This design comes from an exercise in tuning for small area on the open sky130 flow, not from production work.
Function was checked by simulation only, so behaviour that the tests miss may differ from the original.
Not every run is shown, and edits may drop behaviour that the tests do not exercise.

<file path="run.sh">
#!/bin/bash
# synth_recipe.tcl (not shown) runs the flow's synth.tcl, then flattens the netlist and writes it again
# the make line also repeats each setting of config.mk as NAME=value (left out here)
make -C /OpenROAD-flow-scripts/flow DESIGN_CONFIG=/design/flow/config.mk WORK_HOME=/design/flow/orfs CLKGATE_MAP_FILE= SYNTH_SCRIPT=/design/flow/synth_recipe.tcl finish
</file>
<file path="config.mk">
export PLATFORM = sky130hd
export DESIGN_NAME = game_vga
export DESIGN_NICKNAME = game_vga
export VERILOG_FILES = /design/flow/design.v
export SDC_FILE = /design/flow/constraint.sdc
export NUM_CORES = 4
export LEC_CHECK = 0
export CAP_MARGIN = 20
export CORE_MARGIN = 2
export CORE_UTILIZATION = 40
export SLEW_MARGIN = 20
</file>
<file path="constraint.sdc">
create_clock -name core_clock -period 10.0 [get_ports {clk}]
set_input_delay 2.0000 -clock core_clock [delete_from_list [all_inputs] [get_ports {clk}]]
set_output_delay 2.0000 -clock core_clock [all_outputs]
set_load 0.01 [all_outputs]
</file>
<file path="design.v">
module game_vga(
	clk,
	reset,
	board1,board2,
	p1_win,p2_win,draw,
	end_of_active_frame,
	end_of_frame,divcntr,
	vga_blank,					 
	vga_c_sync,					 
	vga_h_sync,					 
	vga_v_sync,					 
	vga_data_enable,			 
	vga_red,						 
	vga_green,	 				 
	vga_blue	   			 
);
parameter CW								= 7;
parameter H_ACTIVE 						= 640;
parameter H_FRONT_PORCH					=  16;
parameter H_SYNC							=  96;
parameter H_BACK_PORCH 					=  48;
parameter H_TOTAL 						= 800;
parameter V_ACTIVE 						= 480;
parameter V_FRONT_PORCH					=  10;
parameter V_SYNC							=   2;
parameter V_BACK_PORCH 					=  33;
parameter V_TOTAL							= 525;
parameter PW								= 10;			 
parameter PIXEL_COUNTER_INCREMENT	= 10'h001;
parameter LW								= 10;			 
parameter LINE_COUNTER_INCREMENT		= 10'h001;
parameter [2500:0] o_pic = {
{50'b00000000000000000000000000000000000000000000000000},
{50'b00000000000000000000000000000000000000000000000000},
{50'b00000000000000000000000000000000000000000000000000},
{50'b00000000000000000000000000000000000000000000000000},
{50'b00000000000000000000000000000000000000000000000000},
{50'b00000000000000000000000000000000000000000000000000},
{50'b00000000000000000000000000000000000000000000000000},
{50'b00000000000000000001111111111100000000000000000000},
{50'b00000000000000001111111111111111100000000000000000},
{50'b00000000000000011111111111111111110000000000000000},
{50'b00000000000001111110000000000011111100000000000000},
{50'b00000000000011111000000000000000111110000000000000},
{50'b00000000000111100000000000000000001111000000000000},
{50'b00000000001111000000000000000000000111100000000000},
{50'b00000000001110000000000000000000000011100000000000},
{50'b00000000011100000000000000000000000001110000000000},
{50'b00000000111100000000000000000000000001111000000000},
{50'b00000000111000000000000000000000000000111000000000},
{50'b00000000111000000000000000000000000000111000000000},
{50'b00000001110000000000000000000000000000011100000000},
{50'b00000001110000000000000000000000000000011100000000},
{50'b00000001110000000000000000000000000000011100000000},
{50'b00000001110000000000000000000000000000011100000000},
{50'b00000001110000000000000000000000000000011100000000},
{50'b00000001110000000000000000000000000000011100000000},
{50'b00000001110000000000000000000000000000011100000000},
{50'b00000001110000000000000000000000000000011100000000},
{50'b00000001110000000000000000000000000000011100000000},
{50'b00000001110000000000000000000000000000011100000000},
{50'b00000001110000000000000000000000000000011100000000},
{50'b00000000111000000000000000000000000000111000000000},
{50'b00000000111000000000000000000000000000111000000000},
{50'b00000000111100000000000000000000000001111000000000},
{50'b00000000011100000000000000000000000001110000000000},
{50'b00000000001110000000000000000000000011100000000000},
{50'b00000000001111000000000000000000000111100000000000},
{50'b00000000000111100000000000000000001111000000000000},
{50'b00000000000011111000000000000000111110000000000000},
{50'b00000000000001111110000000000011111100000000000000},
{50'b00000000000000011111111111111111110000000000000000},
{50'b00000000000000001111111111111111100000000000000000},
{50'b00000000000000000001111111111100000000000000000000},
{50'b00000000000000000000000000000000000000000000000000},
{50'b00000000000000000000000000000000000000000000000000},
{50'b00000000000000000000000000000000000000000000000000},
{50'b00000000000000000000000000000000000000000000000000},
{50'b00000000000000000000000000000000000000000000000000},
{50'b00000000000000000000000000000000000000000000000000},
{50'b00000000000000000000000000000000000000000000000000},
{50'b00000000000000000000000000000000000000000000000000}
};
parameter [2500:0] x_pic = {
{50'b00000000000000000000000000000000000000000000000000},
{50'b01110000000000000000000000000000000000000000000111},
{50'b00111000000000000000000000000000000000000000001110},
{50'b00011100000000000000000000000000000000000000011100},
{50'b00001110000000000000000000000000000000000000111000},
{50'b00000111000000000000000000000000000000000001110000},
{50'b00000011100000000000000000000000000000000011100000},
{50'b00000001110000000000000000000000000000000111000000},
{50'b00000000111000000000000000000000000000001110000000},
{50'b00000000011100000000000000000000000000011100000000},
{50'b00000000001110000000000000000000000000111000000000},
{50'b00000000000111000000000000000000000001110000000000},
{50'b00000000000011100000000000000000000011100000000000},
{50'b00000000000001110000000000000000000111000000000000},
{50'b00000000000000111000000000000000001110000000000000},
{50'b00000000000000011100000000000000011100000000000000},
{50'b00000000000000001110000000000000111000000000000000},
{50'b00000000000000000111000000000001110000000000000000},
{50'b00000000000000000011100000000011100000000000000000},
{50'b00000000000000000001110000000111000000000000000000},
{50'b00000000000000000000111000001110000000000000000000},
{50'b00000000000000000000011100011100000000000000000000},
{50'b00000000000000000000001110111000000000000000000000},
{50'b00000000000000000000000111110000000000000000000000},
{50'b00000000000000000000000011100000000000000000000000},
{50'b00000000000000000000000111110000000000000000000000},
{50'b00000000000000000000001110111000000000000000000000},
{50'b00000000000000000000011100011100000000000000000000},
{50'b00000000000000000000111000001110000000000000000000},
{50'b00000000000000000001110000000111000000000000000000},
{50'b00000000000000000011100000000011100000000000000000},
{50'b00000000000000000111000000000001110000000000000000},
{50'b00000000000000001110000000000000111000000000000000},
{50'b00000000000000011100000000000000011100000000000000},
{50'b00000000000000111000000000000000001110000000000000},
{50'b00000000000001110000000000000000000111000000000000},
{50'b00000000000011100000000000000000000011100000000000},
{50'b00000000000111000000000000000000000001110000000000},
{50'b00000000001110000000000000000000000000111000000000},
{50'b00000000011100000000000000000000000000011100000000},
{50'b00000000111000000000000000000000000000001110000000},
{50'b00000001110000000000000000000000000000000111000000},
{50'b00000011100000000000000000000000000000000011100000},
{50'b00000111000000000000000000000000000000000001110000},
{50'b00001110000000000000000000000000000000000000111000},
{50'b00011100000000000000000000000000000000000000011100},
{50'b00111000000000000000000000000000000000000000001110},
{50'b01110000000000000000000000000000000000000000000111},
{50'b01100000000000000000000000000000000000000000000011},
{50'b01000000000000000000000000000000000000000000000001}
};
input						clk;
input						reset;
input [9:1]board1,board2;
input p1_win,p2_win,draw;
output reg           divcntr;
output reg				end_of_active_frame;
output reg				end_of_frame;
output reg				vga_blank;			 
output reg				vga_c_sync;			 
output reg				vga_h_sync;			 
output reg				vga_v_sync;			 
output reg				vga_data_enable;	 
output reg	[CW: 0]	vga_red;				 
output reg	[CW: 0]	vga_green;			 
output reg	[CW: 0]	vga_blue;  	 		 
reg			[PW:1]	pixel_counter;
reg			[LW:1]	line_counter;
reg						early_hsync_pulse;
reg						early_vsync_pulse;
reg						hsync_pulse;
reg						vsync_pulse;
reg						csync_pulse;
reg						hblanking_pulse;
reg						vblanking_pulse;
reg						blanking_pulse;
reg [11:0] m11,m12,m13,m14,m15,m16,m17,m18,m19;
reg [11:0] m21,m22,m23,m24,m25,m26,m27,m28,m29;
always @(posedge clk)
begin
if(reset) divcntr <= 1'b0;
 else
 divcntr <= ~divcntr;
 end
always @ (posedge clk)
begin
	if (reset)
	begin
		vga_c_sync			<= 1'b1;
		vga_blank			<= 1'b1;
		vga_h_sync			<= 1'b1;
		vga_v_sync			<= 1'b1;
		vga_red				<= {(CW + 1){1'b0}};
		vga_green			<= {(CW + 1){1'b0}};
		vga_blue				<= {(CW + 1){1'b0}};
		vga_data_enable	<= 1'b0;
		m11<=2500;m12<=2500;m13<=2500;m14<=2500;m15<=2500;m16<=2500;m17<=2500;m18<=2500;m19<=2500;
		m21<=2500;m22<=2500;m23<=2500;m24<=2500;m25<=2500;m26<=2500;m27<=2500;m28<=2500;m29<=2500;
	end
	else if (divcntr)
	begin
		vga_blank			<= ~blanking_pulse;
		vga_c_sync			<= ~csync_pulse;
		vga_h_sync			<= ~hsync_pulse;
		vga_v_sync			<= ~vsync_pulse;
		vga_data_enable	<= ~blanking_pulse;
		if (blanking_pulse)
		begin
			vga_red			<= {(CW + 1){1'b0}};
			vga_green		<= {(CW + 1){1'b0}};
			vga_blue			<= {(CW + 1){1'b0}};
		end
		else
		begin
		if((pixel_counter >= 10'd211 && pixel_counter <= 10'd215) ||
			          (pixel_counter >= 10'd424 && pixel_counter <= 10'd428) ||
						 (line_counter >= 10'd158 && line_counter <= 10'd162) ||
						 (line_counter >= 10'd318 && line_counter <= 10'd322))			
		begin
			vga_red<= 8'd255;
			vga_blue<= 8'd255;
			vga_green<= 8'd255;
		end
		else
		begin
			vga_red<= 8'd0;
			vga_blue<= 8'd0;
			vga_green<= 8'd0;
		end
				if(board1 != 9'h0) begin
				if(board1[1]==1'b1)
				begin
					if((pixel_counter >= 10'd0 && pixel_counter <= 10'd210)  && (line_counter >= 10'd0 && line_counter <= 10'd157)) 
					begin
						if((pixel_counter > 10'd60 && pixel_counter <= 10'd110)  && (line_counter > 10'd40 && line_counter <= 10'd90))
						begin
							if(m11==1)
							begin
							vga_red<= 8'd255;
							vga_blue<= 8'd255;
							vga_green<= 8'd255;
							m11<=2500;
							end
						else if(x_pic[m11])
							begin
							vga_red<= 8'd255;
							vga_blue<= 8'd255;
							vga_green<= 8'd255;
							m11<=m11-1'b1;
							end
						else
							begin
							vga_red<= 8'd25;
							vga_blue<= 8'd25;
							vga_green<= 8'd25;
							m11<=m11-1'b1;
							end
						end
					else
					begin
					vga_red<= 8'd25;
					vga_blue<= 8'd25;
					vga_green<= 8'd25;
					end
					end
				end
			if(board1[2]==1'b1)
				begin
				if((pixel_counter > 10'd216 && pixel_counter <= 10'd423)  && (line_counter >= 10'd0 && line_counter <= 10'd157)) begin
				if((pixel_counter > 10'd300 && pixel_counter <= 10'd350)  && (line_counter > 10'd40 && line_counter <= 10'd90))
					begin
						if(m12==1)
						begin
						vga_red<= 8'd255;
						vga_blue<= 8'd255;
						vga_green<= 8'd255;
						m12<=2500;
						end
					else if(x_pic[m12])
						begin
						vga_red<= 8'd255;
						vga_blue<= 8'd255;
						vga_green<= 8'd255;
						m12<=m12-1'b1;
						end
					else
						begin
						vga_red<= 8'd25;
						vga_blue<= 8'd25;
						vga_green<= 8'd25;
						m12<=m12-1'b1;
					end
					end
					else
					begin
					vga_red<= 8'd25;
					vga_blue<= 8'd25;
					vga_green<= 8'd25;
					end
				end
				end
			if(board1[3]==1'b1)
			begin
				if((pixel_counter > 10'd429 && pixel_counter <= 10'd640)  && (line_counter >= 10'd0 && line_counter <= 10'd157)) begin
				if((pixel_counter > 10'd550 && pixel_counter <= 10'd600)  && (line_counter > 10'd40 && line_counter <= 10'd90))
					begin
						if(m13==1)
						begin
						vga_red<= 8'd255;
						vga_blue<= 8'd255;
						vga_green<= 8'd255;
						m13<=2500;
						end
					else if(x_pic[m13])
						begin
						vga_red<= 8'd255;
						vga_blue<= 8'd255;
						vga_green<= 8'd255;
						m13<=m13-1'b1;
						end
					else
						begin
						vga_red<= 8'd25;
						vga_blue<= 8'd25;
						vga_green<= 8'd25;
						m13<=m13-1'b1;
					end
					end
					else
					begin
					vga_red<= 8'd25;
					vga_blue<= 8'd25;
					vga_green<= 8'd25;
					end
				end
				end
			if(board1[4]==1'b1)
			begin
				if((pixel_counter > 10'd0 && pixel_counter <= 10'd210)  && (line_counter > 10'd163 && line_counter <= 10'd317)) begin
				if((pixel_counter > 10'd60 && pixel_counter <= 10'd110)  && (line_counter > 10'd220 && line_counter <= 10'd270))
					begin
						if(m14==1)
						begin
						vga_red<= 8'd255;
						vga_blue<= 8'd255;
						vga_green<= 8'd255;
						m14<=2500;
						end
					else if(x_pic[m14])
						begin
						vga_red<= 8'd255;
						vga_blue<= 8'd255;
						vga_green<= 8'd255;
						m14<=m14-1'b1;
						end
					else
						begin
						vga_red<= 8'd25;
						vga_blue<= 8'd25;
						vga_green<= 8'd25;
						m14<=m14-1'b1;
					end
					end
					else
					begin
					vga_red<= 8'd25;
					vga_blue<= 8'd25;
					vga_green<= 8'd25;
					end
				end		
				end
			if(board1[5]==1'b1)
			begin
				if((pixel_counter > 10'd216 && pixel_counter <= 10'd423)  && (line_counter > 10'd163 && line_counter <= 10'd317)) begin
				if((pixel_counter > 10'd300 && pixel_counter <= 10'd350)  && (line_counter > 10'd220 && line_counter <= 10'd270))
					begin
						if(m15==1)
						begin
						vga_red<= 8'd255;
						vga_blue<= 8'd255;
						vga_green<= 8'd255;
						m15<=2500;
						end
					else if(x_pic[m15])
						begin
						vga_red<= 8'd255;
						vga_blue<= 8'd255;
						vga_green<= 8'd255;
						m15<=m15-1'b1;
						end
					else
						begin
						vga_red<= 8'd25;
						vga_blue<= 8'd25;
						vga_green<= 8'd25;
						m15<=m15-1'b1;
					end
					end
					else
					begin
					vga_red<= 8'd25;
					vga_blue<= 8'd25;
					vga_green<= 8'd25;
					end
				end
				end	
			if(board1[6]==1'b1)
				begin
				if((pixel_counter > 10'd429 && pixel_counter <= 10'd640)  && (line_counter > 10'd163 && line_counter <= 10'd317)) begin
				if((pixel_counter > 10'd550 && pixel_counter <= 10'd600)  && (line_counter > 10'd220 && line_counter <= 10'd270))
					begin
						if(m16==1)
						begin
						vga_red<= 8'd255;
						vga_blue<= 8'd255;
						vga_green<= 8'd255;
						m16<=2500;
						end
					else if(x_pic[m16])
						begin
						vga_red<= 8'd255;
						vga_blue<= 8'd255;
						vga_green<= 8'd255;
						m16<=m16-1'b1;
						end
					else
						begin
						vga_red<= 8'd25;
						vga_blue<= 8'd25;
						vga_green<= 8'd25;
						m16<=m16-1'b1;
					end
					end
					else
					begin
					vga_red<= 8'd25;
					vga_blue<= 8'd25;
					vga_green<= 8'd25;
					end
				end
				end
			if(board1[7]==1'b1)
				begin
				if((pixel_counter > 10'd0 && pixel_counter <= 10'd210)  && (line_counter > 10'd323 && line_counter <= 10'd480)) begin
				if((pixel_counter > 10'd60 && pixel_counter <= 10'd110)  && (line_counter > 10'd380 && line_counter <= 10'd430))
					begin
						if(m17==1)
						begin
						vga_red<= 8'd255;
						vga_blue<= 8'd255;
						vga_green<= 8'd255;
						m17<=2500;
						end
					else if(x_pic[m17])
						begin
						vga_red<= 8'd255;
						vga_blue<= 8'd255;
						vga_green<= 8'd255;
						m17<=m17-1'b1;
						end
					else
						begin
						vga_red<= 8'd25;
						vga_blue<= 8'd25;
						vga_green<= 8'd25;
						m17<=m17-1'b1;
					end
					end
					else
					begin
					vga_red<= 8'd25;
					vga_blue<= 8'd25;
					vga_green<= 8'd25;
					end
					end
				end	
			if(board1[8]==1'b1)
				begin
				if((pixel_counter > 10'd216 && pixel_counter <= 10'd423)  && (line_counter > 10'd323 && line_counter <= 10'd480)) begin
				if((pixel_counter > 10'd300 && pixel_counter <= 10'd350)  && (line_counter > 10'd380 && line_counter <= 10'd430))
					begin
						if(m18==1)
						begin
						vga_red<= 8'd255;
						vga_blue<= 8'd255;
						vga_green<= 8'd255;
						m18<=2500;
						end
					else if(x_pic[m18])
						begin
						vga_red<= 8'd255;
						vga_blue<= 8'd255;
						vga_green<= 8'd255;
						m18<=m18-1'b1;
						end
					else
						begin
						vga_red<= 8'd25;
						vga_blue<= 8'd25;
						vga_green<= 8'd25;
						m18<=m18-1'b1;
					end
					end
					else
					begin
					vga_red<= 8'd25;
					vga_blue<= 8'd25;
					vga_green<= 8'd25;
					end
					end
				end
			if(board1[9]==1'b1)
				begin
				if((pixel_counter > 10'd429 && pixel_counter <= 10'd640)  && (line_counter > 10'd323 && line_counter <= 10'd480)) begin
				if((pixel_counter > 10'd550 && pixel_counter <= 10'd600)  && (line_counter > 10'd380 && line_counter <= 10'd430))
					begin
						if(m19==1)
						begin
						vga_red<= 8'd255;
						vga_blue<= 8'd255;
						vga_green<= 8'd255;
						m19<=2500;
						end
					else if(x_pic[m19])
						begin
						vga_red<= 8'd255;
						vga_blue<= 8'd255;
						vga_green<= 8'd255;
						m19<=m19-1'b1;
						end
					else
						begin
						vga_red<= 8'd25;
						vga_blue<= 8'd25;
						vga_green<= 8'd25;
						m19<=m19-1'b1;
					end
					end
					else
					begin
					vga_red<= 8'd25;
					vga_blue<= 8'd25;
					vga_green<= 8'd25;
					end
					end
				end
				end
			if(board2 !=9'h0) begin
			if(board2[1]==1'b1)
				begin
				if((pixel_counter >= 10'd0 && pixel_counter <= 10'd210)  && (line_counter > 10'd0 && line_counter <= 10'd157)) begin
					if((pixel_counter > 10'd60 && pixel_counter <= 10'd110)  && (line_counter > 10'd40 && line_counter <= 10'd90))
					begin
						if(m21==1)
						begin
						vga_red<= 8'd255;
						vga_blue<= 8'd255;
						vga_green<= 8'd255;
						m21<=2500;
						end
						else if(o_pic[m21])
							begin
							vga_red<= 8'd255;
							vga_blue<= 8'd255;
							vga_green<= 8'd255;
							m21<=m21-1'b1;
							end
						else
							begin
							vga_red<= 8'd25;
							vga_blue<= 8'd25;
							vga_green<= 8'd25;
							m21<=m21-1'b1;
						end
					end
					else
					begin
					vga_red<= 8'd25;
					vga_blue<= 8'd25;
					vga_green<= 8'd25;
					end
				end
			end	
			if(board2[2]==1'b1)
				begin
				if((pixel_counter > 10'd216 && pixel_counter <= 10'd423)  && (line_counter > 10'd0 && line_counter <= 10'd157)) begin
				if((pixel_counter > 10'd300 && pixel_counter <= 10'd350)  && (line_counter > 10'd40 && line_counter <= 10'd90))
					begin
						if(m22==1)
						begin
						vga_red<= 8'd255;
						vga_blue<= 8'd255;
						vga_green<= 8'd255;
						m22<=2500;
						end
					else if(o_pic[m22])
						begin
						vga_red<= 8'd255;
						vga_blue<= 8'd255;
						vga_green<= 8'd255;
						m22<=m22-1'b1;
						end
					else
						begin
						vga_red<= 8'd25;
						vga_blue<= 8'd25;
						vga_green<= 8'd25;
						m22<=m22-1'b1;
					end
					end
					else
					begin
					vga_red<= 8'd25;
					vga_blue<= 8'd25;
					vga_green<= 8'd25;
					end
				end
				end
			if(board2[3]==1'b1)
				begin
				if((pixel_counter > 10'd429 && pixel_counter <= 10'd640)  && (line_counter > 10'd0 && line_counter <= 10'd157)) begin
				if((pixel_counter > 10'd550 && pixel_counter <= 10'd600)  && (line_counter > 10'd40 && line_counter <= 10'd90))
					begin
						if(m23==1)
						begin
						vga_red<= 8'd255;
						vga_blue<= 8'd255;
						vga_green<= 8'd255;
						m23<=2500;
						end
					else if(o_pic[m23])
						begin
						vga_red<= 8'd255;
						vga_blue<= 8'd255;
						vga_green<= 8'd255;
						m23<=m23-1'b1;
						end
					else
						begin
						vga_red<= 8'd25;
						vga_blue<= 8'd25;
						vga_green<= 8'd25;
						m23<=m23-1'b1;
					end
					end
					else
					begin
					vga_red<= 8'd25;
					vga_blue<= 8'd25;
					vga_green<= 8'd25;
					end
					end
				end
			if(board2[4]==1'b1)
				begin
				if((pixel_counter > 10'd0 && pixel_counter <= 10'd210)  && (line_counter > 10'd163 && line_counter <= 10'd317)) begin
				if((pixel_counter > 10'd60 && pixel_counter <= 10'd110)  && (line_counter > 10'd220 && line_counter <= 10'd270))
					begin
						if(m24==1)
						begin
						vga_red<= 8'd255;
						vga_blue<= 8'd255;
						vga_green<= 8'd255;
						m24<=2500;
						end
					else if(o_pic[m24])
						begin
						vga_red<= 8'd255;
						vga_blue<= 8'd255;
						vga_green<= 8'd255;
						m24<=m24-1'b1;
						end
					else
						begin
						vga_red<= 8'd25;
						vga_blue<= 8'd25;
						vga_green<= 8'd25;
						m24<=m24-1'b1;
					end
					end
					else
					begin
					vga_red<= 8'd25;
					vga_blue<= 8'd25;
					vga_green<= 8'd25;
					end
					end
				end			 
			if(board2[5]==1'b1)
				begin
				if((pixel_counter > 10'd216 && pixel_counter <= 10'd423)  && (line_counter > 10'd163 && line_counter <= 10'd317)) begin
				if((pixel_counter > 10'd300 && pixel_counter <= 10'd350)  && (line_counter > 10'd220 && line_counter <= 10'd270))
					begin
						if(m25==1)
						begin
						vga_red<= 8'd255;
						vga_blue<= 8'd255;
						vga_green<= 8'd255;
						m25<=2500;
						end
					else if(o_pic[m25])
						begin
						vga_red<= 8'd255;
						vga_blue<= 8'd255;
						vga_green<= 8'd255;
						m25<=m25-1'b1;
						end
					else
						begin
						vga_red<= 8'd25;
						vga_blue<= 8'd25;
						vga_green<= 8'd25;
						m25<=m25-1'b1;
					end
					end
					else
					begin
					vga_red<= 8'd25;
					vga_blue<= 8'd25;
					vga_green<= 8'd25;
					end
					end
				end	
			if(board2[6]==1'b1)
				begin
				if((pixel_counter > 10'd429 && pixel_counter <= 10'd640)  && (line_counter > 10'd163 && line_counter <= 10'd317)) begin
				if((pixel_counter > 10'd550 && pixel_counter <= 10'd600)  && (line_counter > 10'd220 && line_counter <= 10'd270))
					begin
						if(m26==1)
						begin
						vga_red<= 8'd255;
						vga_blue<= 8'd255;
						vga_green<= 8'd255;
						m26<=2500;
						end
					else if(o_pic[m26])
						begin
						vga_red<= 8'd255;
						vga_blue<= 8'd255;
						vga_green<= 8'd255;
						m26<=m26-1'b1;
						end
					else
						begin
						vga_red<= 8'd25;
						vga_blue<= 8'd25;
						vga_green<= 8'd25;
						m26<=m26-1'b1;
					end
					end
					else
					begin
					vga_red<= 8'd25;
					vga_blue<= 8'd25;
					vga_green<= 8'd25;
					end
					end
				end	
			if(board2[7]==1'b1)
				begin
				if((pixel_counter > 10'd0 && pixel_counter <= 10'd210)  && (line_counter > 10'd323 && line_counter <= 10'd480)) begin
				if((pixel_counter > 10'd60 && pixel_counter <= 10'd110)  && (line_counter > 10'd380 && line_counter <= 10'd430))
					begin
						if(m27==1)
						begin
						vga_red<= 8'd255;
						vga_blue<= 8'd255;
						vga_green<= 8'd255;
						m27<=2500;
						end
					else if(o_pic[m27])
						begin
						vga_red<= 8'd255;
						vga_blue<= 8'd255;
						vga_green<= 8'd255;
						m27<=m27-1'b1;
						end
					else
						begin
						vga_red<= 8'd25;
						vga_blue<= 8'd25;
						vga_green<= 8'd25;
						m27<=m27-1'b1;
					end
					end
					else
					begin
					vga_red<= 8'd25;
					vga_blue<= 8'd25;
					vga_green<= 8'd25;
					end
					end
				end	
			if(board2[8]==1'b1)
				begin
				if((pixel_counter > 10'd216 && pixel_counter <= 10'd423)  && (line_counter > 10'd323 && line_counter <= 10'd480)) begin
				if((pixel_counter > 10'd300 && pixel_counter <= 10'd350)  && (line_counter > 10'd380 && line_counter <= 10'd430))
					begin
						if(m28==1)
						begin
						vga_red<= 8'd255;
						vga_blue<= 8'd255;
						vga_green<= 8'd255;
						m28<=2500;
						end
					else if(o_pic[m28])
						begin
						vga_red<= 8'd255;
						vga_blue<= 8'd255;
						vga_green<= 8'd255;
						m28<=m28-1'b1;
						end
					else
						begin
						vga_red<= 8'd25;
						vga_blue<= 8'd25;
						vga_green<= 8'd25;
						m28<=m28-1'b1;
					end
					end
					else
					begin
					vga_red<= 8'd25;
					vga_blue<= 8'd25;
					vga_green<= 8'd25;
					end
					end
				end		
			if(board2[9]==1'b1)
				begin
				if((pixel_counter >= 10'd429 && pixel_counter <= 10'd640)  && (line_counter > 10'd323 && line_counter <= 10'd480)) begin
				if((pixel_counter > 10'd550 && pixel_counter <= 10'd600)  && (line_counter > 10'd380 && line_counter <= 10'd430))
					begin
						if(m29==1)
						begin
						vga_red<= 8'd255;
						vga_blue<= 8'd255;
						vga_green<= 8'd255;
						m29<=2500;
						end
					else if(o_pic[m29])
						begin
						vga_red<= 8'd255;
						vga_blue<= 8'd255;
						vga_green<= 8'd255;
						m29<=m29-1'b1;
						end
					else
						begin
						vga_red<= 8'd25;
						vga_blue<= 8'd25;
						vga_green<= 8'd25;
						m29<=m29-1'b1;
					end
					end
					else
					begin
					vga_red<= 8'd25;
					vga_blue<= 8'd25;
					vga_green<= 8'd25;
					end
					end
				end
		if(p1_win==1'b1)
	   begin
			if((pixel_counter > 10'd300 && pixel_counter <= 10'd350)  && (line_counter > 10'd220 && line_counter <= 10'd270))
					begin
						if(m15==1)
						begin
						vga_red<= 8'd255;
						vga_blue<= 8'd255;
						vga_green<= 8'd255;
						m15<=2500;
						end
					else if(x_pic[m15])
						begin
						vga_red<= 8'd255;
						vga_blue<= 8'd255;
						vga_green<= 8'd255;
						m15<=m15-1'b1;
						end
					else
						begin
						vga_red<= 8'd25;
						vga_blue<= 8'd25;
						vga_green<= 8'd25;
						m15<=m15-1'b1;
					end
					end
			 else
			 begin
				vga_red<= 8'd25;
				vga_blue<= 8'd25;
				vga_green<= 8'd25;
			 end
	   end
	   else if(p2_win==1'b1)
	   begin
			if((pixel_counter > 10'd300 && pixel_counter <= 10'd350)  && (line_counter > 10'd220 && line_counter <= 10'd270))
					begin
						if(m25==1)
						begin
						vga_red<= 8'd255;
						vga_blue<= 8'd255;
						vga_green<= 8'd255;
						m25<=2500;
						end
					else if(o_pic[m25])
						begin
						vga_red<= 8'd255;
						vga_blue<= 8'd255;
						vga_green<= 8'd255;
						m25<=m25-1'b1;
						end
					else
						begin
						vga_red<= 8'd25;
						vga_blue<= 8'd25;
						vga_green<= 8'd25;
						m25<=m25-1'b1;
					end
					end
			 else
			 begin
				vga_red<= 8'd25;
				vga_blue<= 8'd25;
				vga_green<= 8'd25;
			 end
	   end
	   else if(draw)
	   begin
			vga_red<= 8'd255;
			vga_blue<= 8'd255;
			vga_green<= 8'd255;
	   end	
		end
	end
end
end
always @ (posedge clk)
begin
	if (reset)
	begin
		pixel_counter	<= H_TOTAL - 20; 
		line_counter	<= V_TOTAL - 1; 
	end
	else if (!divcntr)
	begin
		if (pixel_counter == (H_TOTAL - 1))
		begin
			pixel_counter <= {PW{1'b0}};
			if (line_counter == (V_TOTAL - 1))
				line_counter <= {LW{1'b0}};
			else
				line_counter <= line_counter + LINE_COUNTER_INCREMENT;
		end
		else 
			pixel_counter <= pixel_counter + PIXEL_COUNTER_INCREMENT;  
	end
end
always @ (posedge clk)
begin
	if (reset)
	begin
		end_of_active_frame <= 1'b0;
		end_of_frame		<= 1'b0;
	end
	else if (!divcntr)
	begin
		if ((line_counter == (V_ACTIVE - 1)) &&
			(pixel_counter == (H_ACTIVE - 2)))
			end_of_active_frame <= 1'b1;
		else
			end_of_active_frame <= 1'b0;
		if ((line_counter == (V_TOTAL - 1)) && 
			(pixel_counter == (H_TOTAL - 2)))
			end_of_frame <= 1'b1;
		else
			end_of_frame <= 1'b0;
	end
end
always @ (posedge clk)
begin
	if (reset)
	begin
		early_hsync_pulse <= 1'b0;
		early_vsync_pulse <= 1'b0;
		hsync_pulse <= 1'b0;
		vsync_pulse <= 1'b0;
		csync_pulse	<= 1'b0;
	end
	else if (!divcntr)
	begin
		if (pixel_counter == (H_ACTIVE + H_FRONT_PORCH - 2))
			early_hsync_pulse <= 1'b1;	
		else if (pixel_counter == (H_TOTAL - H_BACK_PORCH - 2))
			early_hsync_pulse <= 1'b0;	
		if ((line_counter == (V_ACTIVE + V_FRONT_PORCH - 1)) && 
				(pixel_counter == (H_TOTAL - 2)))
			early_vsync_pulse <= 1'b1;
		else if ((line_counter == (V_TOTAL - V_BACK_PORCH - 1)) && 
				(pixel_counter == (H_TOTAL - 2)))
			early_vsync_pulse <= 1'b0;
		hsync_pulse <= early_hsync_pulse;
		vsync_pulse <= early_vsync_pulse;
		csync_pulse <= early_hsync_pulse ^ early_vsync_pulse;
	end
end
always @ (posedge clk)
begin
	if (reset)
	begin
		hblanking_pulse	<= 1'b1;
		vblanking_pulse	<= 1'b1;
		blanking_pulse	<= 1'b1;
	end
	else if (!divcntr)
	begin
		if (pixel_counter == (H_ACTIVE - 2))
			hblanking_pulse	<= 1'b1;
		else if (pixel_counter == (H_TOTAL - 2))
			hblanking_pulse	<= 1'b0;
		if ((line_counter == (V_ACTIVE - 1)) &&
				(pixel_counter == (H_TOTAL - 2))) 
			vblanking_pulse	<= 1'b1;
		else if ((line_counter == (V_TOTAL - 1)) &&
				(pixel_counter == (H_TOTAL - 2))) 
			vblanking_pulse	<= 1'b0;
		blanking_pulse		<= hblanking_pulse | vblanking_pulse;
	end
end
endmodule
</file>
Run 1, routed clock nets over the placement:
Scale bar: 100 um.
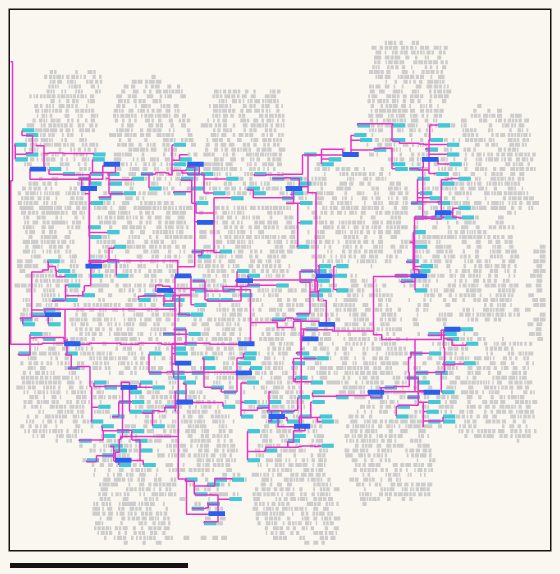
legend:
  flip-flops:
    colour: cyan
    count: 254
  clock drivers:
    colour: blue
    count: 31
  clock wires:
    colour: magenta
    length: 4,310 um
routed clock nets: 32

Run 1, final layout:
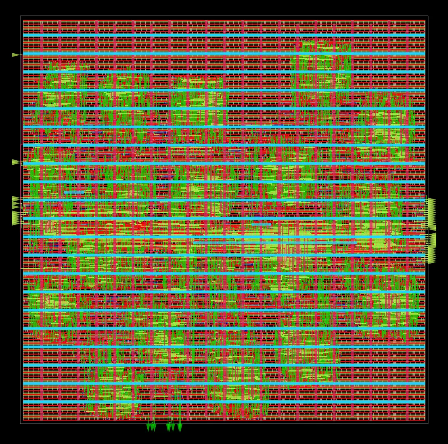
final WL: 123 mm
Die H: 303 um
DIE AREA: 91,600 sq um
row cnt: 109

Run 1, wiring by layer:
Scale bar: 100 um. Only two layers are drawn.
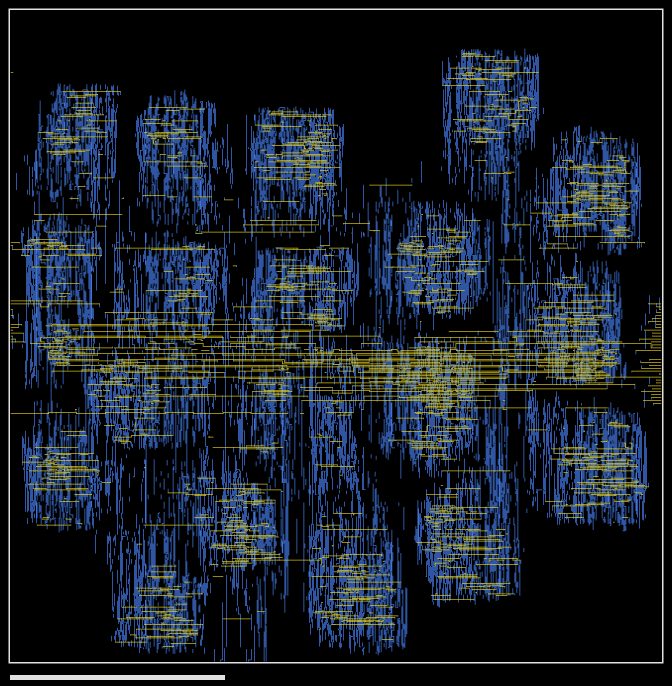
legend:
  metal 3:
    colour: yellow
    wire_length: 14,200 um
  metal 2:
    colour: blue
    wire_length: 52.4 mm
total number of vias: 40,700
WL/cell: 20.0 um
total track usage: 25.2%

==> flow_metrics.env, run 1 <==
export IMPL_nets=5102
export IMPL_syn_area_sq_um=35700
export IMPL_critPathSlowestCell="nor4_1"
export IMPL_synth_simple_gate_area_share_pct=32.6
export IMPL_final_max_slew_violation_count=0
export IMPL_finalSetupViolCount=0
export IMPL_dr_wl_met2_mm=52.4
export IMPL_max_freq_ghz=0.201
export IMPL_syn_nets=5466
export IMPL_fp_dieW_um=303
export IMPL_finalCritPeriodShare_pct=49.7
export IMPL_vias_per_cell=6.65
export IMPL_yosys_area_top_type_share_pct=14.3
export IMPL_yosysTopAreaCell="dfxtp_1"
export IMPL_root_buffer="clkbuf_16"
export IMPL_synth_xor_area_share_pct=5.11
export IMPL_clock_sinks=254
export IMPL_wl_met3_mm=14.2
export IMPL_max_cap_violations=0
export IMPL_crit_required_ns=10.42
export IMPL_ys_top_cells_by_count="nor2_1 (508), nand2_1 (496), clkbuf_1 (348)"
export IMPL_cp_top_family="simple AND/OR/NAND/NOR gates"
export IMPL_initial_core_util_pct=40.4
export IMPL_syn_avg_cell_area_sq_um=6.73
export IMPL_postPlaceCellArea_sq_um=36100
export IMPL_reg2reg_to="vga_blue[6]"
export IMPL_antenna_found_initial=6
export IMPL_met3_usage_pct=5.74
export IMPL_wl_met1_mm=51.8
export IMPL_top_usage_layer="met2"
export IMPL_min_period_ns=4.97
export IMPL_yosysWarnings=1
export IMPL_grt_pass1_vias=35600
export IMPL_synthToLayoutAreaGrowth_pct=4.26
export IMPL_num_io_pins=55
export IMPL_worst_pin_slew_ns=1.30
export IMPL_finClkSkew_ns=0.0144
export IMPL_overflow=0
export IMPL_r2r_start="m13[1]"
export IMPL_synth_top_family_by_area="simple AND/OR/NAND/NOR gates"
export IMPL_synth_edf_count=0
export IMPL_critPathLaunchType="flip-flop"
export IMPL_grt_max_degree=68
export IMPL_synth_seq_cells=254
export IMPL_h_tree_depth=1
export IMPL_drive_gt1_share_pct=5.66
export IMPL_first_pass_iters=9
export IMPL_routabilityCongestion=1.03
export IMPL_seq_area_frac_synth_pct=14.3
export IMPL_muxShareOfSynthArea_pct=2.67
export IMPL_tns_ns=0
export IMPL_synthCells=5300
export IMPL_numCtsBuffers=31
export IMPL_cts_tree="built"
export IMPL_reg2reg_depth=13
export IMPL_coreArea_sq_um=88400
export IMPL_hpwl_mm=84.7
export IMPL_highest_layer="met5"
export IMPL_post_cts_resized=0
export IMPL_synth_compound_area_share_pct=32.0
export IMPL_cp_arrival_ns=5.39
export IMPL_async_flop_share_pct=0
export IMPL_final_cell_mix="nor2_1 (508), nand2_1 (496), o21ai_0 (297)"
export IMPL_whs_path_depth=1
export IMPL_status="complete, no violations"
export IMPL_final_util_pct=42.1
export IMPL_met1_usage_pct=35.5
export IMPL_synth_distinct_cells=108
export IMPL_worstHoldEndpoint="hblanking_pulse"
export IMPL_path_max_fanout=22
export IMPL_rsz0062_at_grt="false"
export IMPL_clk_latency_ns=0.61
export IMPL_grt_pass1_wl_mm=196
export IMPL_end_kind="flip-flop"
export IMPL_maxSlewHeadroom_pct=12.7
export IMPL_hold_violations=0
export IMPL_hold_class="reg2reg"
run 1: stage by stage:
stage	setup WS [ns]	instances
after global routing	4.76	6126
after CTS	5.34	6126
after global placement	4.83	6068
after detailed placement	4.73	6068
final	5.03	6129
after floorplan	5.95	5300
run 1: layout make-up:
type | instances | area (sq um)
Fill cell | 9177 | 51200
Multi-Input combinational cell | 4319 | 27700
Sequential cell | 254 | 5080
Tap cell | 1165 | 1460
Timing Repair Buffer | 131 | 1120
Clock buffer | 38 | 852
Inverter | 199 | 747
Clock inverter | 20 | 278
Antenna cell | 3 | 7.51
run 1: registers in the layout (all words and copies together), names as in the netlist, 2 cells and up:
name / flops
m27: 12
m17: 12
m29: 12
m19: 12
vga_blue: 2
m25: 12
m23: 12
m15: 12
m21: 12
m16: 12
m14: 12
m26: 12
m22: 12
m28: 12
m24: 12
pixel_counter: 10
line_counter: 10
m18: 12
m12: 12
m11: 12
m13: 12
Run 1, signal wires on met4:
Supply wires on this layer in grey.
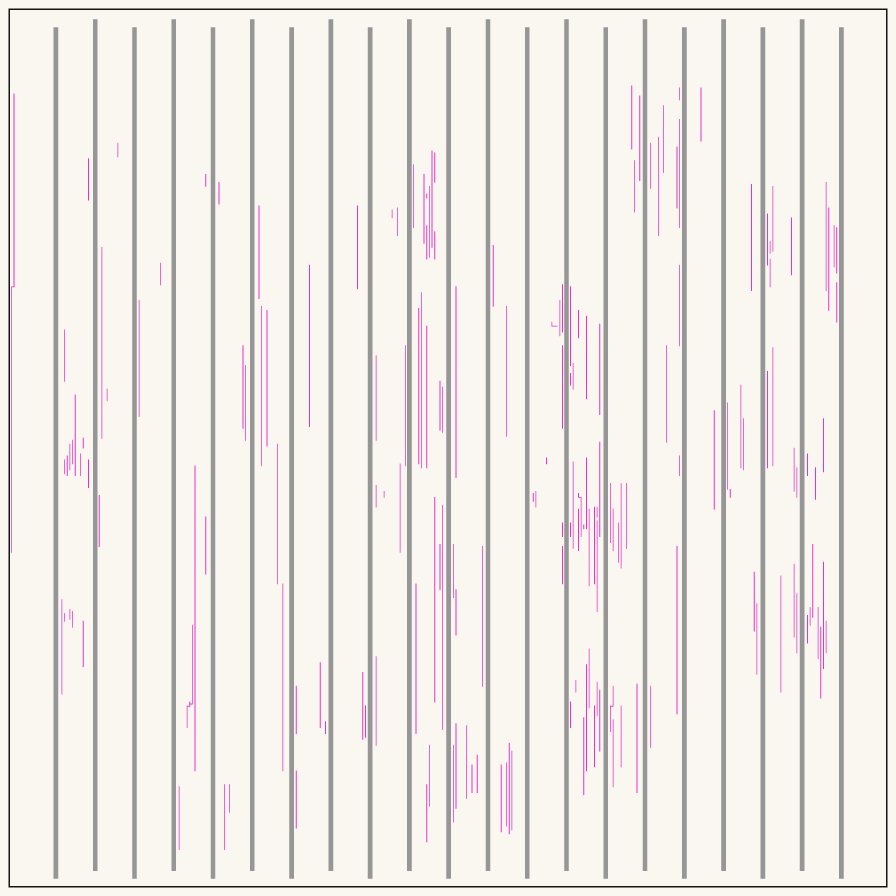

==> run 2: a larger rewrite; changed files in full <==
==> design.v <==
module game_vga(
	clk,
	reset,
	board1,board2,
	p1_win,p2_win,draw,
	end_of_active_frame,
	end_of_frame,divcntr,
	vga_blank,
	vga_c_sync,
	vga_h_sync,
	vga_v_sync,
	vga_data_enable,
	vga_red,
	vga_green,
	vga_blue
);
input			clk;
input			reset;
input	[9:1]	board1,board2;
input			p1_win,p2_win,draw;
output			divcntr;
output			end_of_active_frame;
output			end_of_frame;
output			vga_blank;
output			vga_c_sync;
output			vga_h_sync;
output			vga_v_sync;
output			vga_data_enable;
output	[7:0]	vga_red;
output	[7:0]	vga_green;
output	[7:0]	vga_blue;
wire [9:0] px, ln;
wire dv;
vga_timing tim(.clk(clk), .reset(reset), .px(px), .ln(ln), .dv(dv),
	.end_of_active_frame(end_of_active_frame), .end_of_frame(end_of_frame),
	.vga_blank(vga_blank), .vga_c_sync(vga_c_sync), .vga_h_sync(vga_h_sync),
	.vga_v_sync(vga_v_sync), .vga_data_enable(vga_data_enable));
assign divcntr = dv;
wire active, in_pic, grid;
wire [9:1] pic, in1, in2;
board_regions reg_i(.px(px), .ln(ln), .active(active), .pic(pic), .in_pic(in_pic),
	.in1(in1), .in2(in2), .grid(grid));
wire b2any = |board2;
wire [9:1] enx = {9{dv}} & pic & (board1 | {4'b0, p1_win & b2any, 4'b0});
wire [9:1] eno = {9{dv}} & pic & (board2 | {4'b0, p2_win & ~p1_win & b2any, 4'b0});
wire bitx, bito;
x_counters xc_i(.clk(clk), .reset(reset), .sel(pic), .en(enx), .bit_out(bitx));
o_counters oc_i(.clk(clk), .reset(reset), .sel(pic), .en(eno), .bit_out(bito));
wire hit1 = |(board1 & in1);
wire hit2 = |(board2 & in2);
reg cw, cg;
always @(posedge clk) begin
	if (reset) begin
		cw <= 1'b0;
		cg <= 1'b0;
	end else if (dv) begin
		if (!active) begin
			cw <= 1'b0;
			cg <= 1'b0;
		end else if (p1_win & b2any) begin
			cw <= pic[5] & bitx;
			cg <= 1'b1;
		end else if (p2_win & b2any) begin
			cw <= pic[5] & bito;
			cg <= 1'b1;
		end else if (draw & b2any) begin
			cw <= 1'b1;
			cg <= 1'b1;
		end else if (hit2) begin
			cw <= in_pic & bito;
			cg <= 1'b1;
		end else if (hit1) begin
			cw <= in_pic & bitx;
			cg <= 1'b1;
		end else begin
			cw <= grid;
			cg <= grid;
		end
	end
end
wire [7:0] col = {cw, cw, cw, cg, cg, cw, cw, cg};
assign vga_red   = col;
assign vga_green = col;
assign vga_blue  = col;
endmodule
module vga_timing(
	input clk, input reset,
	output reg [9:0] px, output reg [9:0] ln, output reg dv,
	output end_of_active_frame, output end_of_frame,
	output vga_blank, output vga_c_sync, output vga_h_sync, output vga_v_sync,
	output vga_data_enable
);
reg pr;		 
wire px_last = px[9] & px[8] & (&px[4:0]);
wire ln_last = ln[9] & ln[3] & ln[2];
always @(posedge clk) begin
	if (reset) begin
		dv <= 1'b0;
		px <= 10'd780;
		ln <= 10'd524;
		pr <= 1'b1;
	end else begin
		dv <= ~dv;
		if (dv) pr <= 1'b0;
		if (!dv) begin
			if (px_last) begin
				px <= 10'd0;
				ln <= ln_last ? 10'd0 : ln + 10'd1;
			end else
				px <= px + 10'd1;
		end
	end
end
assign end_of_frame        = ln_last & px_last;
assign end_of_active_frame = (ln == 10'd479) & (px == 10'd639);
wire hs = (px >= 10'd657 && px <= 10'd751) | (px == 10'd656 && !dv) | (px == 10'd752 && dv);
wire vs = (dv && px == 10'd0) ? (ln >= 10'd491 && ln <= 10'd492) : (ln >= 10'd490 && ln <= 10'd491);
wire den = (ln < 10'd480) & (dv ? (px >= 10'd1 && px <= 10'd640) : (px < 10'd640));
assign vga_h_sync = ~hs;
assign vga_v_sync = ~vs;
assign vga_c_sync = ~(hs ^ vs);
assign vga_data_enable = den;
assign vga_blank = den | pr;
endmodule
module board_regions(
	input [9:0] px, input [9:0] ln,
	output active, output [9:1] pic, output in_pic,
	output [9:1] in1, output [9:1] in2, output grid
);
assign active = (px < 10'd640) & (ln < 10'd480);
wire cA = px >= 10'd61  && px <= 10'd110;
wire cB = px >= 10'd301 && px <= 10'd350;
wire cC = px >= 10'd551 && px <= 10'd600;
wire rA = ln >= 10'd41  && ln <= 10'd90;
wire rB = ln >= 10'd221 && ln <= 10'd270;
wire rC = ln >= 10'd381 && ln <= 10'd430;
assign pic = {rC & cC, rC & cB, rC & cA, rB & cC, rB & cB, rB & cA, rA & cC, rA & cB, rA & cA};
assign in_pic = (cA | cB | cC) & (rA | rB | rC);
wire oc0  = px <= 10'd210;
wire oc0n = px >= 10'd1 && px <= 10'd210;
wire oc1  = px >= 10'd217 && px <= 10'd423;
wire oc2  = px >= 10'd430;
wire oc2b = px >= 10'd429;
wire or0  = ln <= 10'd157;
wire or0n = ln >= 10'd1 && ln <= 10'd157;
wire or1  = ln >= 10'd164 && ln <= 10'd317;
wire or2  = ln >= 10'd324;
assign grid = (px >= 10'd211 && px <= 10'd215) || (px >= 10'd424 && px <= 10'd428) ||
              (ln >= 10'd158 && ln <= 10'd162) || (ln >= 10'd318 && ln <= 10'd322);
assign in1 = {or2 & oc2, or2 & oc1, or2 & oc0n, or1 & oc2, or1 & oc1, or1 & oc0n, or0 & oc2, or0 & oc1, or0 & oc0};
assign in2 = {or2 & oc2b, or2 & oc1, or2 & oc0n, or1 & oc2, or1 & oc1, or1 & oc0n, or0n & oc2, or0n & oc1, or0n & oc0};
endmodule
module x_counters(
	input clk, input reset, input [9:1] sel, input [9:1] en, output bit_out
);
reg [5:0] r [1:9];
reg [5:0] c [1:9];
reg [5:0] sr, sc;
integer i;
always @* begin
	sr = 6'd0; sc = 6'd0;
	for (i = 1; i <= 9; i = i + 1) begin
		sr = sr | (r[i] & {6{sel[i]}});
		sc = sc | (c[i] & {6{sel[i]}});
	end
end
wire rl = sr[5] & sr[4] & sr[0];	 
wire cl = sc[5] & sc[4] & sc[0];
reg [6:0] d, s;
reg b;
always @* begin
	d = {1'b0, sc} - {1'b0, sr};
	s = {1'b0, sc} + {1'b0, sr};
	if (rl)
		b = (sc == 6'd1) | (sc == 6'd48);
	else
		b = (sr != 6'd0) & (sc != 6'd0) & ((d <= 7'd2) | (s >= 7'd48 && s <= 7'd50));
end
assign bit_out = b;
wire [5:0] nc = reset ? 6'd49 : (cl ? 6'd0 : sc + 6'd1);
wire [5:0] nr = reset ? 6'd49 : (cl ? (rl ? 6'd0 : sr + 6'd1) : sr);
genvar k;
generate
for (k = 1; k <= 9; k = k + 1) begin : cnt
	always @(posedge clk)
		if (reset | en[k]) begin
			r[k] <= nr;
			c[k] <= nc;
		end
end
endgenerate
endmodule
module o_counters(
	input clk, input reset, input [9:1] sel, input [9:1] en, output bit_out
);
reg [5:0] r [1:9];
reg [5:0] c [1:9];
reg [5:0] sr, sc;
integer i;
always @* begin
	sr = 6'd0; sc = 6'd0;
	for (i = 1; i <= 9; i = i + 1) begin
		sr = sr | (r[i] & {6{sel[i]}});
		sc = sc | (c[i] & {6{sel[i]}});
	end
end
function oring(input [4:0] a, input [4:0] b);
	begin
		case (a)
		5'd0, 5'd1, 5'd2, 5'd3, 5'd4, 5'd5: oring = b >= 15 && b <= 17;
		5'd6, 5'd7:  oring = b >= 14 && b <= 16;
		5'd8:  oring = b >= 13 && b <= 16;
		5'd9:  oring = b >= 13 && b <= 15;
		5'd10: oring = b >= 12 && b <= 14;
		5'd11: oring = b >= 11 && b <= 14;
		5'd12: oring = b >= 10 && b <= 13;
		5'd13: oring = b >= 8 && b <= 12;
		5'd14: oring = b >= 6 && b <= 11;
		5'd15: oring = b <= 9;
		5'd16: oring = b <= 8;
		5'd17: oring = b <= 5;
		default: oring = 1'b0;
		endcase
	end
endfunction
wire rl = ~sr[5] & sr[4] & sr[3] & sr[0];	 
wire cl = ~sc[5] & sc[4] & sc[3] & sc[0];
assign bit_out = oring(sr[4:0], sc[4:0]) | (rl & ~sc[5] & sc[4] & sc[3] & ~sc[0]);
function [5:0] fstep(input [5:0] v);
	begin
		if (v[5])
			fstep = (v[4:1] == 4'd0) ? 6'd0 : {1'b1, v[4:0] - 5'd1};
		else
			fstep = (v[4] & v[3] & v[0]) ? {1'b1, 5'd24} : {1'b0, v[4:0] + 5'd1};
	end
endfunction
wire [5:0] nc = reset ? 6'd25 : fstep(sc);
wire [5:0] nr = reset ? 6'd25 : (cl ? fstep(sr) : sr);
genvar k;
generate
for (k = 1; k <= 9; k = k + 1) begin : cnt
	always @(posedge clk)
		if (reset | en[k]) begin
			r[k] <= nr;
			c[k] <= nc;
		end
end
endgenerate
endmodule
==> config.mk <==
export PLATFORM = sky130hd
export DESIGN_NAME = game_vga
export DESIGN_NICKNAME = game_vga
export VERILOG_FILES = /design/flow/design.v
export SDC_FILE = /design/flow/constraint.sdc
export NUM_CORES = 4
export LEC_CHECK = 0
export CAP_MARGIN = 20
export CORE_MARGIN = 2
export CORE_UTILIZATION = 70
export SLEW_MARGIN = 20
Run 2, signal wires on met4:
Supply wires on this layer in grey.
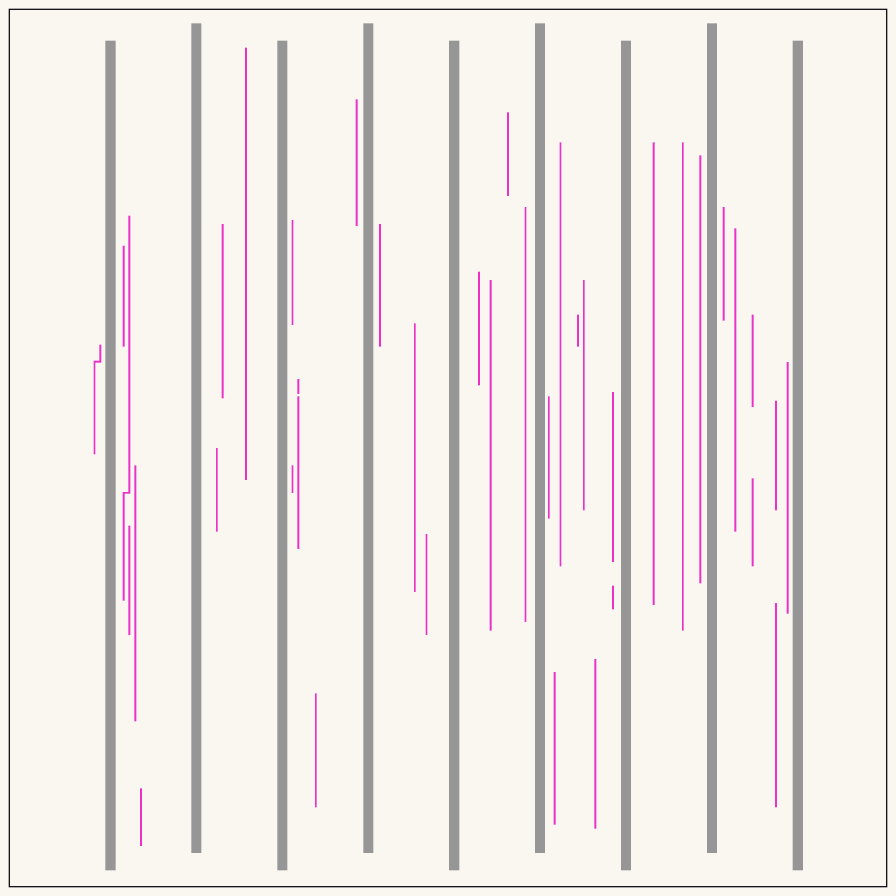
nets with wire on the layer: 27
main direction: vertical

Run 2, wires at chosen ports, followed through buffers:
Scale bar: 50 um.
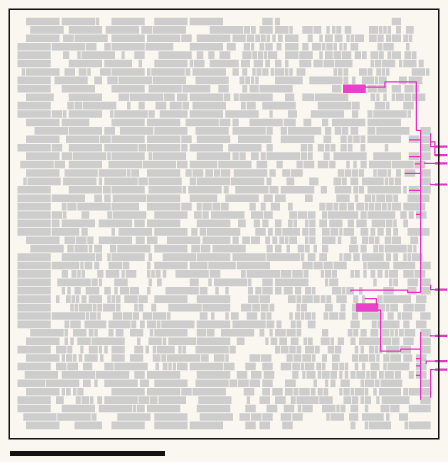
legend:
  vga_green:
    colour: magenta
    direction: output
    end_cells: 2
    buffers: 8
    wire: 230 um

==> run 2 against run 1 <==
Worst hold slack got worse by 0.013 ns. Count of clock-buffer cells in the layout is 7 lower. Clock skew increased by 0.013 ns. Sequential share of layout area increased by 37 points. Critical path depth up 8. Largest cell class is now sequential cells. Highest routed layer unchanged.
==> flow_metrics.env, run 2 <==
export IMPL_grt_pass1_vias=9090
export IMPL_place_inst=1317
export IMPL_syn_avg_cell_area_sq_um=11.3
export IMPL_finalSetupViolCount=0
export IMPL_cts_setup_buffers=0
export IMPL_yosysWarnings=8
export IMPL_vias_per_cell=7.26
export IMPL_rsz0062_at_grt="false"
export IMPL_cts_hold_buf=0
export IMPL_synth_edf_count=216
export IMPL_min_period_ns=5.89
export IMPL_met1_usage_pct=49.9
export IMPL_finClkSkew_ns=0.0277
export IMPL_grt_usage_pct=34.1
export IMPL_clock_sinks=240
export IMPL_die_y_um=138
export IMPL_h_tree_depth=1
export IMPL_clk_pin_slew_worst_paths_ns=0.07
export IMPL_wl_met3_mm=4.07
export IMPL_critical_path_endpoint="cw"
export IMPL_dr_total_vias=9875
export IMPL_syn_area_sq_um=12600
export IMPL_critPathLaunchType="flip-flop"
export IMPL_critPathMaxStageDelay_ns=0.59
export IMPL_r2r_start="tim.ln[1]"
export IMPL_grt_pass1_wl_mm=51.4
export IMPL_critPathSlowestCell="dfxtp_1"
export IMPL_met3_usage_pct=6.58
export IMPL_yosysTopAreaCell="edfxtp_1"
export IMPL_initial_core_util_pct=70.8
export IMPL_antenna_found_initial=1
export IMPL_fillerInstances=1131
export IMPL_wirelength_mm=33.4
export IMPL_clk_latency_ns=0.54
export IMPL_routabilityCongestion=0.931
export IMPL_cp_top_family="compound AO/OA/AOI/OAI gates"
export IMPL_dieArea_sq_um=19100
export IMPL_reg2reg_to="cw"
export IMPL_fin_ws_ns=4.11
export IMPL_async_flop_share_pct=0
export IMPL_regArea_sq_um=6970
export IMPL_drt_iter0_markers=1593
export IMPL_drive_gt1_share_pct=7.25
export IMPL_num_io_pins=55
export IMPL_fin_cells=1360
export IMPL_synth_distinct_cells=79
export IMPL_rows=49
export IMPL_top_usage_layer="met2"
export IMPL_status="complete, no violations"
export IMPL_tns_ns=0
export IMPL_yosysMostFrequentCell="edfxtp_1"
export IMPL_end_kind="flip-flop"
export IMPL_highest_layer="met5"
export IMPL_maxSlewHeadroom_pct=31.6
export IMPL_overflow=0
export IMPL_dr_wl_met2_mm=15.1
export IMPL_syn_nets=1181
export IMPL_cp_arrival_ns=6.29
export IMPL_synth_area_top_cells="edfxtp_1 (51%), dfxtp_1 (3.8%), ha_1 (3.6%)"
export IMPL_fp_dieW_um=138
export IMPL_numCtsBuffers=24
export IMPL_max_cap_violations=0
export IMPL_root_buffer="clkbuf_16"
export IMPL_yosys_area_top_type_share_pct=51.3
export IMPL_wl_per_cell_um=24.5
export IMPL_multi_input_area_sq_um=5040
export IMPL_reg2reg_depth=21
export IMPL_hold_violations=0
export IMPL_worstPathCellList="inv_1, ha_1, nand2b_1, a221o_1, and2_2, buf_4, a222oi_1, o22ai_1, nor2_1, inv_1, ha_1, a21o_1, a21oi_1, mux2_2, o21ai_0, and4_1, a41oi_1, a31oi_1, a31o_2, a311oi_1, o21ai_1"
export IMPL_cts_tree="built"
export IMPL_ys_top_cells_by_count="edfxtp_1 (216), nor2_1 (94), nand2_1 (73)"
export IMPL_worst_pin_slew_ns=1.02
export IMPL_coreArea_sq_um=17800
export IMPL_final_max_slew_violation_count=0
export IMPL_synthToLayoutAreaGrowth_pct=9.40
export IMPL_synthCells=1120
export IMPL_nets=1175
export IMPL_synth_main_ff_cell="edfxtp_1"
export IMPL_wl_met1_mm=13.0
export IMPL_postPlaceCellArea_sq_um=13100
export IMPL_finalCritPeriodShare_pct=58.9
export IMPL_grt_max_degree=69
export IMPL_final_util_pct=77.5
export IMPL_place_ws_ns=4.25
export IMPL_hold_class="reg2reg"
export IMPL_seq_area_frac_synth_pct=55.1
export IMPL_crit_path_start="tim.ln[1]"
export IMPL_diodes=0
export IMPL_first_pass_iters=6
export IMPL_port_buffers=54
export IMPL_final_cell_mix="edfxtp_1 (216), nor2_1 (94), nand2_1 (73)"
export IMPL_path_max_fanout=36
export IMPL_crit_required_ns=10.40
export IMPL_max_freq_ghz=0.170
export IMPL_post_cts_resized=0
export IMPL_hpwl_mm=21.1
export IMPL_synth_seq_cells=240
Run 2, routed clock nets over the placement:
Scale bar: 50 um.
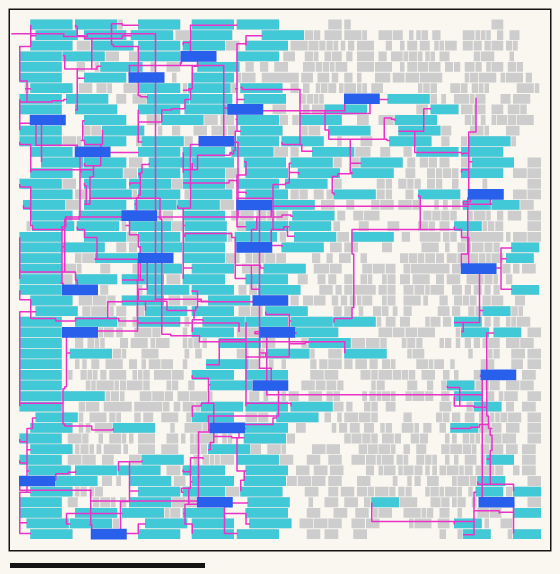
legend:
  clock wires:
    colour: magenta
    length: 2,640 um
  clock drivers:
    colour: blue
    count: 24
  flip-flops:
    colour: cyan
    count: 240
routed clock nets: 25
flops lie: widely spread

run 2: cell count changes after synthesis, moves of 158 or more:
cell | previous run | this run
a21oi_1 | 288 | 51
clkbuf_1 | 348 | 44
dfxtp_1 | 254 | 24
edfxtp_1 | 0 | 216
nand2_1 | 496 | 73
nand3_1 | 195 | 37
nor2_1 | 508 | 94
nor3_1 | 185 | 22
o21ai_0 | 297 | 38
run 2: cell type report:
type                       count  share of cell area, %
sequential                   240                   50.4
multi-input combinational    744                   36.5
timing repair buffer          74                   5.00
clock buffer                  31                   4.54
tap                          229                   2.07
inverter                      30                  0.815
clock inverter                12                  0.724
run 2: worst min-delay path by stage:
stage | to | slack [ns] | cells past startpoint
after CTS | tim.pr | 0.45 | 1
after floorplan | tim.pr | 0.42 | 1
after global routing | tim.pr | 0.49 | 1
final | tim.pr | 0.46 | 1
after detailed placement | tim.pr | 0.44 | 1
after global placement | tim.pr | 0.43 | 1
run 2: cell families after synthesis:
family,count (synthesis),share of synthesized area (%)
AND/OR/NAND/NOR,360,14.4
AO/OA/AOI/OAI,317,19.1
flip-flops,240,55.1
buffers and inverters,136,5.37
adder cells (fa/ha/maj),38,3.88
XOR/XNOR,22,1.53
multiplexers,7,0.574
Run 2, wiring by layer:
Scale bar: 50 um. Only two layers are drawn.
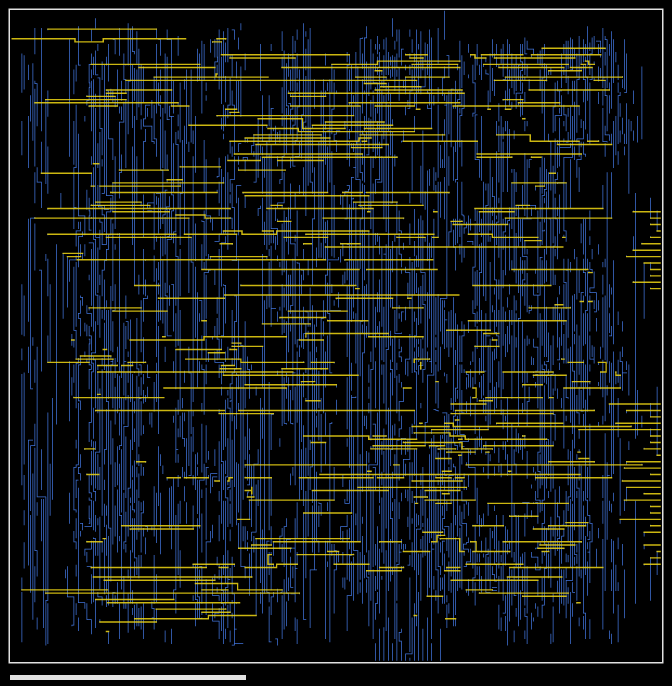

==> run 2 -> run 3 <==
--- a/config.mk
+++ b/config.mk
@@ -7,5 +7,5 @@
 export LEC_CHECK = 0
 export CAP_MARGIN = 20
 export CORE_MARGIN = 2
-export CORE_UTILIZATION = 70
+export CORE_UTILIZATION = 40
 export SLEW_MARGIN = 20
Run 3, wiring by layer:
Scale bar: 50 um. Only two layers are drawn.
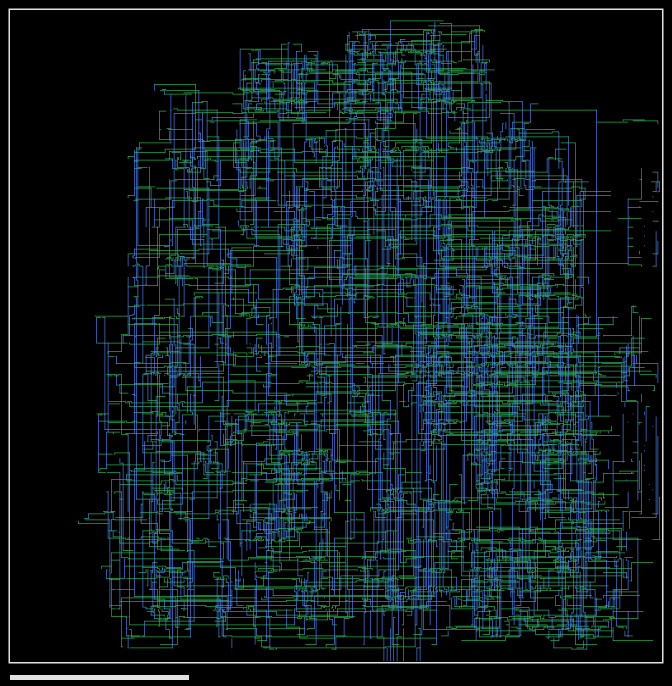
legend:
  metal 1:
    colour: green
    wire_length: 15,900 um
  metal 2:
    colour: blue
    wire_length: 17,000 um

Run 3, signal wires on met4:
Supply wires on this layer in grey.
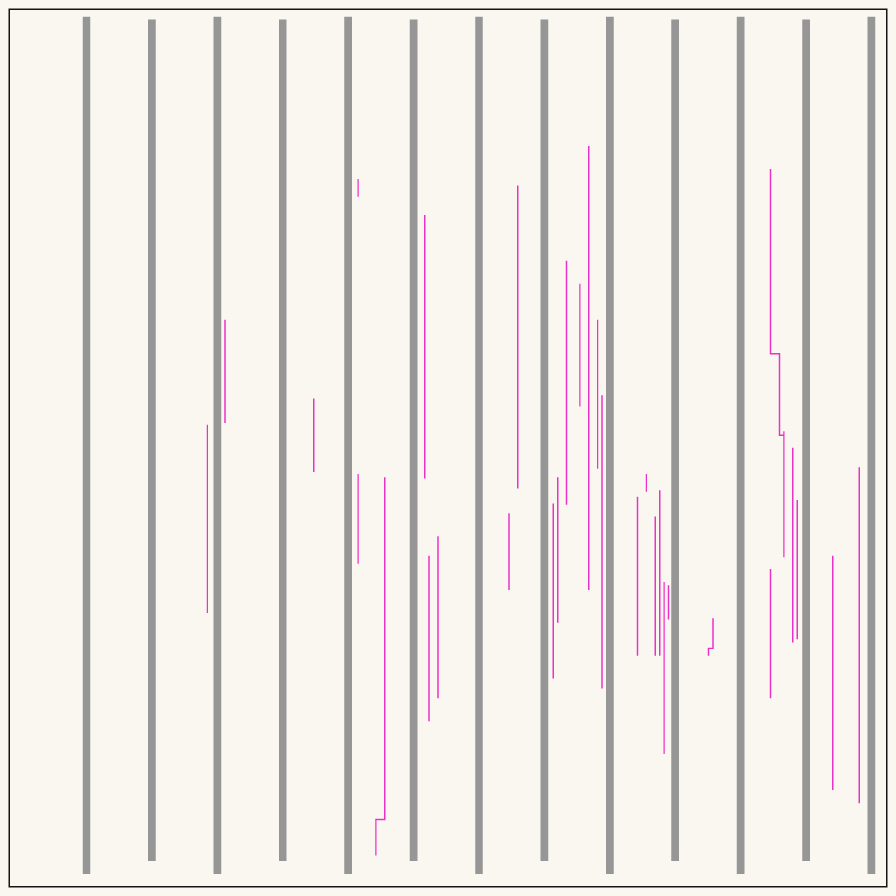
wire length on this layer: 1,150 um
nets with wire on the layer: 23
longest straight run: 91.8 um
total number of vias: 9,760
final WL: 36.8 mm

Run 3, routed clock nets over the placement:
Scale bar: 50 um.
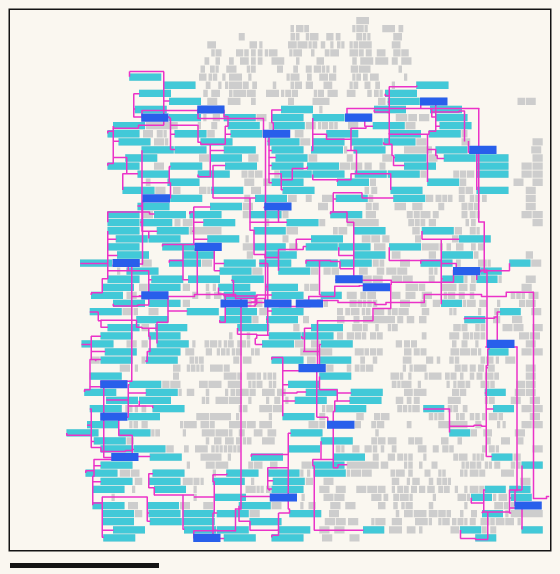
legend:
  clock drivers:
    colour: blue
    count: 26
  flip-flops:
    colour: cyan
    count: 240
  clock wires:
    colour: magenta
    length: 2,930 um
routed clock nets: 27
Clock Skew: 0.0161 ns
Skew-Pair Late Insertion Delay: 0.55 ns

==> run 3 against run 2 <==
First-iteration DRC count down 21%. Final area rose by 3.0%. Die area grew 73%. Critical path depth shrank 3. Clock skew decreased by 0.012 ns.
==> flow_metrics.env, run 3 <==
export IMPL_status="complete, no violations"
export IMPL_multi_input_area_sq_um=5020
export IMPL_path_class="reg2reg"
export IMPL_routabilityCongestion=0.903
export IMPL_nets=1178
export IMPL_maxSlewHeadroom_pct=25.9
export IMPL_met3_usage_pct=2.77
export IMPL_antenna_left=0
export IMPL_num_io_pins=55
export IMPL_whs_path_depth=1
export IMPL_synthCells=1120
export IMPL_grt_pass1_vias=9308
export IMPL_antenna_found_initial=0
export IMPL_numCtsBuffers=26
export IMPL_cp_arrival_ns=6.41
export IMPL_async_flop_share_pct=0
export IMPL_rsz0062_at_grt="false"
export IMPL_final_common_cell="edfxtp_1"
export IMPL_path_max_fanout=37
export IMPL_r2r_start="tim.ln[1]"
export IMPL_die_y_um=182
export IMPL_hold_start="tim.pr"
export IMPL_cts_tree="built"
export IMPL_max_freq_ghz=0.167
export IMPL_yosysMostFrequentCell="edfxtp_1"
export IMPL_grt_pass1_wl_mm=56.3
export IMPL_wl_per_cell_um=23.9
export IMPL_max_cap_violations=0
export IMPL_dieArea_sq_um=33000
export IMPL_cts_hold_buf=0
export IMPL_drive_gt1_share_pct=7.92
export IMPL_syn_avg_cell_area_sq_um=11.3
export IMPL_hpwl_mm=23.2
export IMPL_critPathSlowestCell="a221o_1"
export IMPL_r2r_setup_slack_ns=4.01
export IMPL_worst_pin_slew_ns=1.10
export IMPL_clock_path_buffers=3
export IMPL_final_max_slew_violation_count=0
export IMPL_yosysTopAreaCell="edfxtp_1"
export IMPL_fin_cells=1539
export IMPL_synth_edf_count=216
export IMPL_worstPathCellList="inv_1, ha_1, nand2b_1, a221o_1, and2_2, buf_4, a222oi_1, nor2_1, nor3_2, inv_1, ha_1, nor2_1, nor2_1, o311ai_0, a211oi_1, or4b_1, o41ai_2, o21ai_1"
export IMPL_clock_sinks=240
export IMPL_reg2reg_depth=18
export IMPL_critical_path_endpoint="cw"
export IMPL_regArea_sq_um=6970
export IMPL_clk_pin_slew_worst_paths_ns=0.06
export IMPL_overflow=0
export IMPL_place_inst=1491
export IMPL_vias_per_cell=6.34
export IMPL_grt_max_degree=58
export IMPL_tns_ns=0
export IMPL_yosys_area_top_type_share_pct=51.3
export IMPL_met1_usage_pct=30.6
export IMPL_highest_layer="met4"
export IMPL_cp_num_cells=18
export IMPL_seq_area_frac_synth_pct=55.1
export IMPL_fp_dieW_um=182
export IMPL_top_usage_layer="met2"
export IMPL_port_buffers=54
export IMPL_crit_path_start="tim.ln[1]"
export IMPL_crit_buf_inv=3
export IMPL_reg2reg_to="cw"
export IMPL_finalSetupViolCount=0
export IMPL_worstHoldEndpoint="tim.pr"
export IMPL_syn_area_sq_um=12600
export IMPL_rows=65
export IMPL_dr_wl_met2_mm=17.0
export IMPL_crit_required_ns=10.42
export IMPL_first_pass_iters=8
export IMPL_post_cts_resized=0
export IMPL_hold_violations=0
export IMPL_syn_nets=1181
export IMPL_yosysWarnings=8
export IMPL_grt_usage_pct=22.0
export IMPL_critPathLaunchType="flip-flop"
export IMPL_critPathMaxStageDelay_ns=0.65
export IMPL_drc=0
export IMPL_hold_class="reg2reg"
export IMPL_min_period_ns=5.99
export IMPL_final_cell_mix="edfxtp_1 (216), nor2_1 (94), nand2_1 (73)"
export IMPL_cp_common_cell="nor2_1"
export IMPL_synth_main_ff_cell="edfxtp_1"
export IMPL_cts_setup_buffers=0
export IMPL_root_buffer="clkbuf_16"
export IMPL_wl_met1_mm=15.9
export IMPL_diodes=0
export IMPL_coreArea_sq_um=31300
export IMPL_drt_iter0_markers=1256
export IMPL_synth_seq_cells=240
export IMPL_globalRouteMet2Util_pct=35.7
export IMPL_synth_distinct_cells=79
export IMPL_synthToLayoutAreaGrowth_pct=12.7
export IMPL_h_tree_depth=1
export IMPL_initial_core_util_pct=40.4
export IMPL_wl_met3_mm=2.85
export IMPL_finalCritPeriodShare_pct=59.9
export IMPL_cp_top_family="compound AO/OA/AOI/OAI gates"
export IMPL_end_kind="flip-flop"
export IMPL_fillerInstances=2810
export IMPL_synth_area_top_cells="edfxtp_1 (51%), dfxtp_1 (3.8%), ha_1 (3.6%)"
export IMPL_ys_top_cells_by_count="edfxtp_1 (216), nor2_1 (94), nand2_1 (73)"
==> run 3: cell counts after synthesis <==
Identical to the previous run, type by type.
==> run 3: through the flow <==
step                      hold slack, ns  worst slack, ns  cell area (sq um)  utilization, %
after CTS                          0.459             4.04              14200            45.5
after global placement             0.439             4.19              13300            42.5
final                              0.456             4.01              14200            45.5
after detailed placement           0.444             4.12              13300            42.5
after floorplan                    0.423             4.73              12600               -
after global routing               0.471             3.43              14200            45.5
==> run 3: final cells by class <==
cell class	instances	share of cell area, %
Clock buffer	29	4.65
Clock inverter	19	1.96
Inverter	30	0.791
Multi-Input combinational cell	744	35.3
Sequential cell	240	48.9
Tap cell	402	3.53
Timing Repair Buffer	75	4.90
==> run 3: logic make-up after synthesis <==
| kind of cell | share of synthesized area (%) |
|---|---|
| AOI/OAI and AO/OA | 19.1 |
| xor gates and xnor gates | 1.53 |
| adders and majority gates | 3.88 |
| buffers and inverters | 5.37 |
| DFF | 55.1 |
| muxes | 0.574 |
| and+or+nand+nor | 14.4 |
Run 3, wires at chosen ports, followed through buffers:
Scale bar: 50 um.
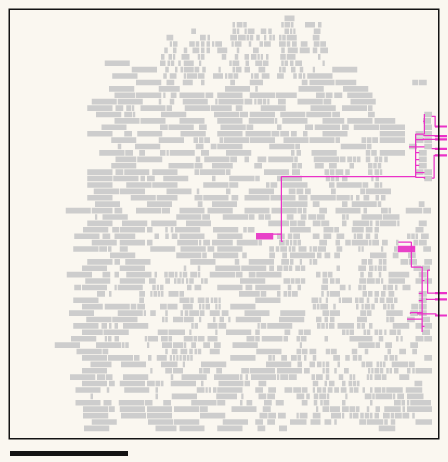

==> run 3 -> run 4 <==
==> config.mk (replaced) <==
export PLATFORM = sky130hd
export DESIGN_NAME = game_vga
export DESIGN_NICKNAME = game_vga
export VERILOG_FILES = /design/flow/design.v
export SDC_FILE = /design/flow/constraint.sdc
export NUM_CORES = 4
export LEC_CHECK = 0
export CAP_MARGIN = 0
export CORE_MARGIN = 2
export CORE_UTILIZATION = 70
export CTS_BUF_LIST = sky130_fd_sc_hd__clkbuf_8
export CTS_CLUSTER_SIZE = 30
export SLEW_MARGIN = 0
Run 4, wires at chosen ports, followed through buffers:
Scale bar: 50 um.
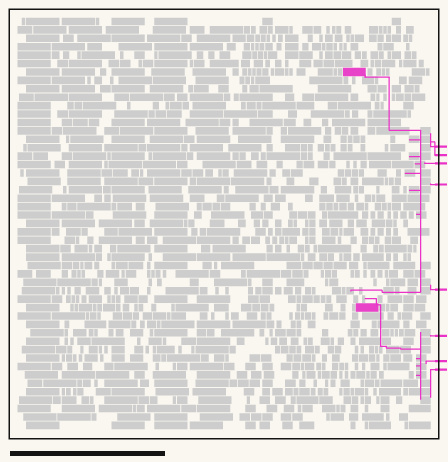
legend:
  vga_green:
    colour: magenta
    direction: output
    end_cells: 2
    buffers: 8
    wire: 231 um
num ports: 55
Port Buffers: 54

Run 4, wiring by layer:
Scale bar: 50 um. Only two layers are drawn.
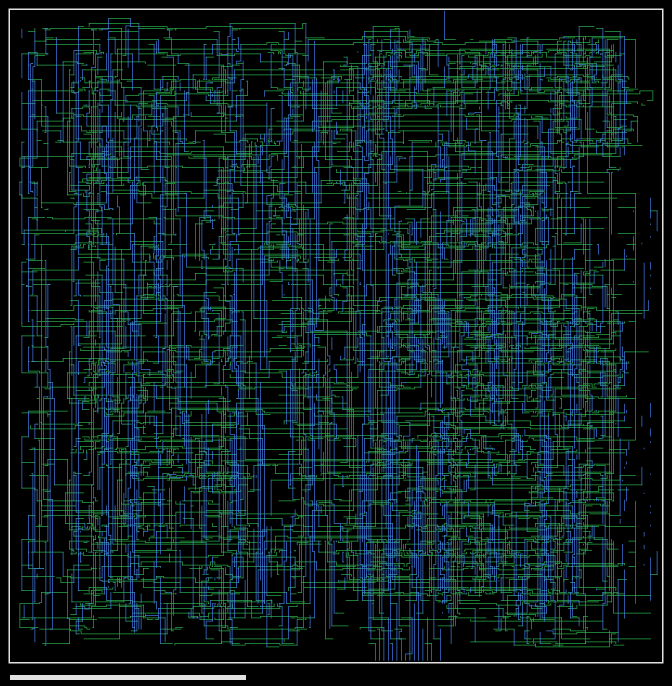
legend:
  metal 1:
    colour: green
    wire_length: 13,200 um
  metal 2:
    colour: blue
    wire_length: 15,100 um
total number of vias: 9,899
final WL: 33.2 mm
total track usage: 33.9%

Run 4, final layout:
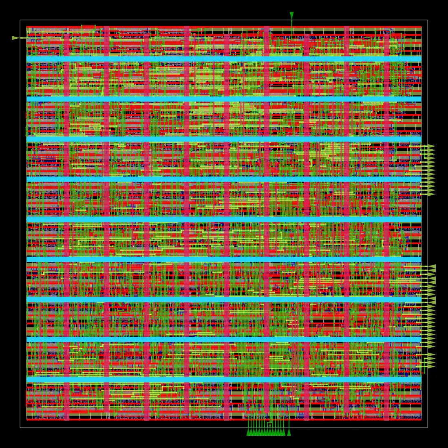
Final Cell Area: 13,800 sq um
row cnt: 49
post-route insts no fill: 1,383
DIE AREA: 19,100 sq um
Die W: 138 um

==> run 4 against run 3 <==
Core utilization rose by 32 points. First-iteration DRC count rose by 27%. Sequential share of layout area rose by 1.5 points. Register-to-register slack improved by 0.11 ns.
==> flow_metrics.env, run 4 <==
export IMPL_path_class="reg2reg"
export IMPL_regArea_sq_um=6970
export IMPL_max_cap_violations=0
export IMPL_critPathLaunchType="flip-flop"
export IMPL_grt_max_degree=69
export IMPL_top_usage_layer="met2"
export IMPL_postPlaceCellArea_sq_um=13100
export IMPL_highest_layer="met4"
export IMPL_post_cts_resized=0
export IMPL_yosysTopAreaCell="edfxtp_1"
export IMPL_diodes=0
export IMPL_whs_path_depth=1
export IMPL_globalRouteMet2Util_pct=50.9
export IMPL_clk_latency_ns=0.56
export IMPL_maxSlewHeadroom_pct=18.4
export IMPL_r2r_start="tim.ln[2]"
export IMPL_initial_core_util_pct=70.8
export IMPL_crit_buf_inv=2
export IMPL_multi_input_area_sq_um=5030
export IMPL_cp_num_cells=19
export IMPL_root_buffer="clkbuf_8"
export IMPL_worstHoldEndpoint="tim.pr"
export IMPL_path_max_fanout=57
export IMPL_cts_hold_buf=0
export IMPL_end_kind="flip-flop"
export IMPL_drc=0
export IMPL_nets=1190
export IMPL_r2r_setup_slack_ns=4.12
export IMPL_final_util_pct=77.5
export IMPL_seq_cells=240
export IMPL_bufAreaShareNonClock_pct=4.99
export IMPL_antenna_found_initial=0
export IMPL_finalCritPeriodShare_pct=58.8
export IMPL_finClkSkew_ns=0.0291
export IMPL_synth_seq_cells=240
export IMPL_drt_iter0_markers=1594
export IMPL_synth_edf_count=216
export IMPL_drive_gt1_share_pct=8.49
export IMPL_wl_met1_mm=13.2
export IMPL_yosysWarnings=8
export IMPL_first_pass_iters=9
export IMPL_finalSetupViolCount=0
export IMPL_final_common_cell="edfxtp_1"
export IMPL_yosysMostFrequentCell="edfxtp_1"
export IMPL_clock_sinks=240
export IMPL_synth_area_top_cells="edfxtp_1 (51%), dfxtp_1 (3.8%), ha_1 (3.6%)"
export IMPL_taps=229
export IMPL_seq_area_frac_synth_pct=55.1
export IMPL_crit_required_ns=10.41
export IMPL_nNonClkBuffers=74
export IMPL_synthToLayoutAreaGrowth_pct=9.45
export IMPL_cp_arrival_ns=6.28
export IMPL_multi_input_cells=744
export IMPL_tns_ns=0
export IMPL_largest_class="sequential cells"
export IMPL_wl_met3_mm=3.86
export IMPL_ys_top_cells_by_count="edfxtp_1 (216), nor2_1 (94), nand2_1 (73)"
export IMPL_grt_pass1_vias=9096
export IMPL_hpwl_mm=21.1
export IMPL_multi_input_area_share_pct=36.4
export IMPL_sh_seq_area_pct=50.4
export IMPL_hold_violations=0
export IMPL_clk_pin_slew_worst_paths_ns=0.06
export IMPL_h_tree_depth=2
export IMPL_routabilityCongestion=0.931
export IMPL_critPathMaxStageDelay_ns=0.62
export IMPL_inv_count=30
export IMPL_clock_path_buffers=3
export IMPL_met3_usage_pct=6.58
export IMPL_worstPathCellList="nand4_1, o211ai_1, a21oi_4, buf_4, a222oi_1, nor2_1, a211oi_1, inv_1, ha_1, a21o_1, a21oi_1, mux2_2, o21ai_0, and4_1, a41oi_1, a31oi_1, a31o_2, a311oi_1, o21ai_1"
export IMPL_clock_buffers=40
export IMPL_overflow=0
export IMPL_syn_area_sq_um=12600
export IMPL_synthCells=1120
export IMPL_hold_start="tim.pr"
export IMPL_dr_wl_met2_mm=15.1
export IMPL_syn_nets=1181
export IMPL_max_freq_ghz=0.170
export IMPL_synth_distinct_cells=79
export IMPL_cts_tree="built"
export IMPL_async_flop_share_pct=0
export IMPL_coreArea_sq_um=17800
export IMPL_syn_avg_cell_area_sq_um=11.3
export IMPL_antenna_left=0
export IMPL_hold_class="reg2reg"
export IMPL_cts_setup_buffers=0
export IMPL_final_cell_mix="edfxtp_1 (216), nor2_1 (94), nand2_1 (73)"
export IMPL_crit_path_start="tim.ln[2]"
export IMPL_final_max_slew_violation_count=0
export IMPL_yosys_area_top_type_share_pct=51.3
export IMPL_reg2reg_depth=19
export IMPL_cp_top_family="compound AO/OA/AOI/OAI gates"
export IMPL_place_inst=1317
export IMPL_status="complete, no violations"
export IMPL_clkCellAreaFrac_pct=5.37
export IMPL_critPathSlowestCell="dfxtp_1"
export IMPL_numCtsBuffers=39
export IMPL_vias_per_cell=7.16
export IMPL_reg2reg_to="cw"
export IMPL_wl_per_cell_um=24.0
export IMPL_rsz0062_at_grt="false"
export IMPL_min_period_ns=5.88
export IMPL_critical_path_endpoint="cw"
export IMPL_met1_usage_pct=49.6
export IMPL_fillerInstances=1149
export IMPL_grt_pass1_wl_mm=50.9
export IMPL_synth_main_ff_cell="edfxtp_1"
export IMPL_worst_pin_slew_ns=1.22
## run 4: cell counts after synthesis
No cell type changed its count.
## run 4: cells by family (layout without fill, tap and decap cells)
family,count (synthesis),after routing,share of synthesized area [%]
XOR/XNOR,22,22,1.53
AO/OA/AOI/OAI,317,317,19.1
multiplexers,7,7,0.574
AND/OR/NAND/NOR,360,360,14.4
adder cells (fa/ha/maj),38,38,3.88
buffers and inverters,136,170,5.37
flip-flops,240,240,55.1
## run 4: metrics by stage
stage | hold WS (ns) | setup WS, ns
2_1_floorplan | 0.423 | 4.73
3_3_place_gp | 0.431 | 4.33
3_5_place_dp | 0.438 | 4.25
4_1_cts | 0.452 | 4.17
5_1_grt | 0.489 | 3.70
6_report | 0.456 | 4.12
Run 4, routed clock nets over the placement:
Scale bar: 50 um.
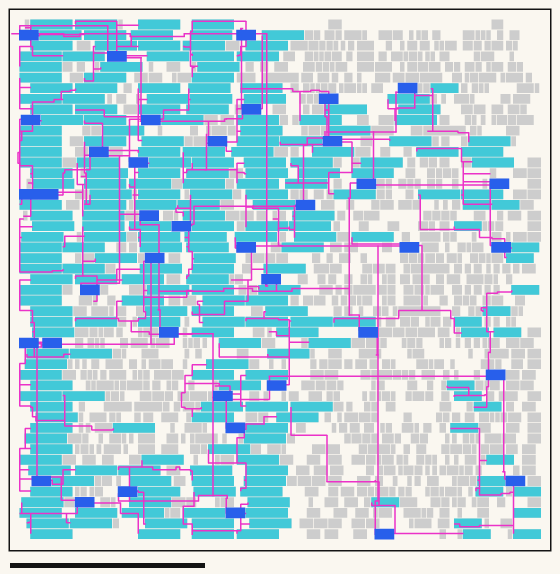

==> run 4 -> run 5 <==
--- a/config.mk
+++ b/config.mk
@@ -8,6 +8,5 @@
 export CAP_MARGIN = 0
 export CORE_MARGIN = 2
 export CORE_UTILIZATION = 70
-export CTS_BUF_LIST = sky130_fd_sc_hd__clkbuf_8
-export CTS_CLUSTER_SIZE = 30
+export CTS_BUF_LIST = sky130_fd_sc_hd__clkbuf_4
 export SLEW_MARGIN = 0
Run 5, routed clock nets over the placement:
Scale bar: 50 um.
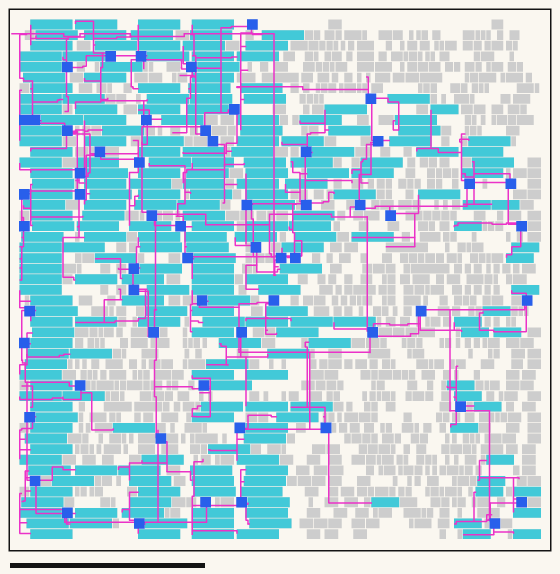
legend:
  clock wires:
    colour: magenta
    length: 2,860 um
  clock drivers:
    colour: blue
    count: 59
  flip-flops:
    colour: cyan
    count: 240
flops lie: widely spread

Run 5, signal wires on met4:
Supply wires on this layer in grey.
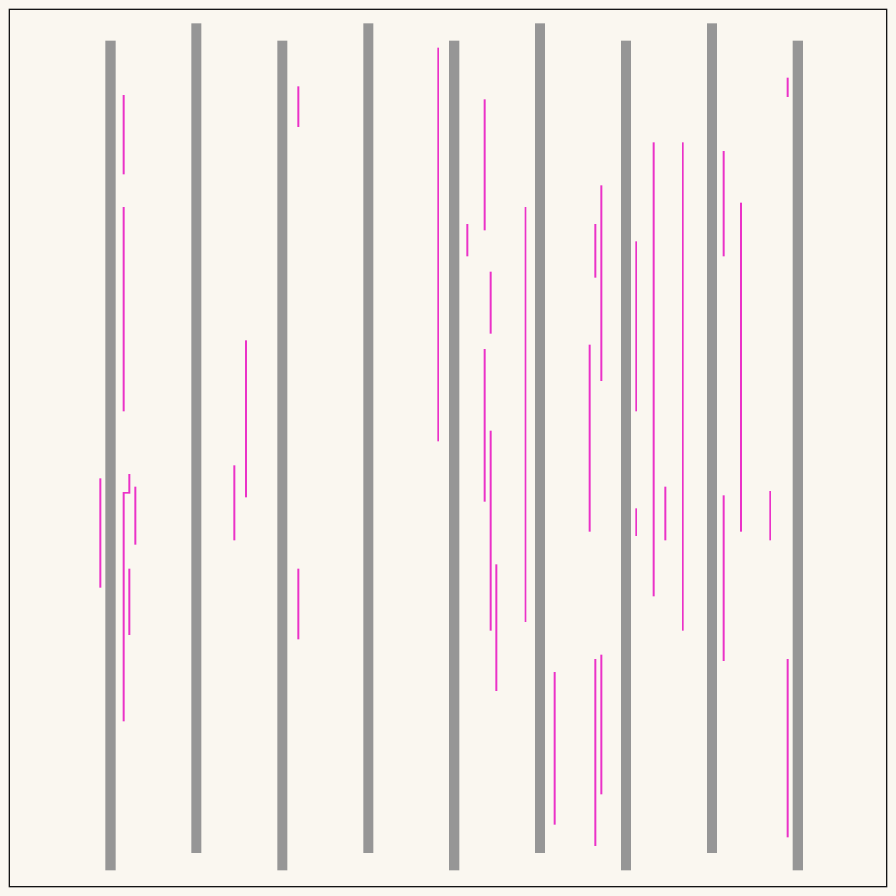
share of all routed wire: 2.6%
longest straight run: 76.8 um
total number of vias: 10,100
final WL: 33.1 mm

==> run 5 against run 4 <==
First-iteration DRC count rose by 3.7%. Worst hold slack got worse by 0.0033 ns. Sequential share of layout area fell by 0.11 points. Count of clock-buffer cells in the layout rose by 43. Core utilization rose by 0.18 points. Via count rose by 1.7%. Maximum frequency fell by 1.1%. Still clean on timing, DRC and antenna. Worst setup slack got worse by 0.064 ns.
==> flow_metrics.env, run 5 <==
export IMPL_critPathSlowestCell="dfxtp_1"
export IMPL_worstPathCellList="nand4_1, o211ai_1, a21oi_4, buf_4, a222oi_1, nor2_1, a211oi_1, inv_1, ha_1, a21o_1, a21oi_1, mux2_2, o21ai_0, and4_1, a41oi_1, a31oi_1, a31o_2, a311oi_1, o21ai_1"
export IMPL_dieArea_sq_um=19100
export IMPL_dr_wl_met2_mm=15.2
export IMPL_clk_latency_ns=0.71
export IMPL_grt_usage_pct=33.8
export IMPL_grt_pass1_vias=9279
export IMPL_routabilityCongestion=0.931
export IMPL_coreArea_sq_um=17800
export IMPL_synth_area_top_cells="edfxtp_1 (51%), dfxtp_1 (3.8%), ha_1 (3.6%)"
export IMPL_synth_main_ff_cell="edfxtp_1"
export IMPL_finalCritPeriodShare_pct=59.4
export IMPL_nets=1210
export IMPL_syn_area_sq_um=12600
export IMPL_hpwl_mm=21.1
export IMPL_grt_pass1_wl_mm=50.9
export IMPL_numCtsBuffers=59
export IMPL_drc=0
export IMPL_globalRouteMet2Util_pct=51.3
export IMPL_clock_path_buffers=3
export IMPL_status="complete, no violations"
export IMPL_min_period_ns=5.94
export IMPL_antenna_found_initial=1
export IMPL_max_freq_ghz=0.168
export IMPL_highest_layer="met4"
export IMPL_final_common_cell="edfxtp_1"
export IMPL_postPlaceCellArea_sq_um=13100
export IMPL_finalSetupViolCount=0
export IMPL_crit_required_ns=10.54
export IMPL_place_inst=1317
export IMPL_fillerInstances=1161
export IMPL_clock_sinks=240
export IMPL_critPathLaunchType="flip-flop"
export IMPL_met1_usage_pct=48.7
export IMPL_synthToLayoutAreaGrowth_pct=9.69
export IMPL_path_class="reg2reg"
export IMPL_place_ws_ns=4.25
export IMPL_fin_ws_ns=4.06
export IMPL_max_cap_violations=0
export IMPL_root_buffer="clkbuf_4"
export IMPL_fp_dieW_um=138
export IMPL_vias_per_cell=7.05
export IMPL_wl_met1_mm=13.2
export IMPL_cts_setup_buffers=0
export IMPL_cts_tree="built"
export IMPL_yosysTopAreaCell="edfxtp_1"
export IMPL_cp_arrival_ns=6.48
export IMPL_hold_violations=0
export IMPL_r2r_setup_slack_ns=4.06
export IMPL_antenna_left=0
export IMPL_seq_area_frac_synth_pct=55.1
export IMPL_grt_max_degree=69
export IMPL_initial_core_util_pct=70.8
export IMPL_syn_avg_cell_area_sq_um=11.3
export IMPL_crit_buf_inv=2
export IMPL_synthCells=1120
export IMPL_post_cts_resized=0
export IMPL_multi_input_area_sq_um=5030
export IMPL_drive_gt1_share_pct=11.4
export IMPL_synth_seq_cells=240
export IMPL_finClkSkew_ns=0.0573
export IMPL_cp_top_family="compound AO/OA/AOI/OAI gates"
export IMPL_num_io_pins=55
export IMPL_first_pass_iters=9
export IMPL_ys_top_cells_by_count="edfxtp_1 (216), nor2_1 (94), nand2_1 (73)"
export IMPL_clk_pin_slew_worst_paths_ns=0.07
export IMPL_async_flop_share_pct=0
export IMPL_cts_hold_buf=0
export IMPL_yosysWarnings=8
export IMPL_path_max_fanout=57
export IMPL_rsz0062_at_grt="false"
export IMPL_yosys_area_top_type_share_pct=51.3
export IMPL_end_kind="flip-flop"
export IMPL_overflow=0
export IMPL_final_cell_mix="edfxtp_1 (216), nor2_1 (94), clkbuf_4 (83)"
export IMPL_regArea_sq_um=6970
export IMPL_yosysMostFrequentCell="edfxtp_1"
export IMPL_maxSlewHeadroom_pct=10.1
export IMPL_synth_distinct_cells=79
export IMPL_wl_per_cell_um=23.2
export IMPL_critPathMaxStageDelay_ns=0.63
export IMPL_rows=49
export IMPL_tns_ns=0
export IMPL_drt_iter0_markers=1653
export IMPL_wl_met3_mm=3.79
export IMPL_whs_ns=0.453
export IMPL_hold_class="reg2reg"
export IMPL_port_buffers=54
export IMPL_h_tree_depth=2
export IMPL_synth_edf_count=216
export IMPL_top_usage_layer="met2"
export IMPL_syn_nets=1181
export IMPL_worst_pin_slew_ns=1.34
export IMPL_final_max_slew_violation_count=0
export IMPL_met3_usage_pct=7.27
Run 5, final layout:
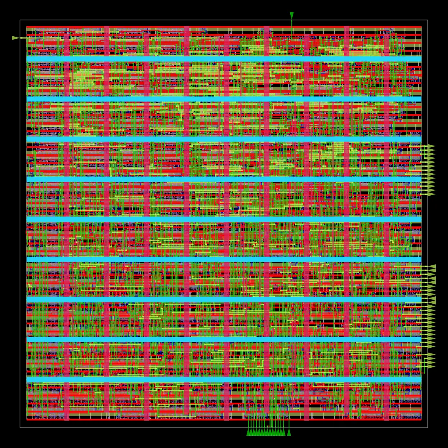
Final Cell Area: 13,900 sq um
post-route insts no fill: 1,427
Core Util, Final: 77.7%
Die H: 138 um

[run 5: kinds of logic (layout without fill, tap and decap cells)]
logic type	Yosys count	after routing	share of synthesized area [%]
and+or+nand+nor	360	360	14.4
AOI/OAI and AO/OA	317	317	19.1
DFF	240	240	55.1
buffers and inverters	136	213	5.37
adders and majority gates	38	38	3.88
xor gates and xnor gates	22	22	1.53
muxes	7	7	0.574
other	0	1	0
[run 5: final timing paths]
check                 to  cells past startpoint       from
setup / recovery      cw                     19  tim.ln[2]
hold / removal    tim.pr                      1     tim.pr
setup reg to reg      cw                     19  tim.ln[2]
hold reg to reg   tim.pr                      1     tim.pr
[run 5: final cells by class]
class	count	area share, %
repair buffers	74	4.98
flip-flops and latches	240	50.3
inverters	30	0.812
clock buffers	83	4.50
clock inverters	26	1.07
well taps	229	2.07
multi-input cells	744	36.3
diodes	1	0.0181
Run 5, wiring by layer:
Scale bar: 50 um. Only two layers are drawn.
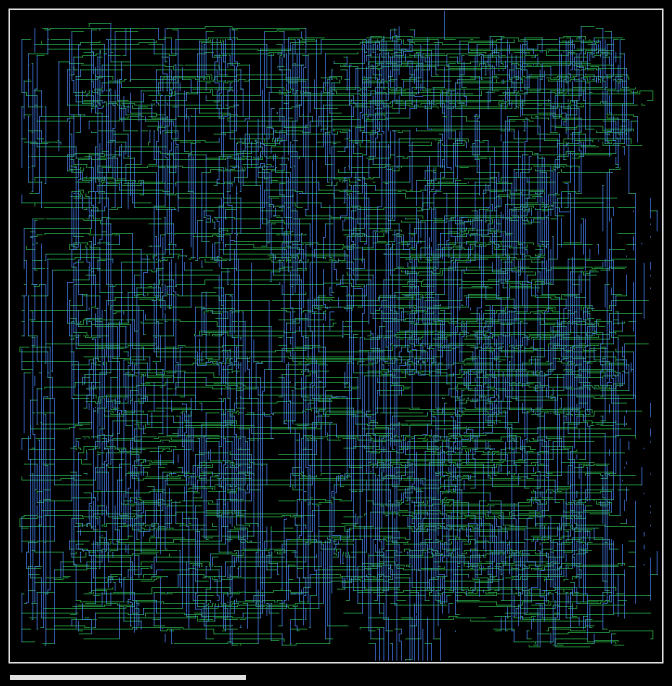

## Run 6: files that changed since run 5, shown whole
==> design.v <==
module game_vga(
	clk,
	reset,
	board1,board2,
	p1_win,p2_win,draw,
	end_of_active_frame,
	end_of_frame,divcntr,
	vga_blank,
	vga_c_sync,
	vga_h_sync,
	vga_v_sync,
	vga_data_enable,
	vga_red,
	vga_green,
	vga_blue
);
input			clk;
input			reset;
input	[9:1]	board1,board2;
input			p1_win,p2_win,draw;
output			divcntr;
output			end_of_active_frame;
output			end_of_frame;
output			vga_blank;
output			vga_c_sync;
output			vga_h_sync;
output			vga_v_sync;
output			vga_data_enable;
output	[7:0]	vga_red;
output	[7:0]	vga_green;
output	[7:0]	vga_blue;
wire [9:0] px, ln;
wire dv;
vga_timing tim(.clk(clk), .reset(reset), .px(px), .ln(ln), .dv(dv),
	.end_of_active_frame(end_of_active_frame), .end_of_frame(end_of_frame),
	.vga_blank(vga_blank), .vga_c_sync(vga_c_sync), .vga_h_sync(vga_h_sync),
	.vga_v_sync(vga_v_sync), .vga_data_enable(vga_data_enable));
assign divcntr = dv;
wire act_h = px < 10'd640;
wire act_v = ln < 10'd480;
wire col0 = px < 10'd212;
wire col2 = px >= 10'd429;
wire row0 = ln < 10'd160;
wire row2 = ln >= 10'd320;
wire col1 = ~col0 & ~col2;
wire row1 = ~row0 & ~row2;
wire [9:1] cs = {row2 & col2, row2 & col1, row2 & col0, row1 & col2, row1 & col1, row1 & col0,
                   row0 & col2, row0 & col1, row0 & col0};
wire pic_h = (px >= 10'd61 && px <= 10'd110) | (px >= 10'd301 && px <= 10'd350) | (px >= 10'd551 && px <= 10'd600);
wire pic_v = (ln >= 10'd41 && ln <= 10'd90) | (ln >= 10'd221 && ln <= 10'd270) | (ln >= 10'd381 && ln <= 10'd430);
wire in_pic = pic_h & pic_v;
wire sep_h = (px >= 10'd211 && px <= 10'd216) | (px >= 10'd424 && px <= 10'd429);
wire sep_v = (ln >= 10'd158 && ln <= 10'd163) | (ln >= 10'd318 && ln <= 10'd323);
wire grid = (px >= 10'd211 && px <= 10'd215) | (px >= 10'd424 && px <= 10'd428) |
            (ln >= 10'd158 && ln <= 10'd162) | (ln >= 10'd318 && ln <= 10'd322);
wire px0 = px == 10'd0;
wire ln0 = ln == 10'd0;
wire in1 = ~sep_h & ~sep_v & ~(px0 & ~row0);
wire in2 = ~sep_v & (~sep_h | (px == 10'd429 & row2)) & ~(px0 & ~row0) & ~ln0;
wire b1 = |(board1 & cs);
wire b2 = |(board2 & cs);
wire b2any = |board2;
wire p1 = p1_win & b2any;
wire p2 = p2_win & ~p1_win & b2any;
wire [9:1] enx = {9{dv & in_pic}} & cs & (board1 | {4'b0, p1, 4'b0});
wire [9:1] eno = {9{dv & in_pic}} & cs & (board2 | {4'b0, p2, 4'b0});
wire bitx, bito;
x_counters xc_i(.clk(clk), .reset(reset), .sel(cs), .en(enx), .bit_out(bitx));
o_counters oc_i(.clk(clk), .reset(reset), .sel(cs), .en(eno), .bit_out(bito));
reg cw, cg;
always @(posedge clk) begin
	if (reset) begin
		cw <= 1'b0;
		cg <= 1'b0;
	end else if (dv) begin
		if (!(act_h & act_v)) begin
			cw <= 1'b0;
			cg <= 1'b0;
		end else if (b2any & (p1_win | p2_win | draw)) begin
			cw <= p1_win ? (cs[5] & in_pic & bitx) : p2_win ? (cs[5] & in_pic & bito) : 1'b1;
			cg <= 1'b1;
		end else if (b2 & in2) begin
			cw <= in_pic & bito;
			cg <= 1'b1;
		end else if (b1 & in1) begin
			cw <= in_pic & bitx;
			cg <= 1'b1;
		end else begin
			cw <= grid;
			cg <= grid;
		end
	end
end
wire [7:0] col = {cw, cw, cw, cg, cg, cw, cw, cg};
assign vga_red   = col;
assign vga_green = col;
assign vga_blue  = col;
endmodule
module vga_timing(
	input clk, input reset,
	output [9:0] px, output reg [9:0] ln, output dv,
	output end_of_active_frame, output end_of_frame,
	output vga_blank, output vga_c_sync, output vga_h_sync, output vga_v_sync,
	output vga_data_enable
);
reg [10:0] h;
reg pr;		 
wire h_last  = h[10] & h[9] & (&h[5:0]);
wire ln_last = ln[9] & ln[3] & ln[2];
always @(posedge clk) begin
	if (reset)
		h <= 11'd1561;
	else
		h <= h_last ? 11'd0 : h + 11'd1;
	if (reset | h_last)
		ln <= reset ? 10'd524 : ln_last ? 10'd0 : ln + 10'd1;
	pr <= reset | (pr & h[0]);
end
assign px = h[10:1];
assign dv = ~h[0];
assign end_of_frame        = ln_last & (h[10:1] == 10'd799);
assign end_of_active_frame = (ln == 10'd479) & (h[10:1] == 10'd639);
wire hs = h >= 11'd1313 && h <= 11'd1504;
wire vs = (h == 11'd0) ? (ln >= 10'd491 && ln <= 10'd492) : (ln >= 10'd490 && ln <= 10'd491);
wire den = (ln < 10'd480) & (h >= 11'd1) & (h <= 11'd1280);
assign vga_h_sync = ~hs;
assign vga_v_sync = ~vs;
assign vga_c_sync = ~(hs ^ vs);
assign vga_data_enable = den;
assign vga_blank = den | pr;
endmodule
module x_counters(
	input clk, input reset, input [9:1] sel, input [9:1] en, output bit_out
);
reg [11:0] q [1:9];
reg [11:0] s;
integer i;
always @* begin
	s = 12'd0;
	for (i = 1; i <= 9; i = i + 1)
		s = s | (q[i] & {12{sel[i]}});
end
wire [5:0] sr = s[11:6];
wire [5:0] sc = s[5:0];
wire rl = sr[5] & sr[4] & sr[0];	 
wire cl = sc[5] & sc[4] & sc[0];
wire [6:0] d = {1'b0, sc} - {1'b0, sr};
wire [6:0] t = {1'b0, sc} + {1'b0, sr};
assign bit_out = rl ? ((sc == 6'd1) | (sc == 6'd48)) :
	((sr != 6'd0) & (sc != 6'd0) & ((d <= 7'd2) | (t >= 7'd48 && t <= 7'd50)));
wire [5:0] nc = cl ? 6'd0 : sc + 6'd1;
wire [5:0] nr = cl ? (rl ? 6'd0 : sr + 6'd1) : sr;
wire [11:0] nq = reset ? {6'd49, 6'd49} : {nr, nc};
genvar k;
generate
for (k = 1; k <= 9; k = k + 1) begin : cnt
	always @(posedge clk)
		if (reset | en[k]) q[k] <= nq;
end
endgenerate
endmodule
module o_counters(
	input clk, input reset, input [9:1] sel, input [9:1] en, output bit_out
);
reg [11:0] q [1:9];
reg [11:0] s;
integer i;
always @* begin
	s = 12'd0;
	for (i = 1; i <= 9; i = i + 1)
		s = s | (q[i] & {12{sel[i]}});
end
wire [5:0] sr = s[11:6];
wire [5:0] sc = s[5:0];
function oring(input [4:0] a, input [4:0] b);
	begin
		case (a)
		5'd0, 5'd1, 5'd2, 5'd3, 5'd4, 5'd5: oring = b >= 15 && b <= 17;
		5'd6, 5'd7:  oring = b >= 14 && b <= 16;
		5'd8:  oring = b >= 13 && b <= 16;
		5'd9:  oring = b >= 13 && b <= 15;
		5'd10: oring = b >= 12 && b <= 14;
		5'd11: oring = b >= 11 && b <= 14;
		5'd12: oring = b >= 10 && b <= 13;
		5'd13: oring = b >= 8 && b <= 12;
		5'd14: oring = b >= 6 && b <= 11;
		5'd15: oring = b <= 9;
		5'd16: oring = b <= 8;
		5'd17: oring = b <= 5;
		default: oring = 1'b0;
		endcase
	end
endfunction
wire rl = ~sr[5] & sr[4] & sr[3] & sr[0];	 
wire cl = ~sc[5] & sc[4] & sc[3] & sc[0];
assign bit_out = oring(sr[4:0], sc[4:0]) | (rl & ~sc[5] & sc[4] & sc[3] & ~sc[0]);
function [5:0] fstep(input [5:0] v);
	reg [4:0] y, t;
	integer j;
	begin
		y = v[4:0] ^ {5{v[5]}};
		t[0] = 1'b1;
		for (j = 1; j < 5; j = j + 1) t[j] = t[j-1] & y[j-1];
		if (v[5])
			fstep = (v[4:1] == 4'd0) ? 6'd0 : {1'b1, v[4:0] ^ t};
		else
			fstep = (v[4] & v[3] & v[0]) ? {1'b1, 5'd24} : {1'b0, v[4:0] ^ t};
	end
endfunction
wire [5:0] nc = fstep(sc);
wire [5:0] nr = cl ? fstep(sr) : sr;
wire [11:0] nq = reset ? {6'd25, 6'd25} : {nr, nc};
genvar k;
generate
for (k = 1; k <= 9; k = k + 1) begin : cnt
	always @(posedge clk)
		if (reset | en[k]) q[k] <= nq;
end
endgenerate
endmodule
==> config.mk <==
export PLATFORM = sky130hd
export DESIGN_NAME = game_vga
export DESIGN_NICKNAME = game_vga
export VERILOG_FILES = /design/flow/design.v
export SDC_FILE = /design/flow/constraint.sdc
export NUM_CORES = 4
export LEC_CHECK = 0
export CAP_MARGIN = 0
export CORE_MARGIN = 2
export CORE_UTILIZATION = 70
export CTS_BUF_LIST = sky130_fd_sc_hd__clkbuf_16
export CTS_CLUSTER_DIAMETER = 100
export CTS_CLUSTER_SIZE = 22
export SLEW_MARGIN = 0
Run 6, wiring by layer:
Scale bar: 50 um. Only two layers are drawn.
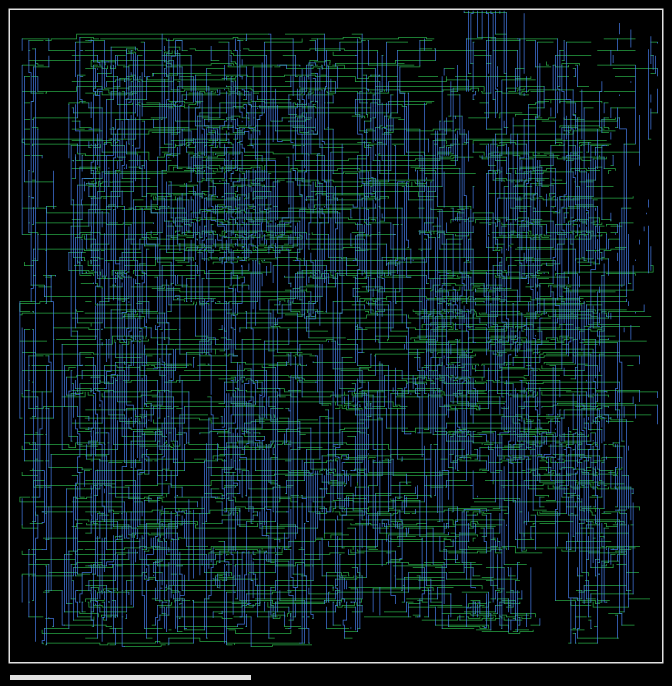
legend:
  metal 2:
    colour: blue
    wire_length: 14,600 um
  metal 1:
    colour: green
    wire_length: 11,700 um

Run 6, wires at chosen ports, followed through buffers:
Scale bar: 50 um.
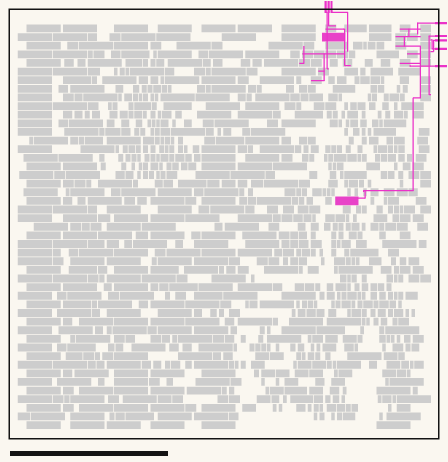
legend:
  vga_green:
    colour: magenta
    direction: output
    end_cells: 2
    buffers: 8
    wire: 256 um

==> run 6 against run 5 <==
Still clean. Synthesized area fell by 4.9%. Via count is 11% lower. Sequential share of layout area grew 4.7 points. Count of clock-buffer cells in the layout down 68. Synthesized cell count fell by 12%.
==> flow_metrics.env, run 6 <==
export IMPL_status="complete, no violations"
export IMPL_hold_violations=0
export IMPL_clkCellAreaFrac_pct=3.33
export IMPL_async_flop_share_pct=0
export IMPL_path_class="reg2reg"
export IMPL_largest_class="sequential cells"
export IMPL_synth_distinct_cells=76
export IMPL_grt_usage_pct=34.5
export IMPL_antenna_left=0
export IMPL_inv_count=28
export IMPL_coreArea_sq_um=16700
export IMPL_wl_met1_mm=11.7
export IMPL_highest_layer="met4"
export IMPL_drc=0
export IMPL_final_max_slew_violation_count=0
export IMPL_largestRegisters="oc_i.q: 108 flops, xc_i.q: 108 flops, tim.h: 11 flops"
export IMPL_routabilityCongestion=1.05
export IMPL_wirelength_mm=31.2
export IMPL_seq_cells=240
export IMPL_bufAreaShareNonClock_pct=5.16
export IMPL_vias_per_cell=7.50
export IMPL_synth_main_ff_cell="edfxtp_1"
export IMPL_top_usage_layer="met2"
export IMPL_maxSlewHeadroom_pct=33.6
export IMPL_first_pass_iters=10
export IMPL_crit_buf_inv=3
export IMPL_nNonClkBuffers=71
export IMPL_finalSetupViolCount=0
export IMPL_rsz0062_at_grt="false"
export IMPL_globalRouteMet2Util_pct=53.9
export IMPL_final_util_pct=77.0
export IMPL_wl_met3_mm=4.15
export IMPL_cts_tree="built"
export IMPL_tns_ns=0
export IMPL_critPathSlowestCell="edfxtp_1"
export IMPL_synth_area_top_cells="edfxtp_1 (56%), a222oi_1 (3.9%), o21ai_0 (2.6%)"
export IMPL_hold_start="tim.pr"
export IMPL_clock_path_buffers=3
export IMPL_clock_sinks=240
export IMPL_met3_usage_pct=5.22
export IMPL_syn_area_sq_um=12000
export IMPL_initial_core_util_pct=72.0
export IMPL_sh_seq_area_pct=55.0
export IMPL_h_tree_depth=1
export IMPL_final_cell_mix="edfxtp_1 (226), o21ai_0 (62), nor2_1 (61)"
export IMPL_fin_ws_ns=4.39
export IMPL_cp_num_cells=19
export IMPL_taps=220
export IMPL_worst_pin_slew_ns=0.986
export IMPL_crit_path_start="tim.ln[7]"
export IMPL_overflow=0
export IMPL_max_freq_ghz=0.178
export IMPL_numCtsBuffers=15
export IMPL_post_cts_resized=0
export IMPL_wl_per_cell_um=26.0
export IMPL_grt_pass1_vias=8566
export IMPL_regArea_sq_um=7070
export IMPL_yosysTopAreaCell="edfxtp_1"
export IMPL_fillerInstances=1039
export IMPL_whs_ns=0.467
export IMPL_clk_latency_ns=0.50
export IMPL_cp_arrival_ns=6.05
export IMPL_yosys_area_top_type_share_pct=56.5
export IMPL_clock_buffers=15
export IMPL_critPathLaunchType="flip-flop"
export IMPL_hpwl_mm=19.1
export IMPL_critPathMaxStageDelay_ns=0.64
export IMPL_synth_edf_count=226
export IMPL_drive_gt1_share_pct=6.73
export IMPL_dr_total_vias=8994
export IMPL_cts_setup_buffers=0
export IMPL_place_inst=1177
export IMPL_yosysWarnings=6
export IMPL_finClkSkew_ns=0.0204
export IMPL_postPlaceCellArea_sq_um=12400
export IMPL_clk_pin_slew_worst_paths_ns=0.10
export IMPL_multi_input_area_share_pct=33.6
export IMPL_grt_max_degree=71
export IMPL_syn_avg_cell_area_sq_um=12.2
export IMPL_max_cap_violations=0
export IMPL_end_kind="flip-flop"
export IMPL_reg2reg_depth=19
export IMPL_met1_usage_pct=51.0
export IMPL_synthCells=983
export IMPL_min_period_ns=5.61
export IMPL_num_io_pins=55
export IMPL_ys_top_cells_by_count="edfxtp_1 (226), o21ai_0 (62), nor2_1 (61)"
export IMPL_multi_input_cells=618
export IMPL_dr_wl_met2_mm=14.6
export IMPL_worstPathCellList="nor3b_2, a31oi_4, buf_4, nor2_4, buf_4, a222oi_1, o22a_1, o21ai_1, inv_1, ha_1, fa_1, xor2_1, a221oi_1, a41oi_1, a311o_1, mux2_2, o21ai_1, o32ai_1, a21oi_1"
export IMPL_synthToLayoutAreaGrowth_pct=6.96
export IMPL_hold_class="reg2reg"
export IMPL_root_buffer="clkbuf_16"
export IMPL_diodes=0
export IMPL_fin_cells=1200
export IMPL_port_buffers=54
export IMPL_nets=1023
export IMPL_finalCritPeriodShare_pct=56.1
export IMPL_stdcell_area_sq_um=12900
export IMPL_r2r_start="tim.ln[7]"
export IMPL_yosysMostFrequentCell="edfxtp_1"
export IMPL_seq_area_frac_synth_pct=58.8
export IMPL_cp_top_family="compound AO/OA/AOI/OAI gates"
export IMPL_path_max_fanout=52
export IMPL_grt_pass1_wl_mm=48.6
export IMPL_place_ws_ns=4.60
export IMPL_synth_seq_cells=240
export IMPL_drt_iter0_markers=2036
export IMPL_antenna_found_initial=0
export IMPL_whs_path_depth=1
export IMPL_final_common_cell="edfxtp_1"
export IMPL_syn_nets=1032
export IMPL_multi_input_area_sq_um=4320
export IMPL_crit_required_ns=10.44
export IMPL_cts_hold_buf=0
Run 6, final layout:
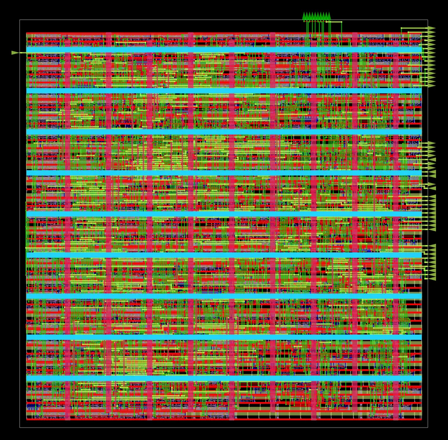
DIE AREA: 18,200 sq um
Die W: 135 um
row cnt: 47

[run 6: cell count changes after synthesis, sizes merged, moves of 12 or more]
cell,before,now
a22o,3,26
and3,25,9
and2,21,1
nor2,94,63
o21ai,42,65
nand2,73,45
a22oi,22,7
o21bai,1,13
a21oi,52,33
nor3b,6,30
ha,36,24
[run 6: worst paths after layout]
check | to | slack [ns]
max | cw | 4.39
max reg2reg | cw | 4.39
min reg2reg | tim.pr | 0.47
min | tim.pr | 0.47
[run 6: logic make-up after synthesis]
group / after synthesis / share of synthesized area (%)
DFF: 240 / 58.8
adders and majority gates: 27 / 2.92
buffers and inverters: 125 / 5.29
and+or+nand+nor: 267 / 11.9
muxes: 5 / 0.458
xor gates and xnor gates: 24 / 1.75
AOI/OAI and AO/OA: 295 / 18.9
Run 6, routed clock nets over the placement:
Scale bar: 50 um.
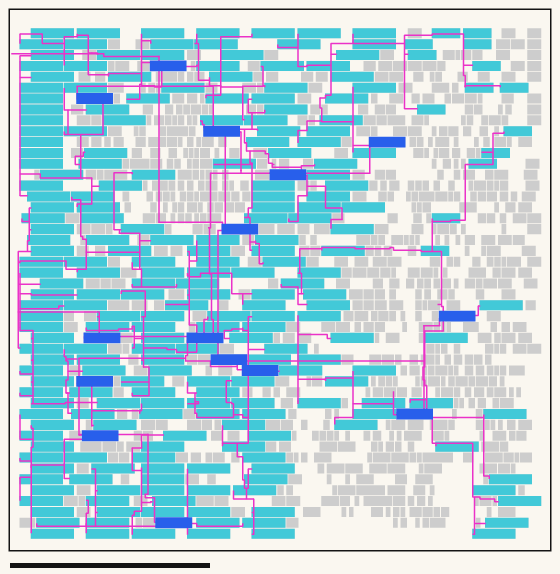

==> run 6 -> run 7 <==
--- a/config.mk
+++ b/config.mk
@@ -10,5 +10,5 @@
 export CORE_UTILIZATION = 70
 export CTS_BUF_LIST = sky130_fd_sc_hd__clkbuf_16
 export CTS_CLUSTER_DIAMETER = 100
-export CTS_CLUSTER_SIZE = 22
+export CTS_CLUSTER_SIZE = 30
 export SLEW_MARGIN = 0
Run 7, routed clock nets over the placement:
Scale bar: 50 um.
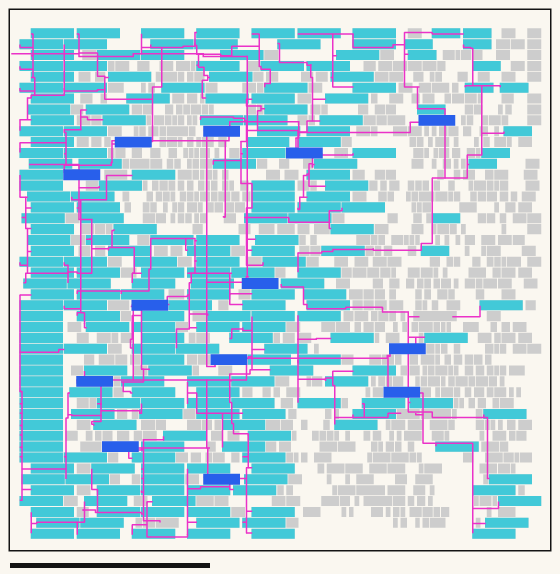
legend:
  clock drivers:
    colour: blue
    count: 13
  flip-flops:
    colour: cyan
    count: 240
  clock wires:
    colour: magenta
    length: 2,270 um
routed clock nets: 14
Skew-Pair Late Insertion Delay: 0.50 ns
Clock Skew: 0.0255 ns

Run 7, wiring by layer:
Scale bar: 50 um. Only two layers are drawn.
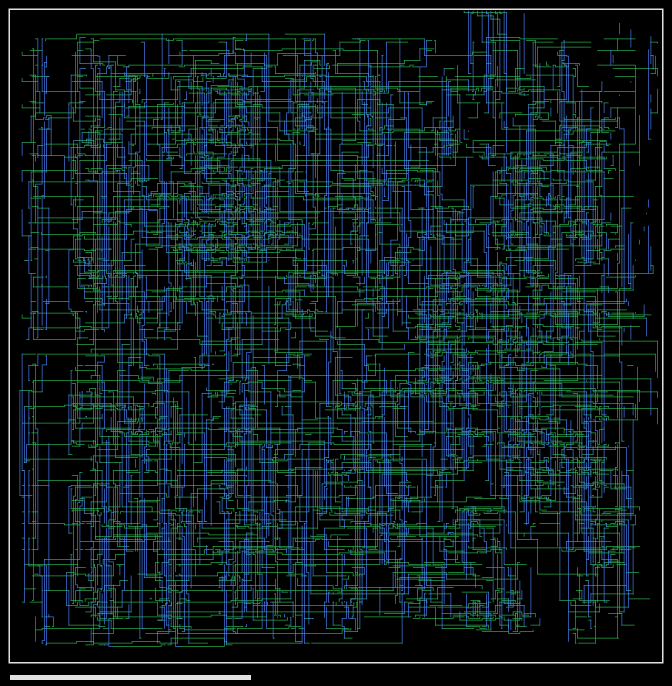
legend:
  metal 2:
    colour: blue
    wire_length: 14,100 um
  metal 1:
    colour: green
    wire_length: 11,500 um
total number of vias: 8,946
total track usage: 33.7%
final WL: 30.3 mm
WL/cell: 25.4 um

Run 7, final layout:
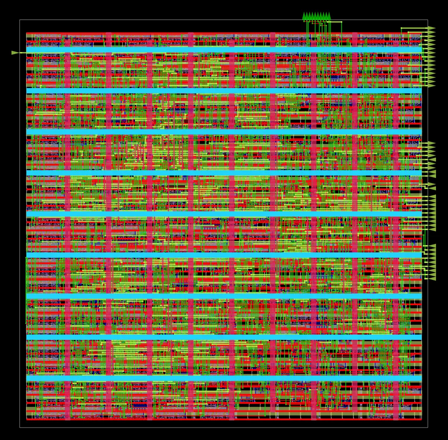
Final Cell Area: 12,800 sq um
Die H: 135 um
Core Util, Final: 76.8%

==> run 7 against run 6 <==
Synthesized cell count did not move. Cell count down 0.42%. Count of clock-buffer cells in the layout is 2 lower. Largest cell class unchanged. Die area is the same.
==> flow_metrics.env, run 7 <==
export IMPL_status="complete, no violations"
export IMPL_synth_distinct_cells=76
export IMPL_num_io_pins=55
export IMPL_met3_usage_pct=4.62
export IMPL_min_period_ns=5.58
export IMPL_yosysWarnings=6
export IMPL_finalCritPeriodShare_pct=55.8
export IMPL_final_cell_mix="edfxtp_1 (226), o21ai_0 (62), nor2_1 (61)"
export IMPL_end_kind="flip-flop"
export IMPL_synth_area_top_cells="edfxtp_1 (56%), a222oi_1 (3.9%), o21ai_0 (2.6%)"
export IMPL_antenna_left=0
export IMPL_cts_tree="built"
export IMPL_rsz0062_at_grt="false"
export IMPL_postPlaceCellArea_sq_um=12400
export IMPL_max_freq_ghz=0.179
export IMPL_syn_nets=1032
export IMPL_finalSetupViolCount=0
export IMPL_wl_met3_mm=4.15
export IMPL_final_common_cell="edfxtp_1"
export IMPL_critPathSlowestCell="edfxtp_1"
export IMPL_cp_top_family="compound AO/OA/AOI/OAI gates"
export IMPL_numCtsBuffers=13
export IMPL_path_max_fanout=54
export IMPL_critical_path_endpoint="cw"
export IMPL_reg2reg_to="cw"
export IMPL_crit_path_start="tim.ln[7]"
export IMPL_whs_ns=0.474
export IMPL_r2r_start="tim.ln[7]"
export IMPL_globalRouteMet2Util_pct=52.5
export IMPL_fp_dieW_um=135
export IMPL_antenna_found_initial=0
export IMPL_drt_iter0_markers=1842
export IMPL_post_cts_resized=0
export IMPL_coreArea_sq_um=16700
export IMPL_maxSlewHeadroom_pct=29.2
export IMPL_ys_top_cells_by_count="edfxtp_1 (226), o21ai_0 (62), nor2_1 (61)"
export IMPL_nets=1021
export IMPL_fin_cells=1195
export IMPL_grt_max_degree=71
export IMPL_diodes=0
export IMPL_clock_path_buffers=3
export IMPL_syn_avg_cell_area_sq_um=12.2
export IMPL_highest_layer="met4"
export IMPL_cp_num_cells=17
export IMPL_fillerInstances=1040
export IMPL_crit_buf_inv=2
export IMPL_critPathLaunchType="flip-flop"
export IMPL_h_tree_depth=1
export IMPL_drive_gt1_share_pct=6.67
export IMPL_fin_ws_ns=4.42
export IMPL_max_cap_violations=0
export IMPL_syn_area_sq_um=12000
export IMPL_yosysTopAreaCell="edfxtp_1"
export IMPL_dr_wl_met2_mm=14.1
export IMPL_vias_per_cell=7.49
export IMPL_hpwl_mm=19.1
export IMPL_synthToLayoutAreaGrowth_pct=6.78
export IMPL_critPathMaxStageDelay_ns=0.72
export IMPL_crit_required_ns=10.42
export IMPL_dieArea_sq_um=18200
export IMPL_grt_pass1_vias=8456
export IMPL_final_max_slew_violation_count=0
export IMPL_yosys_area_top_type_share_pct=56.5
export IMPL_synth_seq_cells=240
export IMPL_largestRegisters="oc_i.q: 108 flops, xc_i.q: 108 flops, tim.h: 11 flops"
export IMPL_synth_edf_count=226
export IMPL_tns_ns=0
export IMPL_r2r_setup_slack_ns=4.42
export IMPL_cts_setup_buffers=0
export IMPL_cp_arrival_ns=6.01
export IMPL_reg2reg_depth=17
export IMPL_async_flop_share_pct=0
export IMPL_root_buffer="clkbuf_16"
export IMPL_drc=0
export IMPL_wl_met1_mm=11.5
export IMPL_path_class="reg2reg"
export IMPL_hold_violations=0
export IMPL_synthCells=983
export IMPL_port_buffers=54
export IMPL_grt_pass1_wl_mm=47.4
export IMPL_seq_area_frac_synth_pct=58.8
export IMPL_synth_main_ff_cell="edfxtp_1"
export IMPL_top_usage_layer="met2"
export IMPL_initial_core_util_pct=72.0
export IMPL_cts_hold_buf=0
export IMPL_first_pass_iters=8
export IMPL_cp_common_cell="o21ai_1"
export IMPL_place_ws_ns=4.60
export IMPL_clk_pin_slew_worst_paths_ns=0.11
export IMPL_hold_class="reg2reg"
export IMPL_worstPathCellList="o21a_1, or2_2, buf_4, a222oi_1, o22a_1, o21ai_1, inv_1, ha_1, fa_1, xor2_1, a221oi_1, a41oi_1, a311o_1, mux2_2, o21ai_1, o32ai_1, a21oi_1"
export IMPL_yosysMostFrequentCell="edfxtp_1"
export IMPL_rows=47
export IMPL_clock_sinks=240
export IMPL_overflow=0
export IMPL_met1_usage_pct=50.4
export IMPL_routabilityCongestion=1.05
export IMPL_worst_pin_slew_ns=1.06
## run 7: cell families (layout without fill, tap and decap cells)
kind of cell               Yosys count  count (layout)  synth area share [%]
AOI/OAI and AO/OA                  295             295                  18.9
and+or+nand+nor                    267             267                  11.9
DFF                                240             240                  58.8
buffers and inverters              125             117                  5.29
adders and majority gates           27              27                  2.92
xor gates and xnor gates            24              24                  1.75
muxes                                5               5                 0.458
## run 7: worst min-delay path by stage
stage	startpoint	endpoint	slack [ns]	depth (start not counted)
2_1_floorplan	tim.pr	tim.pr	0.42	1
3_3_place_gp	tim.pr	tim.pr	0.43	1
3_5_place_dp	tim.pr	tim.pr	0.45	1
4_1_cts	tim.pr	tim.pr	0.47	1
5_1_grt	tim.pr	tim.pr	0.49	1
6_report	tim.pr	tim.pr	0.47	1
## run 7: layout make-up
class | instances | area [sq um] | area share (%)
tap | 220 | 275 | 2.15
clock inverter | 5 | 80.1 | 0.624
inverter | 28 | 105 | 0.819
clock buffer | 13 | 325 | 2.54
sequential | 240 | 7070 | 55.1
multi-input combinational | 618 | 4320 | 33.6
timing repair buffer | 71 | 663 | 5.17

==> screenshots <==
Signal wires on met4.
Supply wires on this layer in grey.
image #1
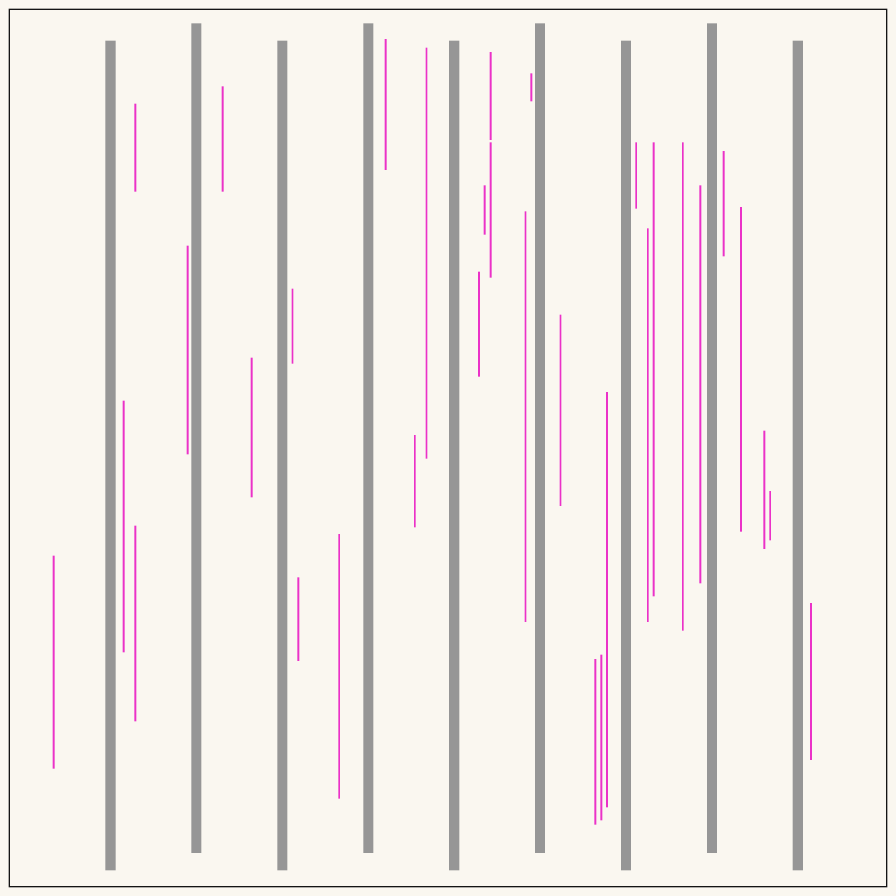
image #2
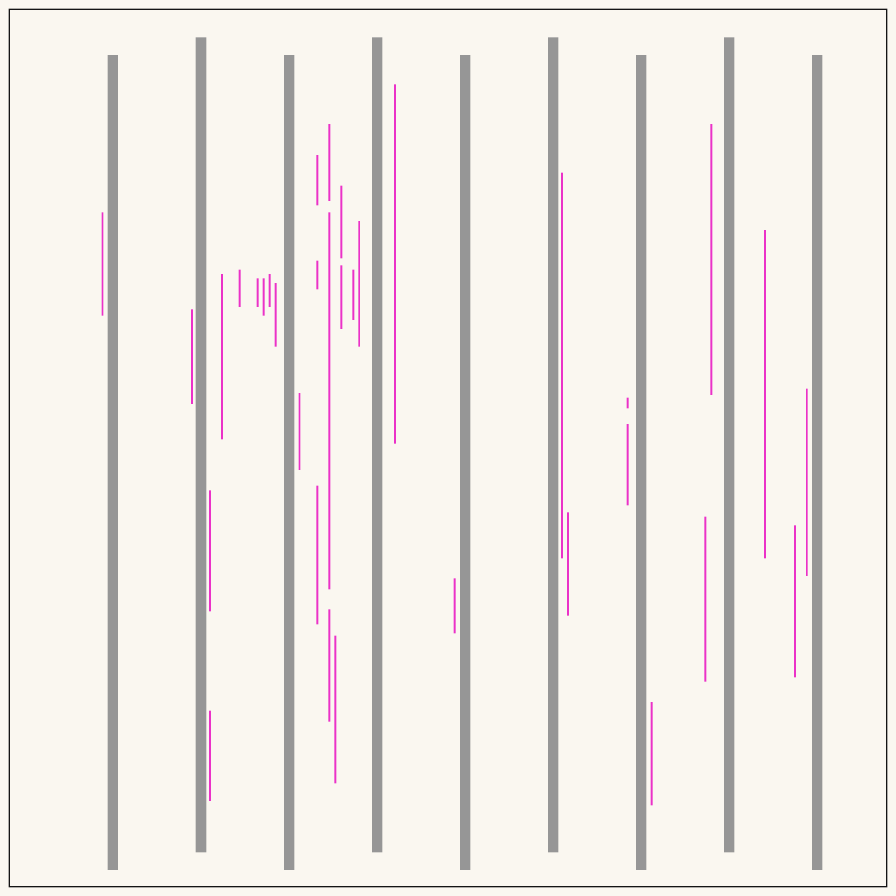
image #3
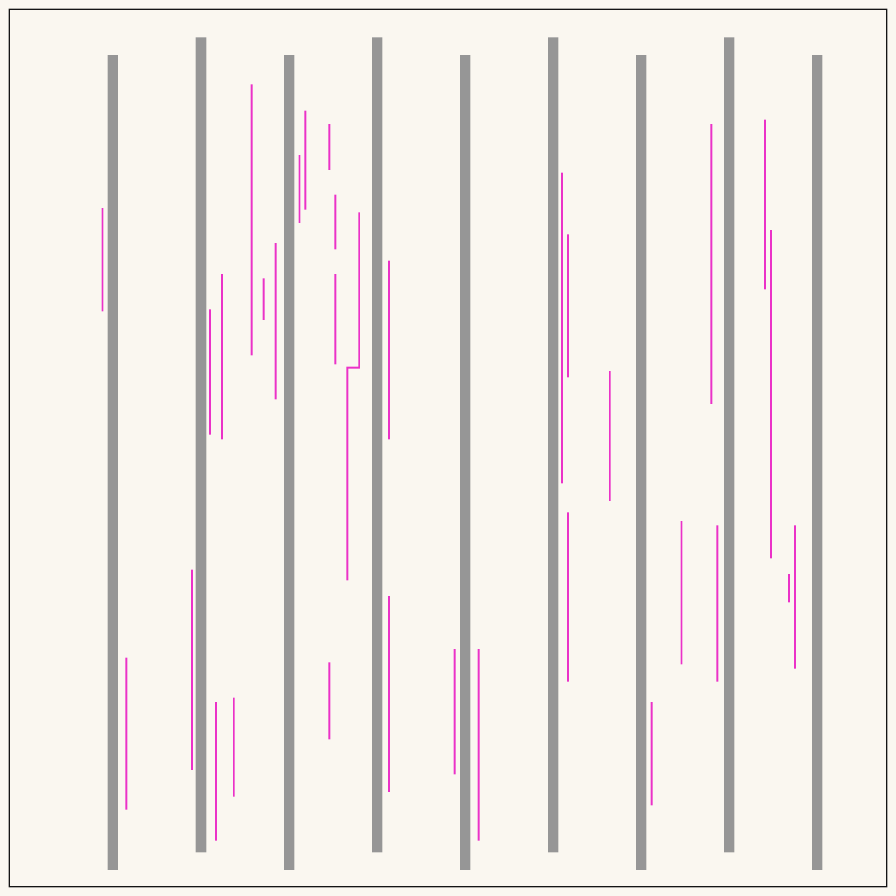
Image #1 comes from run 4.
Image #2 comes from run 7.
Image #3 comes from run 6.


## Gallery

Wires at chosen ports, followed through buffers.
shot_01.png
Scale bar: 100 um.
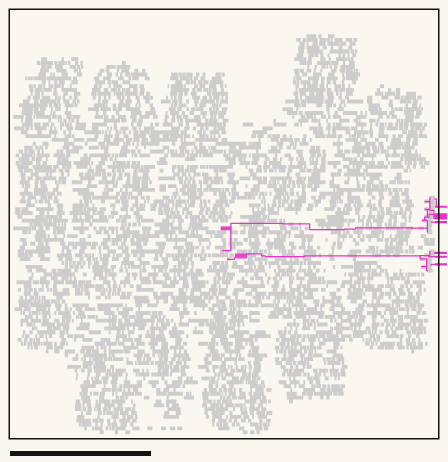
shot_02.png
Scale bar: 50 um.
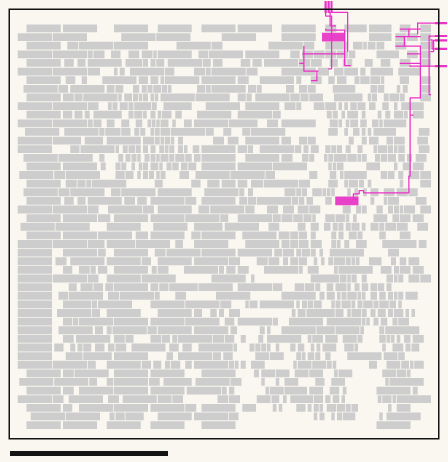
shot_03.png
Scale bar: 50 um.
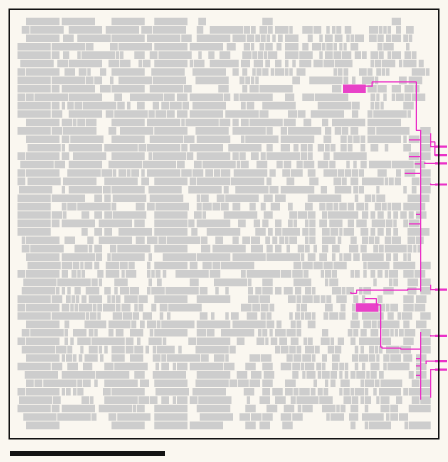
run 5 -> shot_03.png
run 1 -> shot_01.png
run 7 -> shot_02.png

Key to shot_02.png:
legend:
  vga_green:
    colour: magenta
    direction: output
    end_cells: 2
    buffers: 8
    wire: 259 um

[what the ideal ports hide]
Ports are ideal in the flow. The routed layouts listed here were re-timed in OpenROAD. Step 1, drivers: a clkbuf_16 drives clk and a buf_2 each remaining input, both assumed. Step 2 moves the port delays by t, midway between the first and last clock arrival at a register: inputs arrive t later, outputs are due t later. That takes back most of the time a late clock gives input paths. Three values: ideal ports, drivers, drivers and shift; two values: the first two.
run	t, ns	slack for setup (ns)	worst setup path at the end	worst register clock-pin slew, ns
run 1	0.661	5.028 / 5.028 / 4.654	input to register	0.06 / 0.06
run 2	0.577	4.113 / 4.113 / 4.113	register to register	0.08 / 0.08
run 3	0.598	4.011 / 4.011 / 4.011	register to register	0.06 / 0.06
run 4	0.589	4.125 / 4.125 / 4.125	register to register	0.07 / 0.07
run 5	0.728	4.060 / 4.060 / 4.060	register to register	0.08 / 0.08
run 6	0.531	4.386 / 4.386 / 4.386	register to register	0.10 / 0.10
run 7	0.534	4.416 / 4.416 / 4.416	register to register	0.11 / 0.11
After both steps every run listed still meets setup and hold. The setup slack of run 1, which loses most, moves by 0.000 ns with the drivers and by -0.374 ns with both steps.
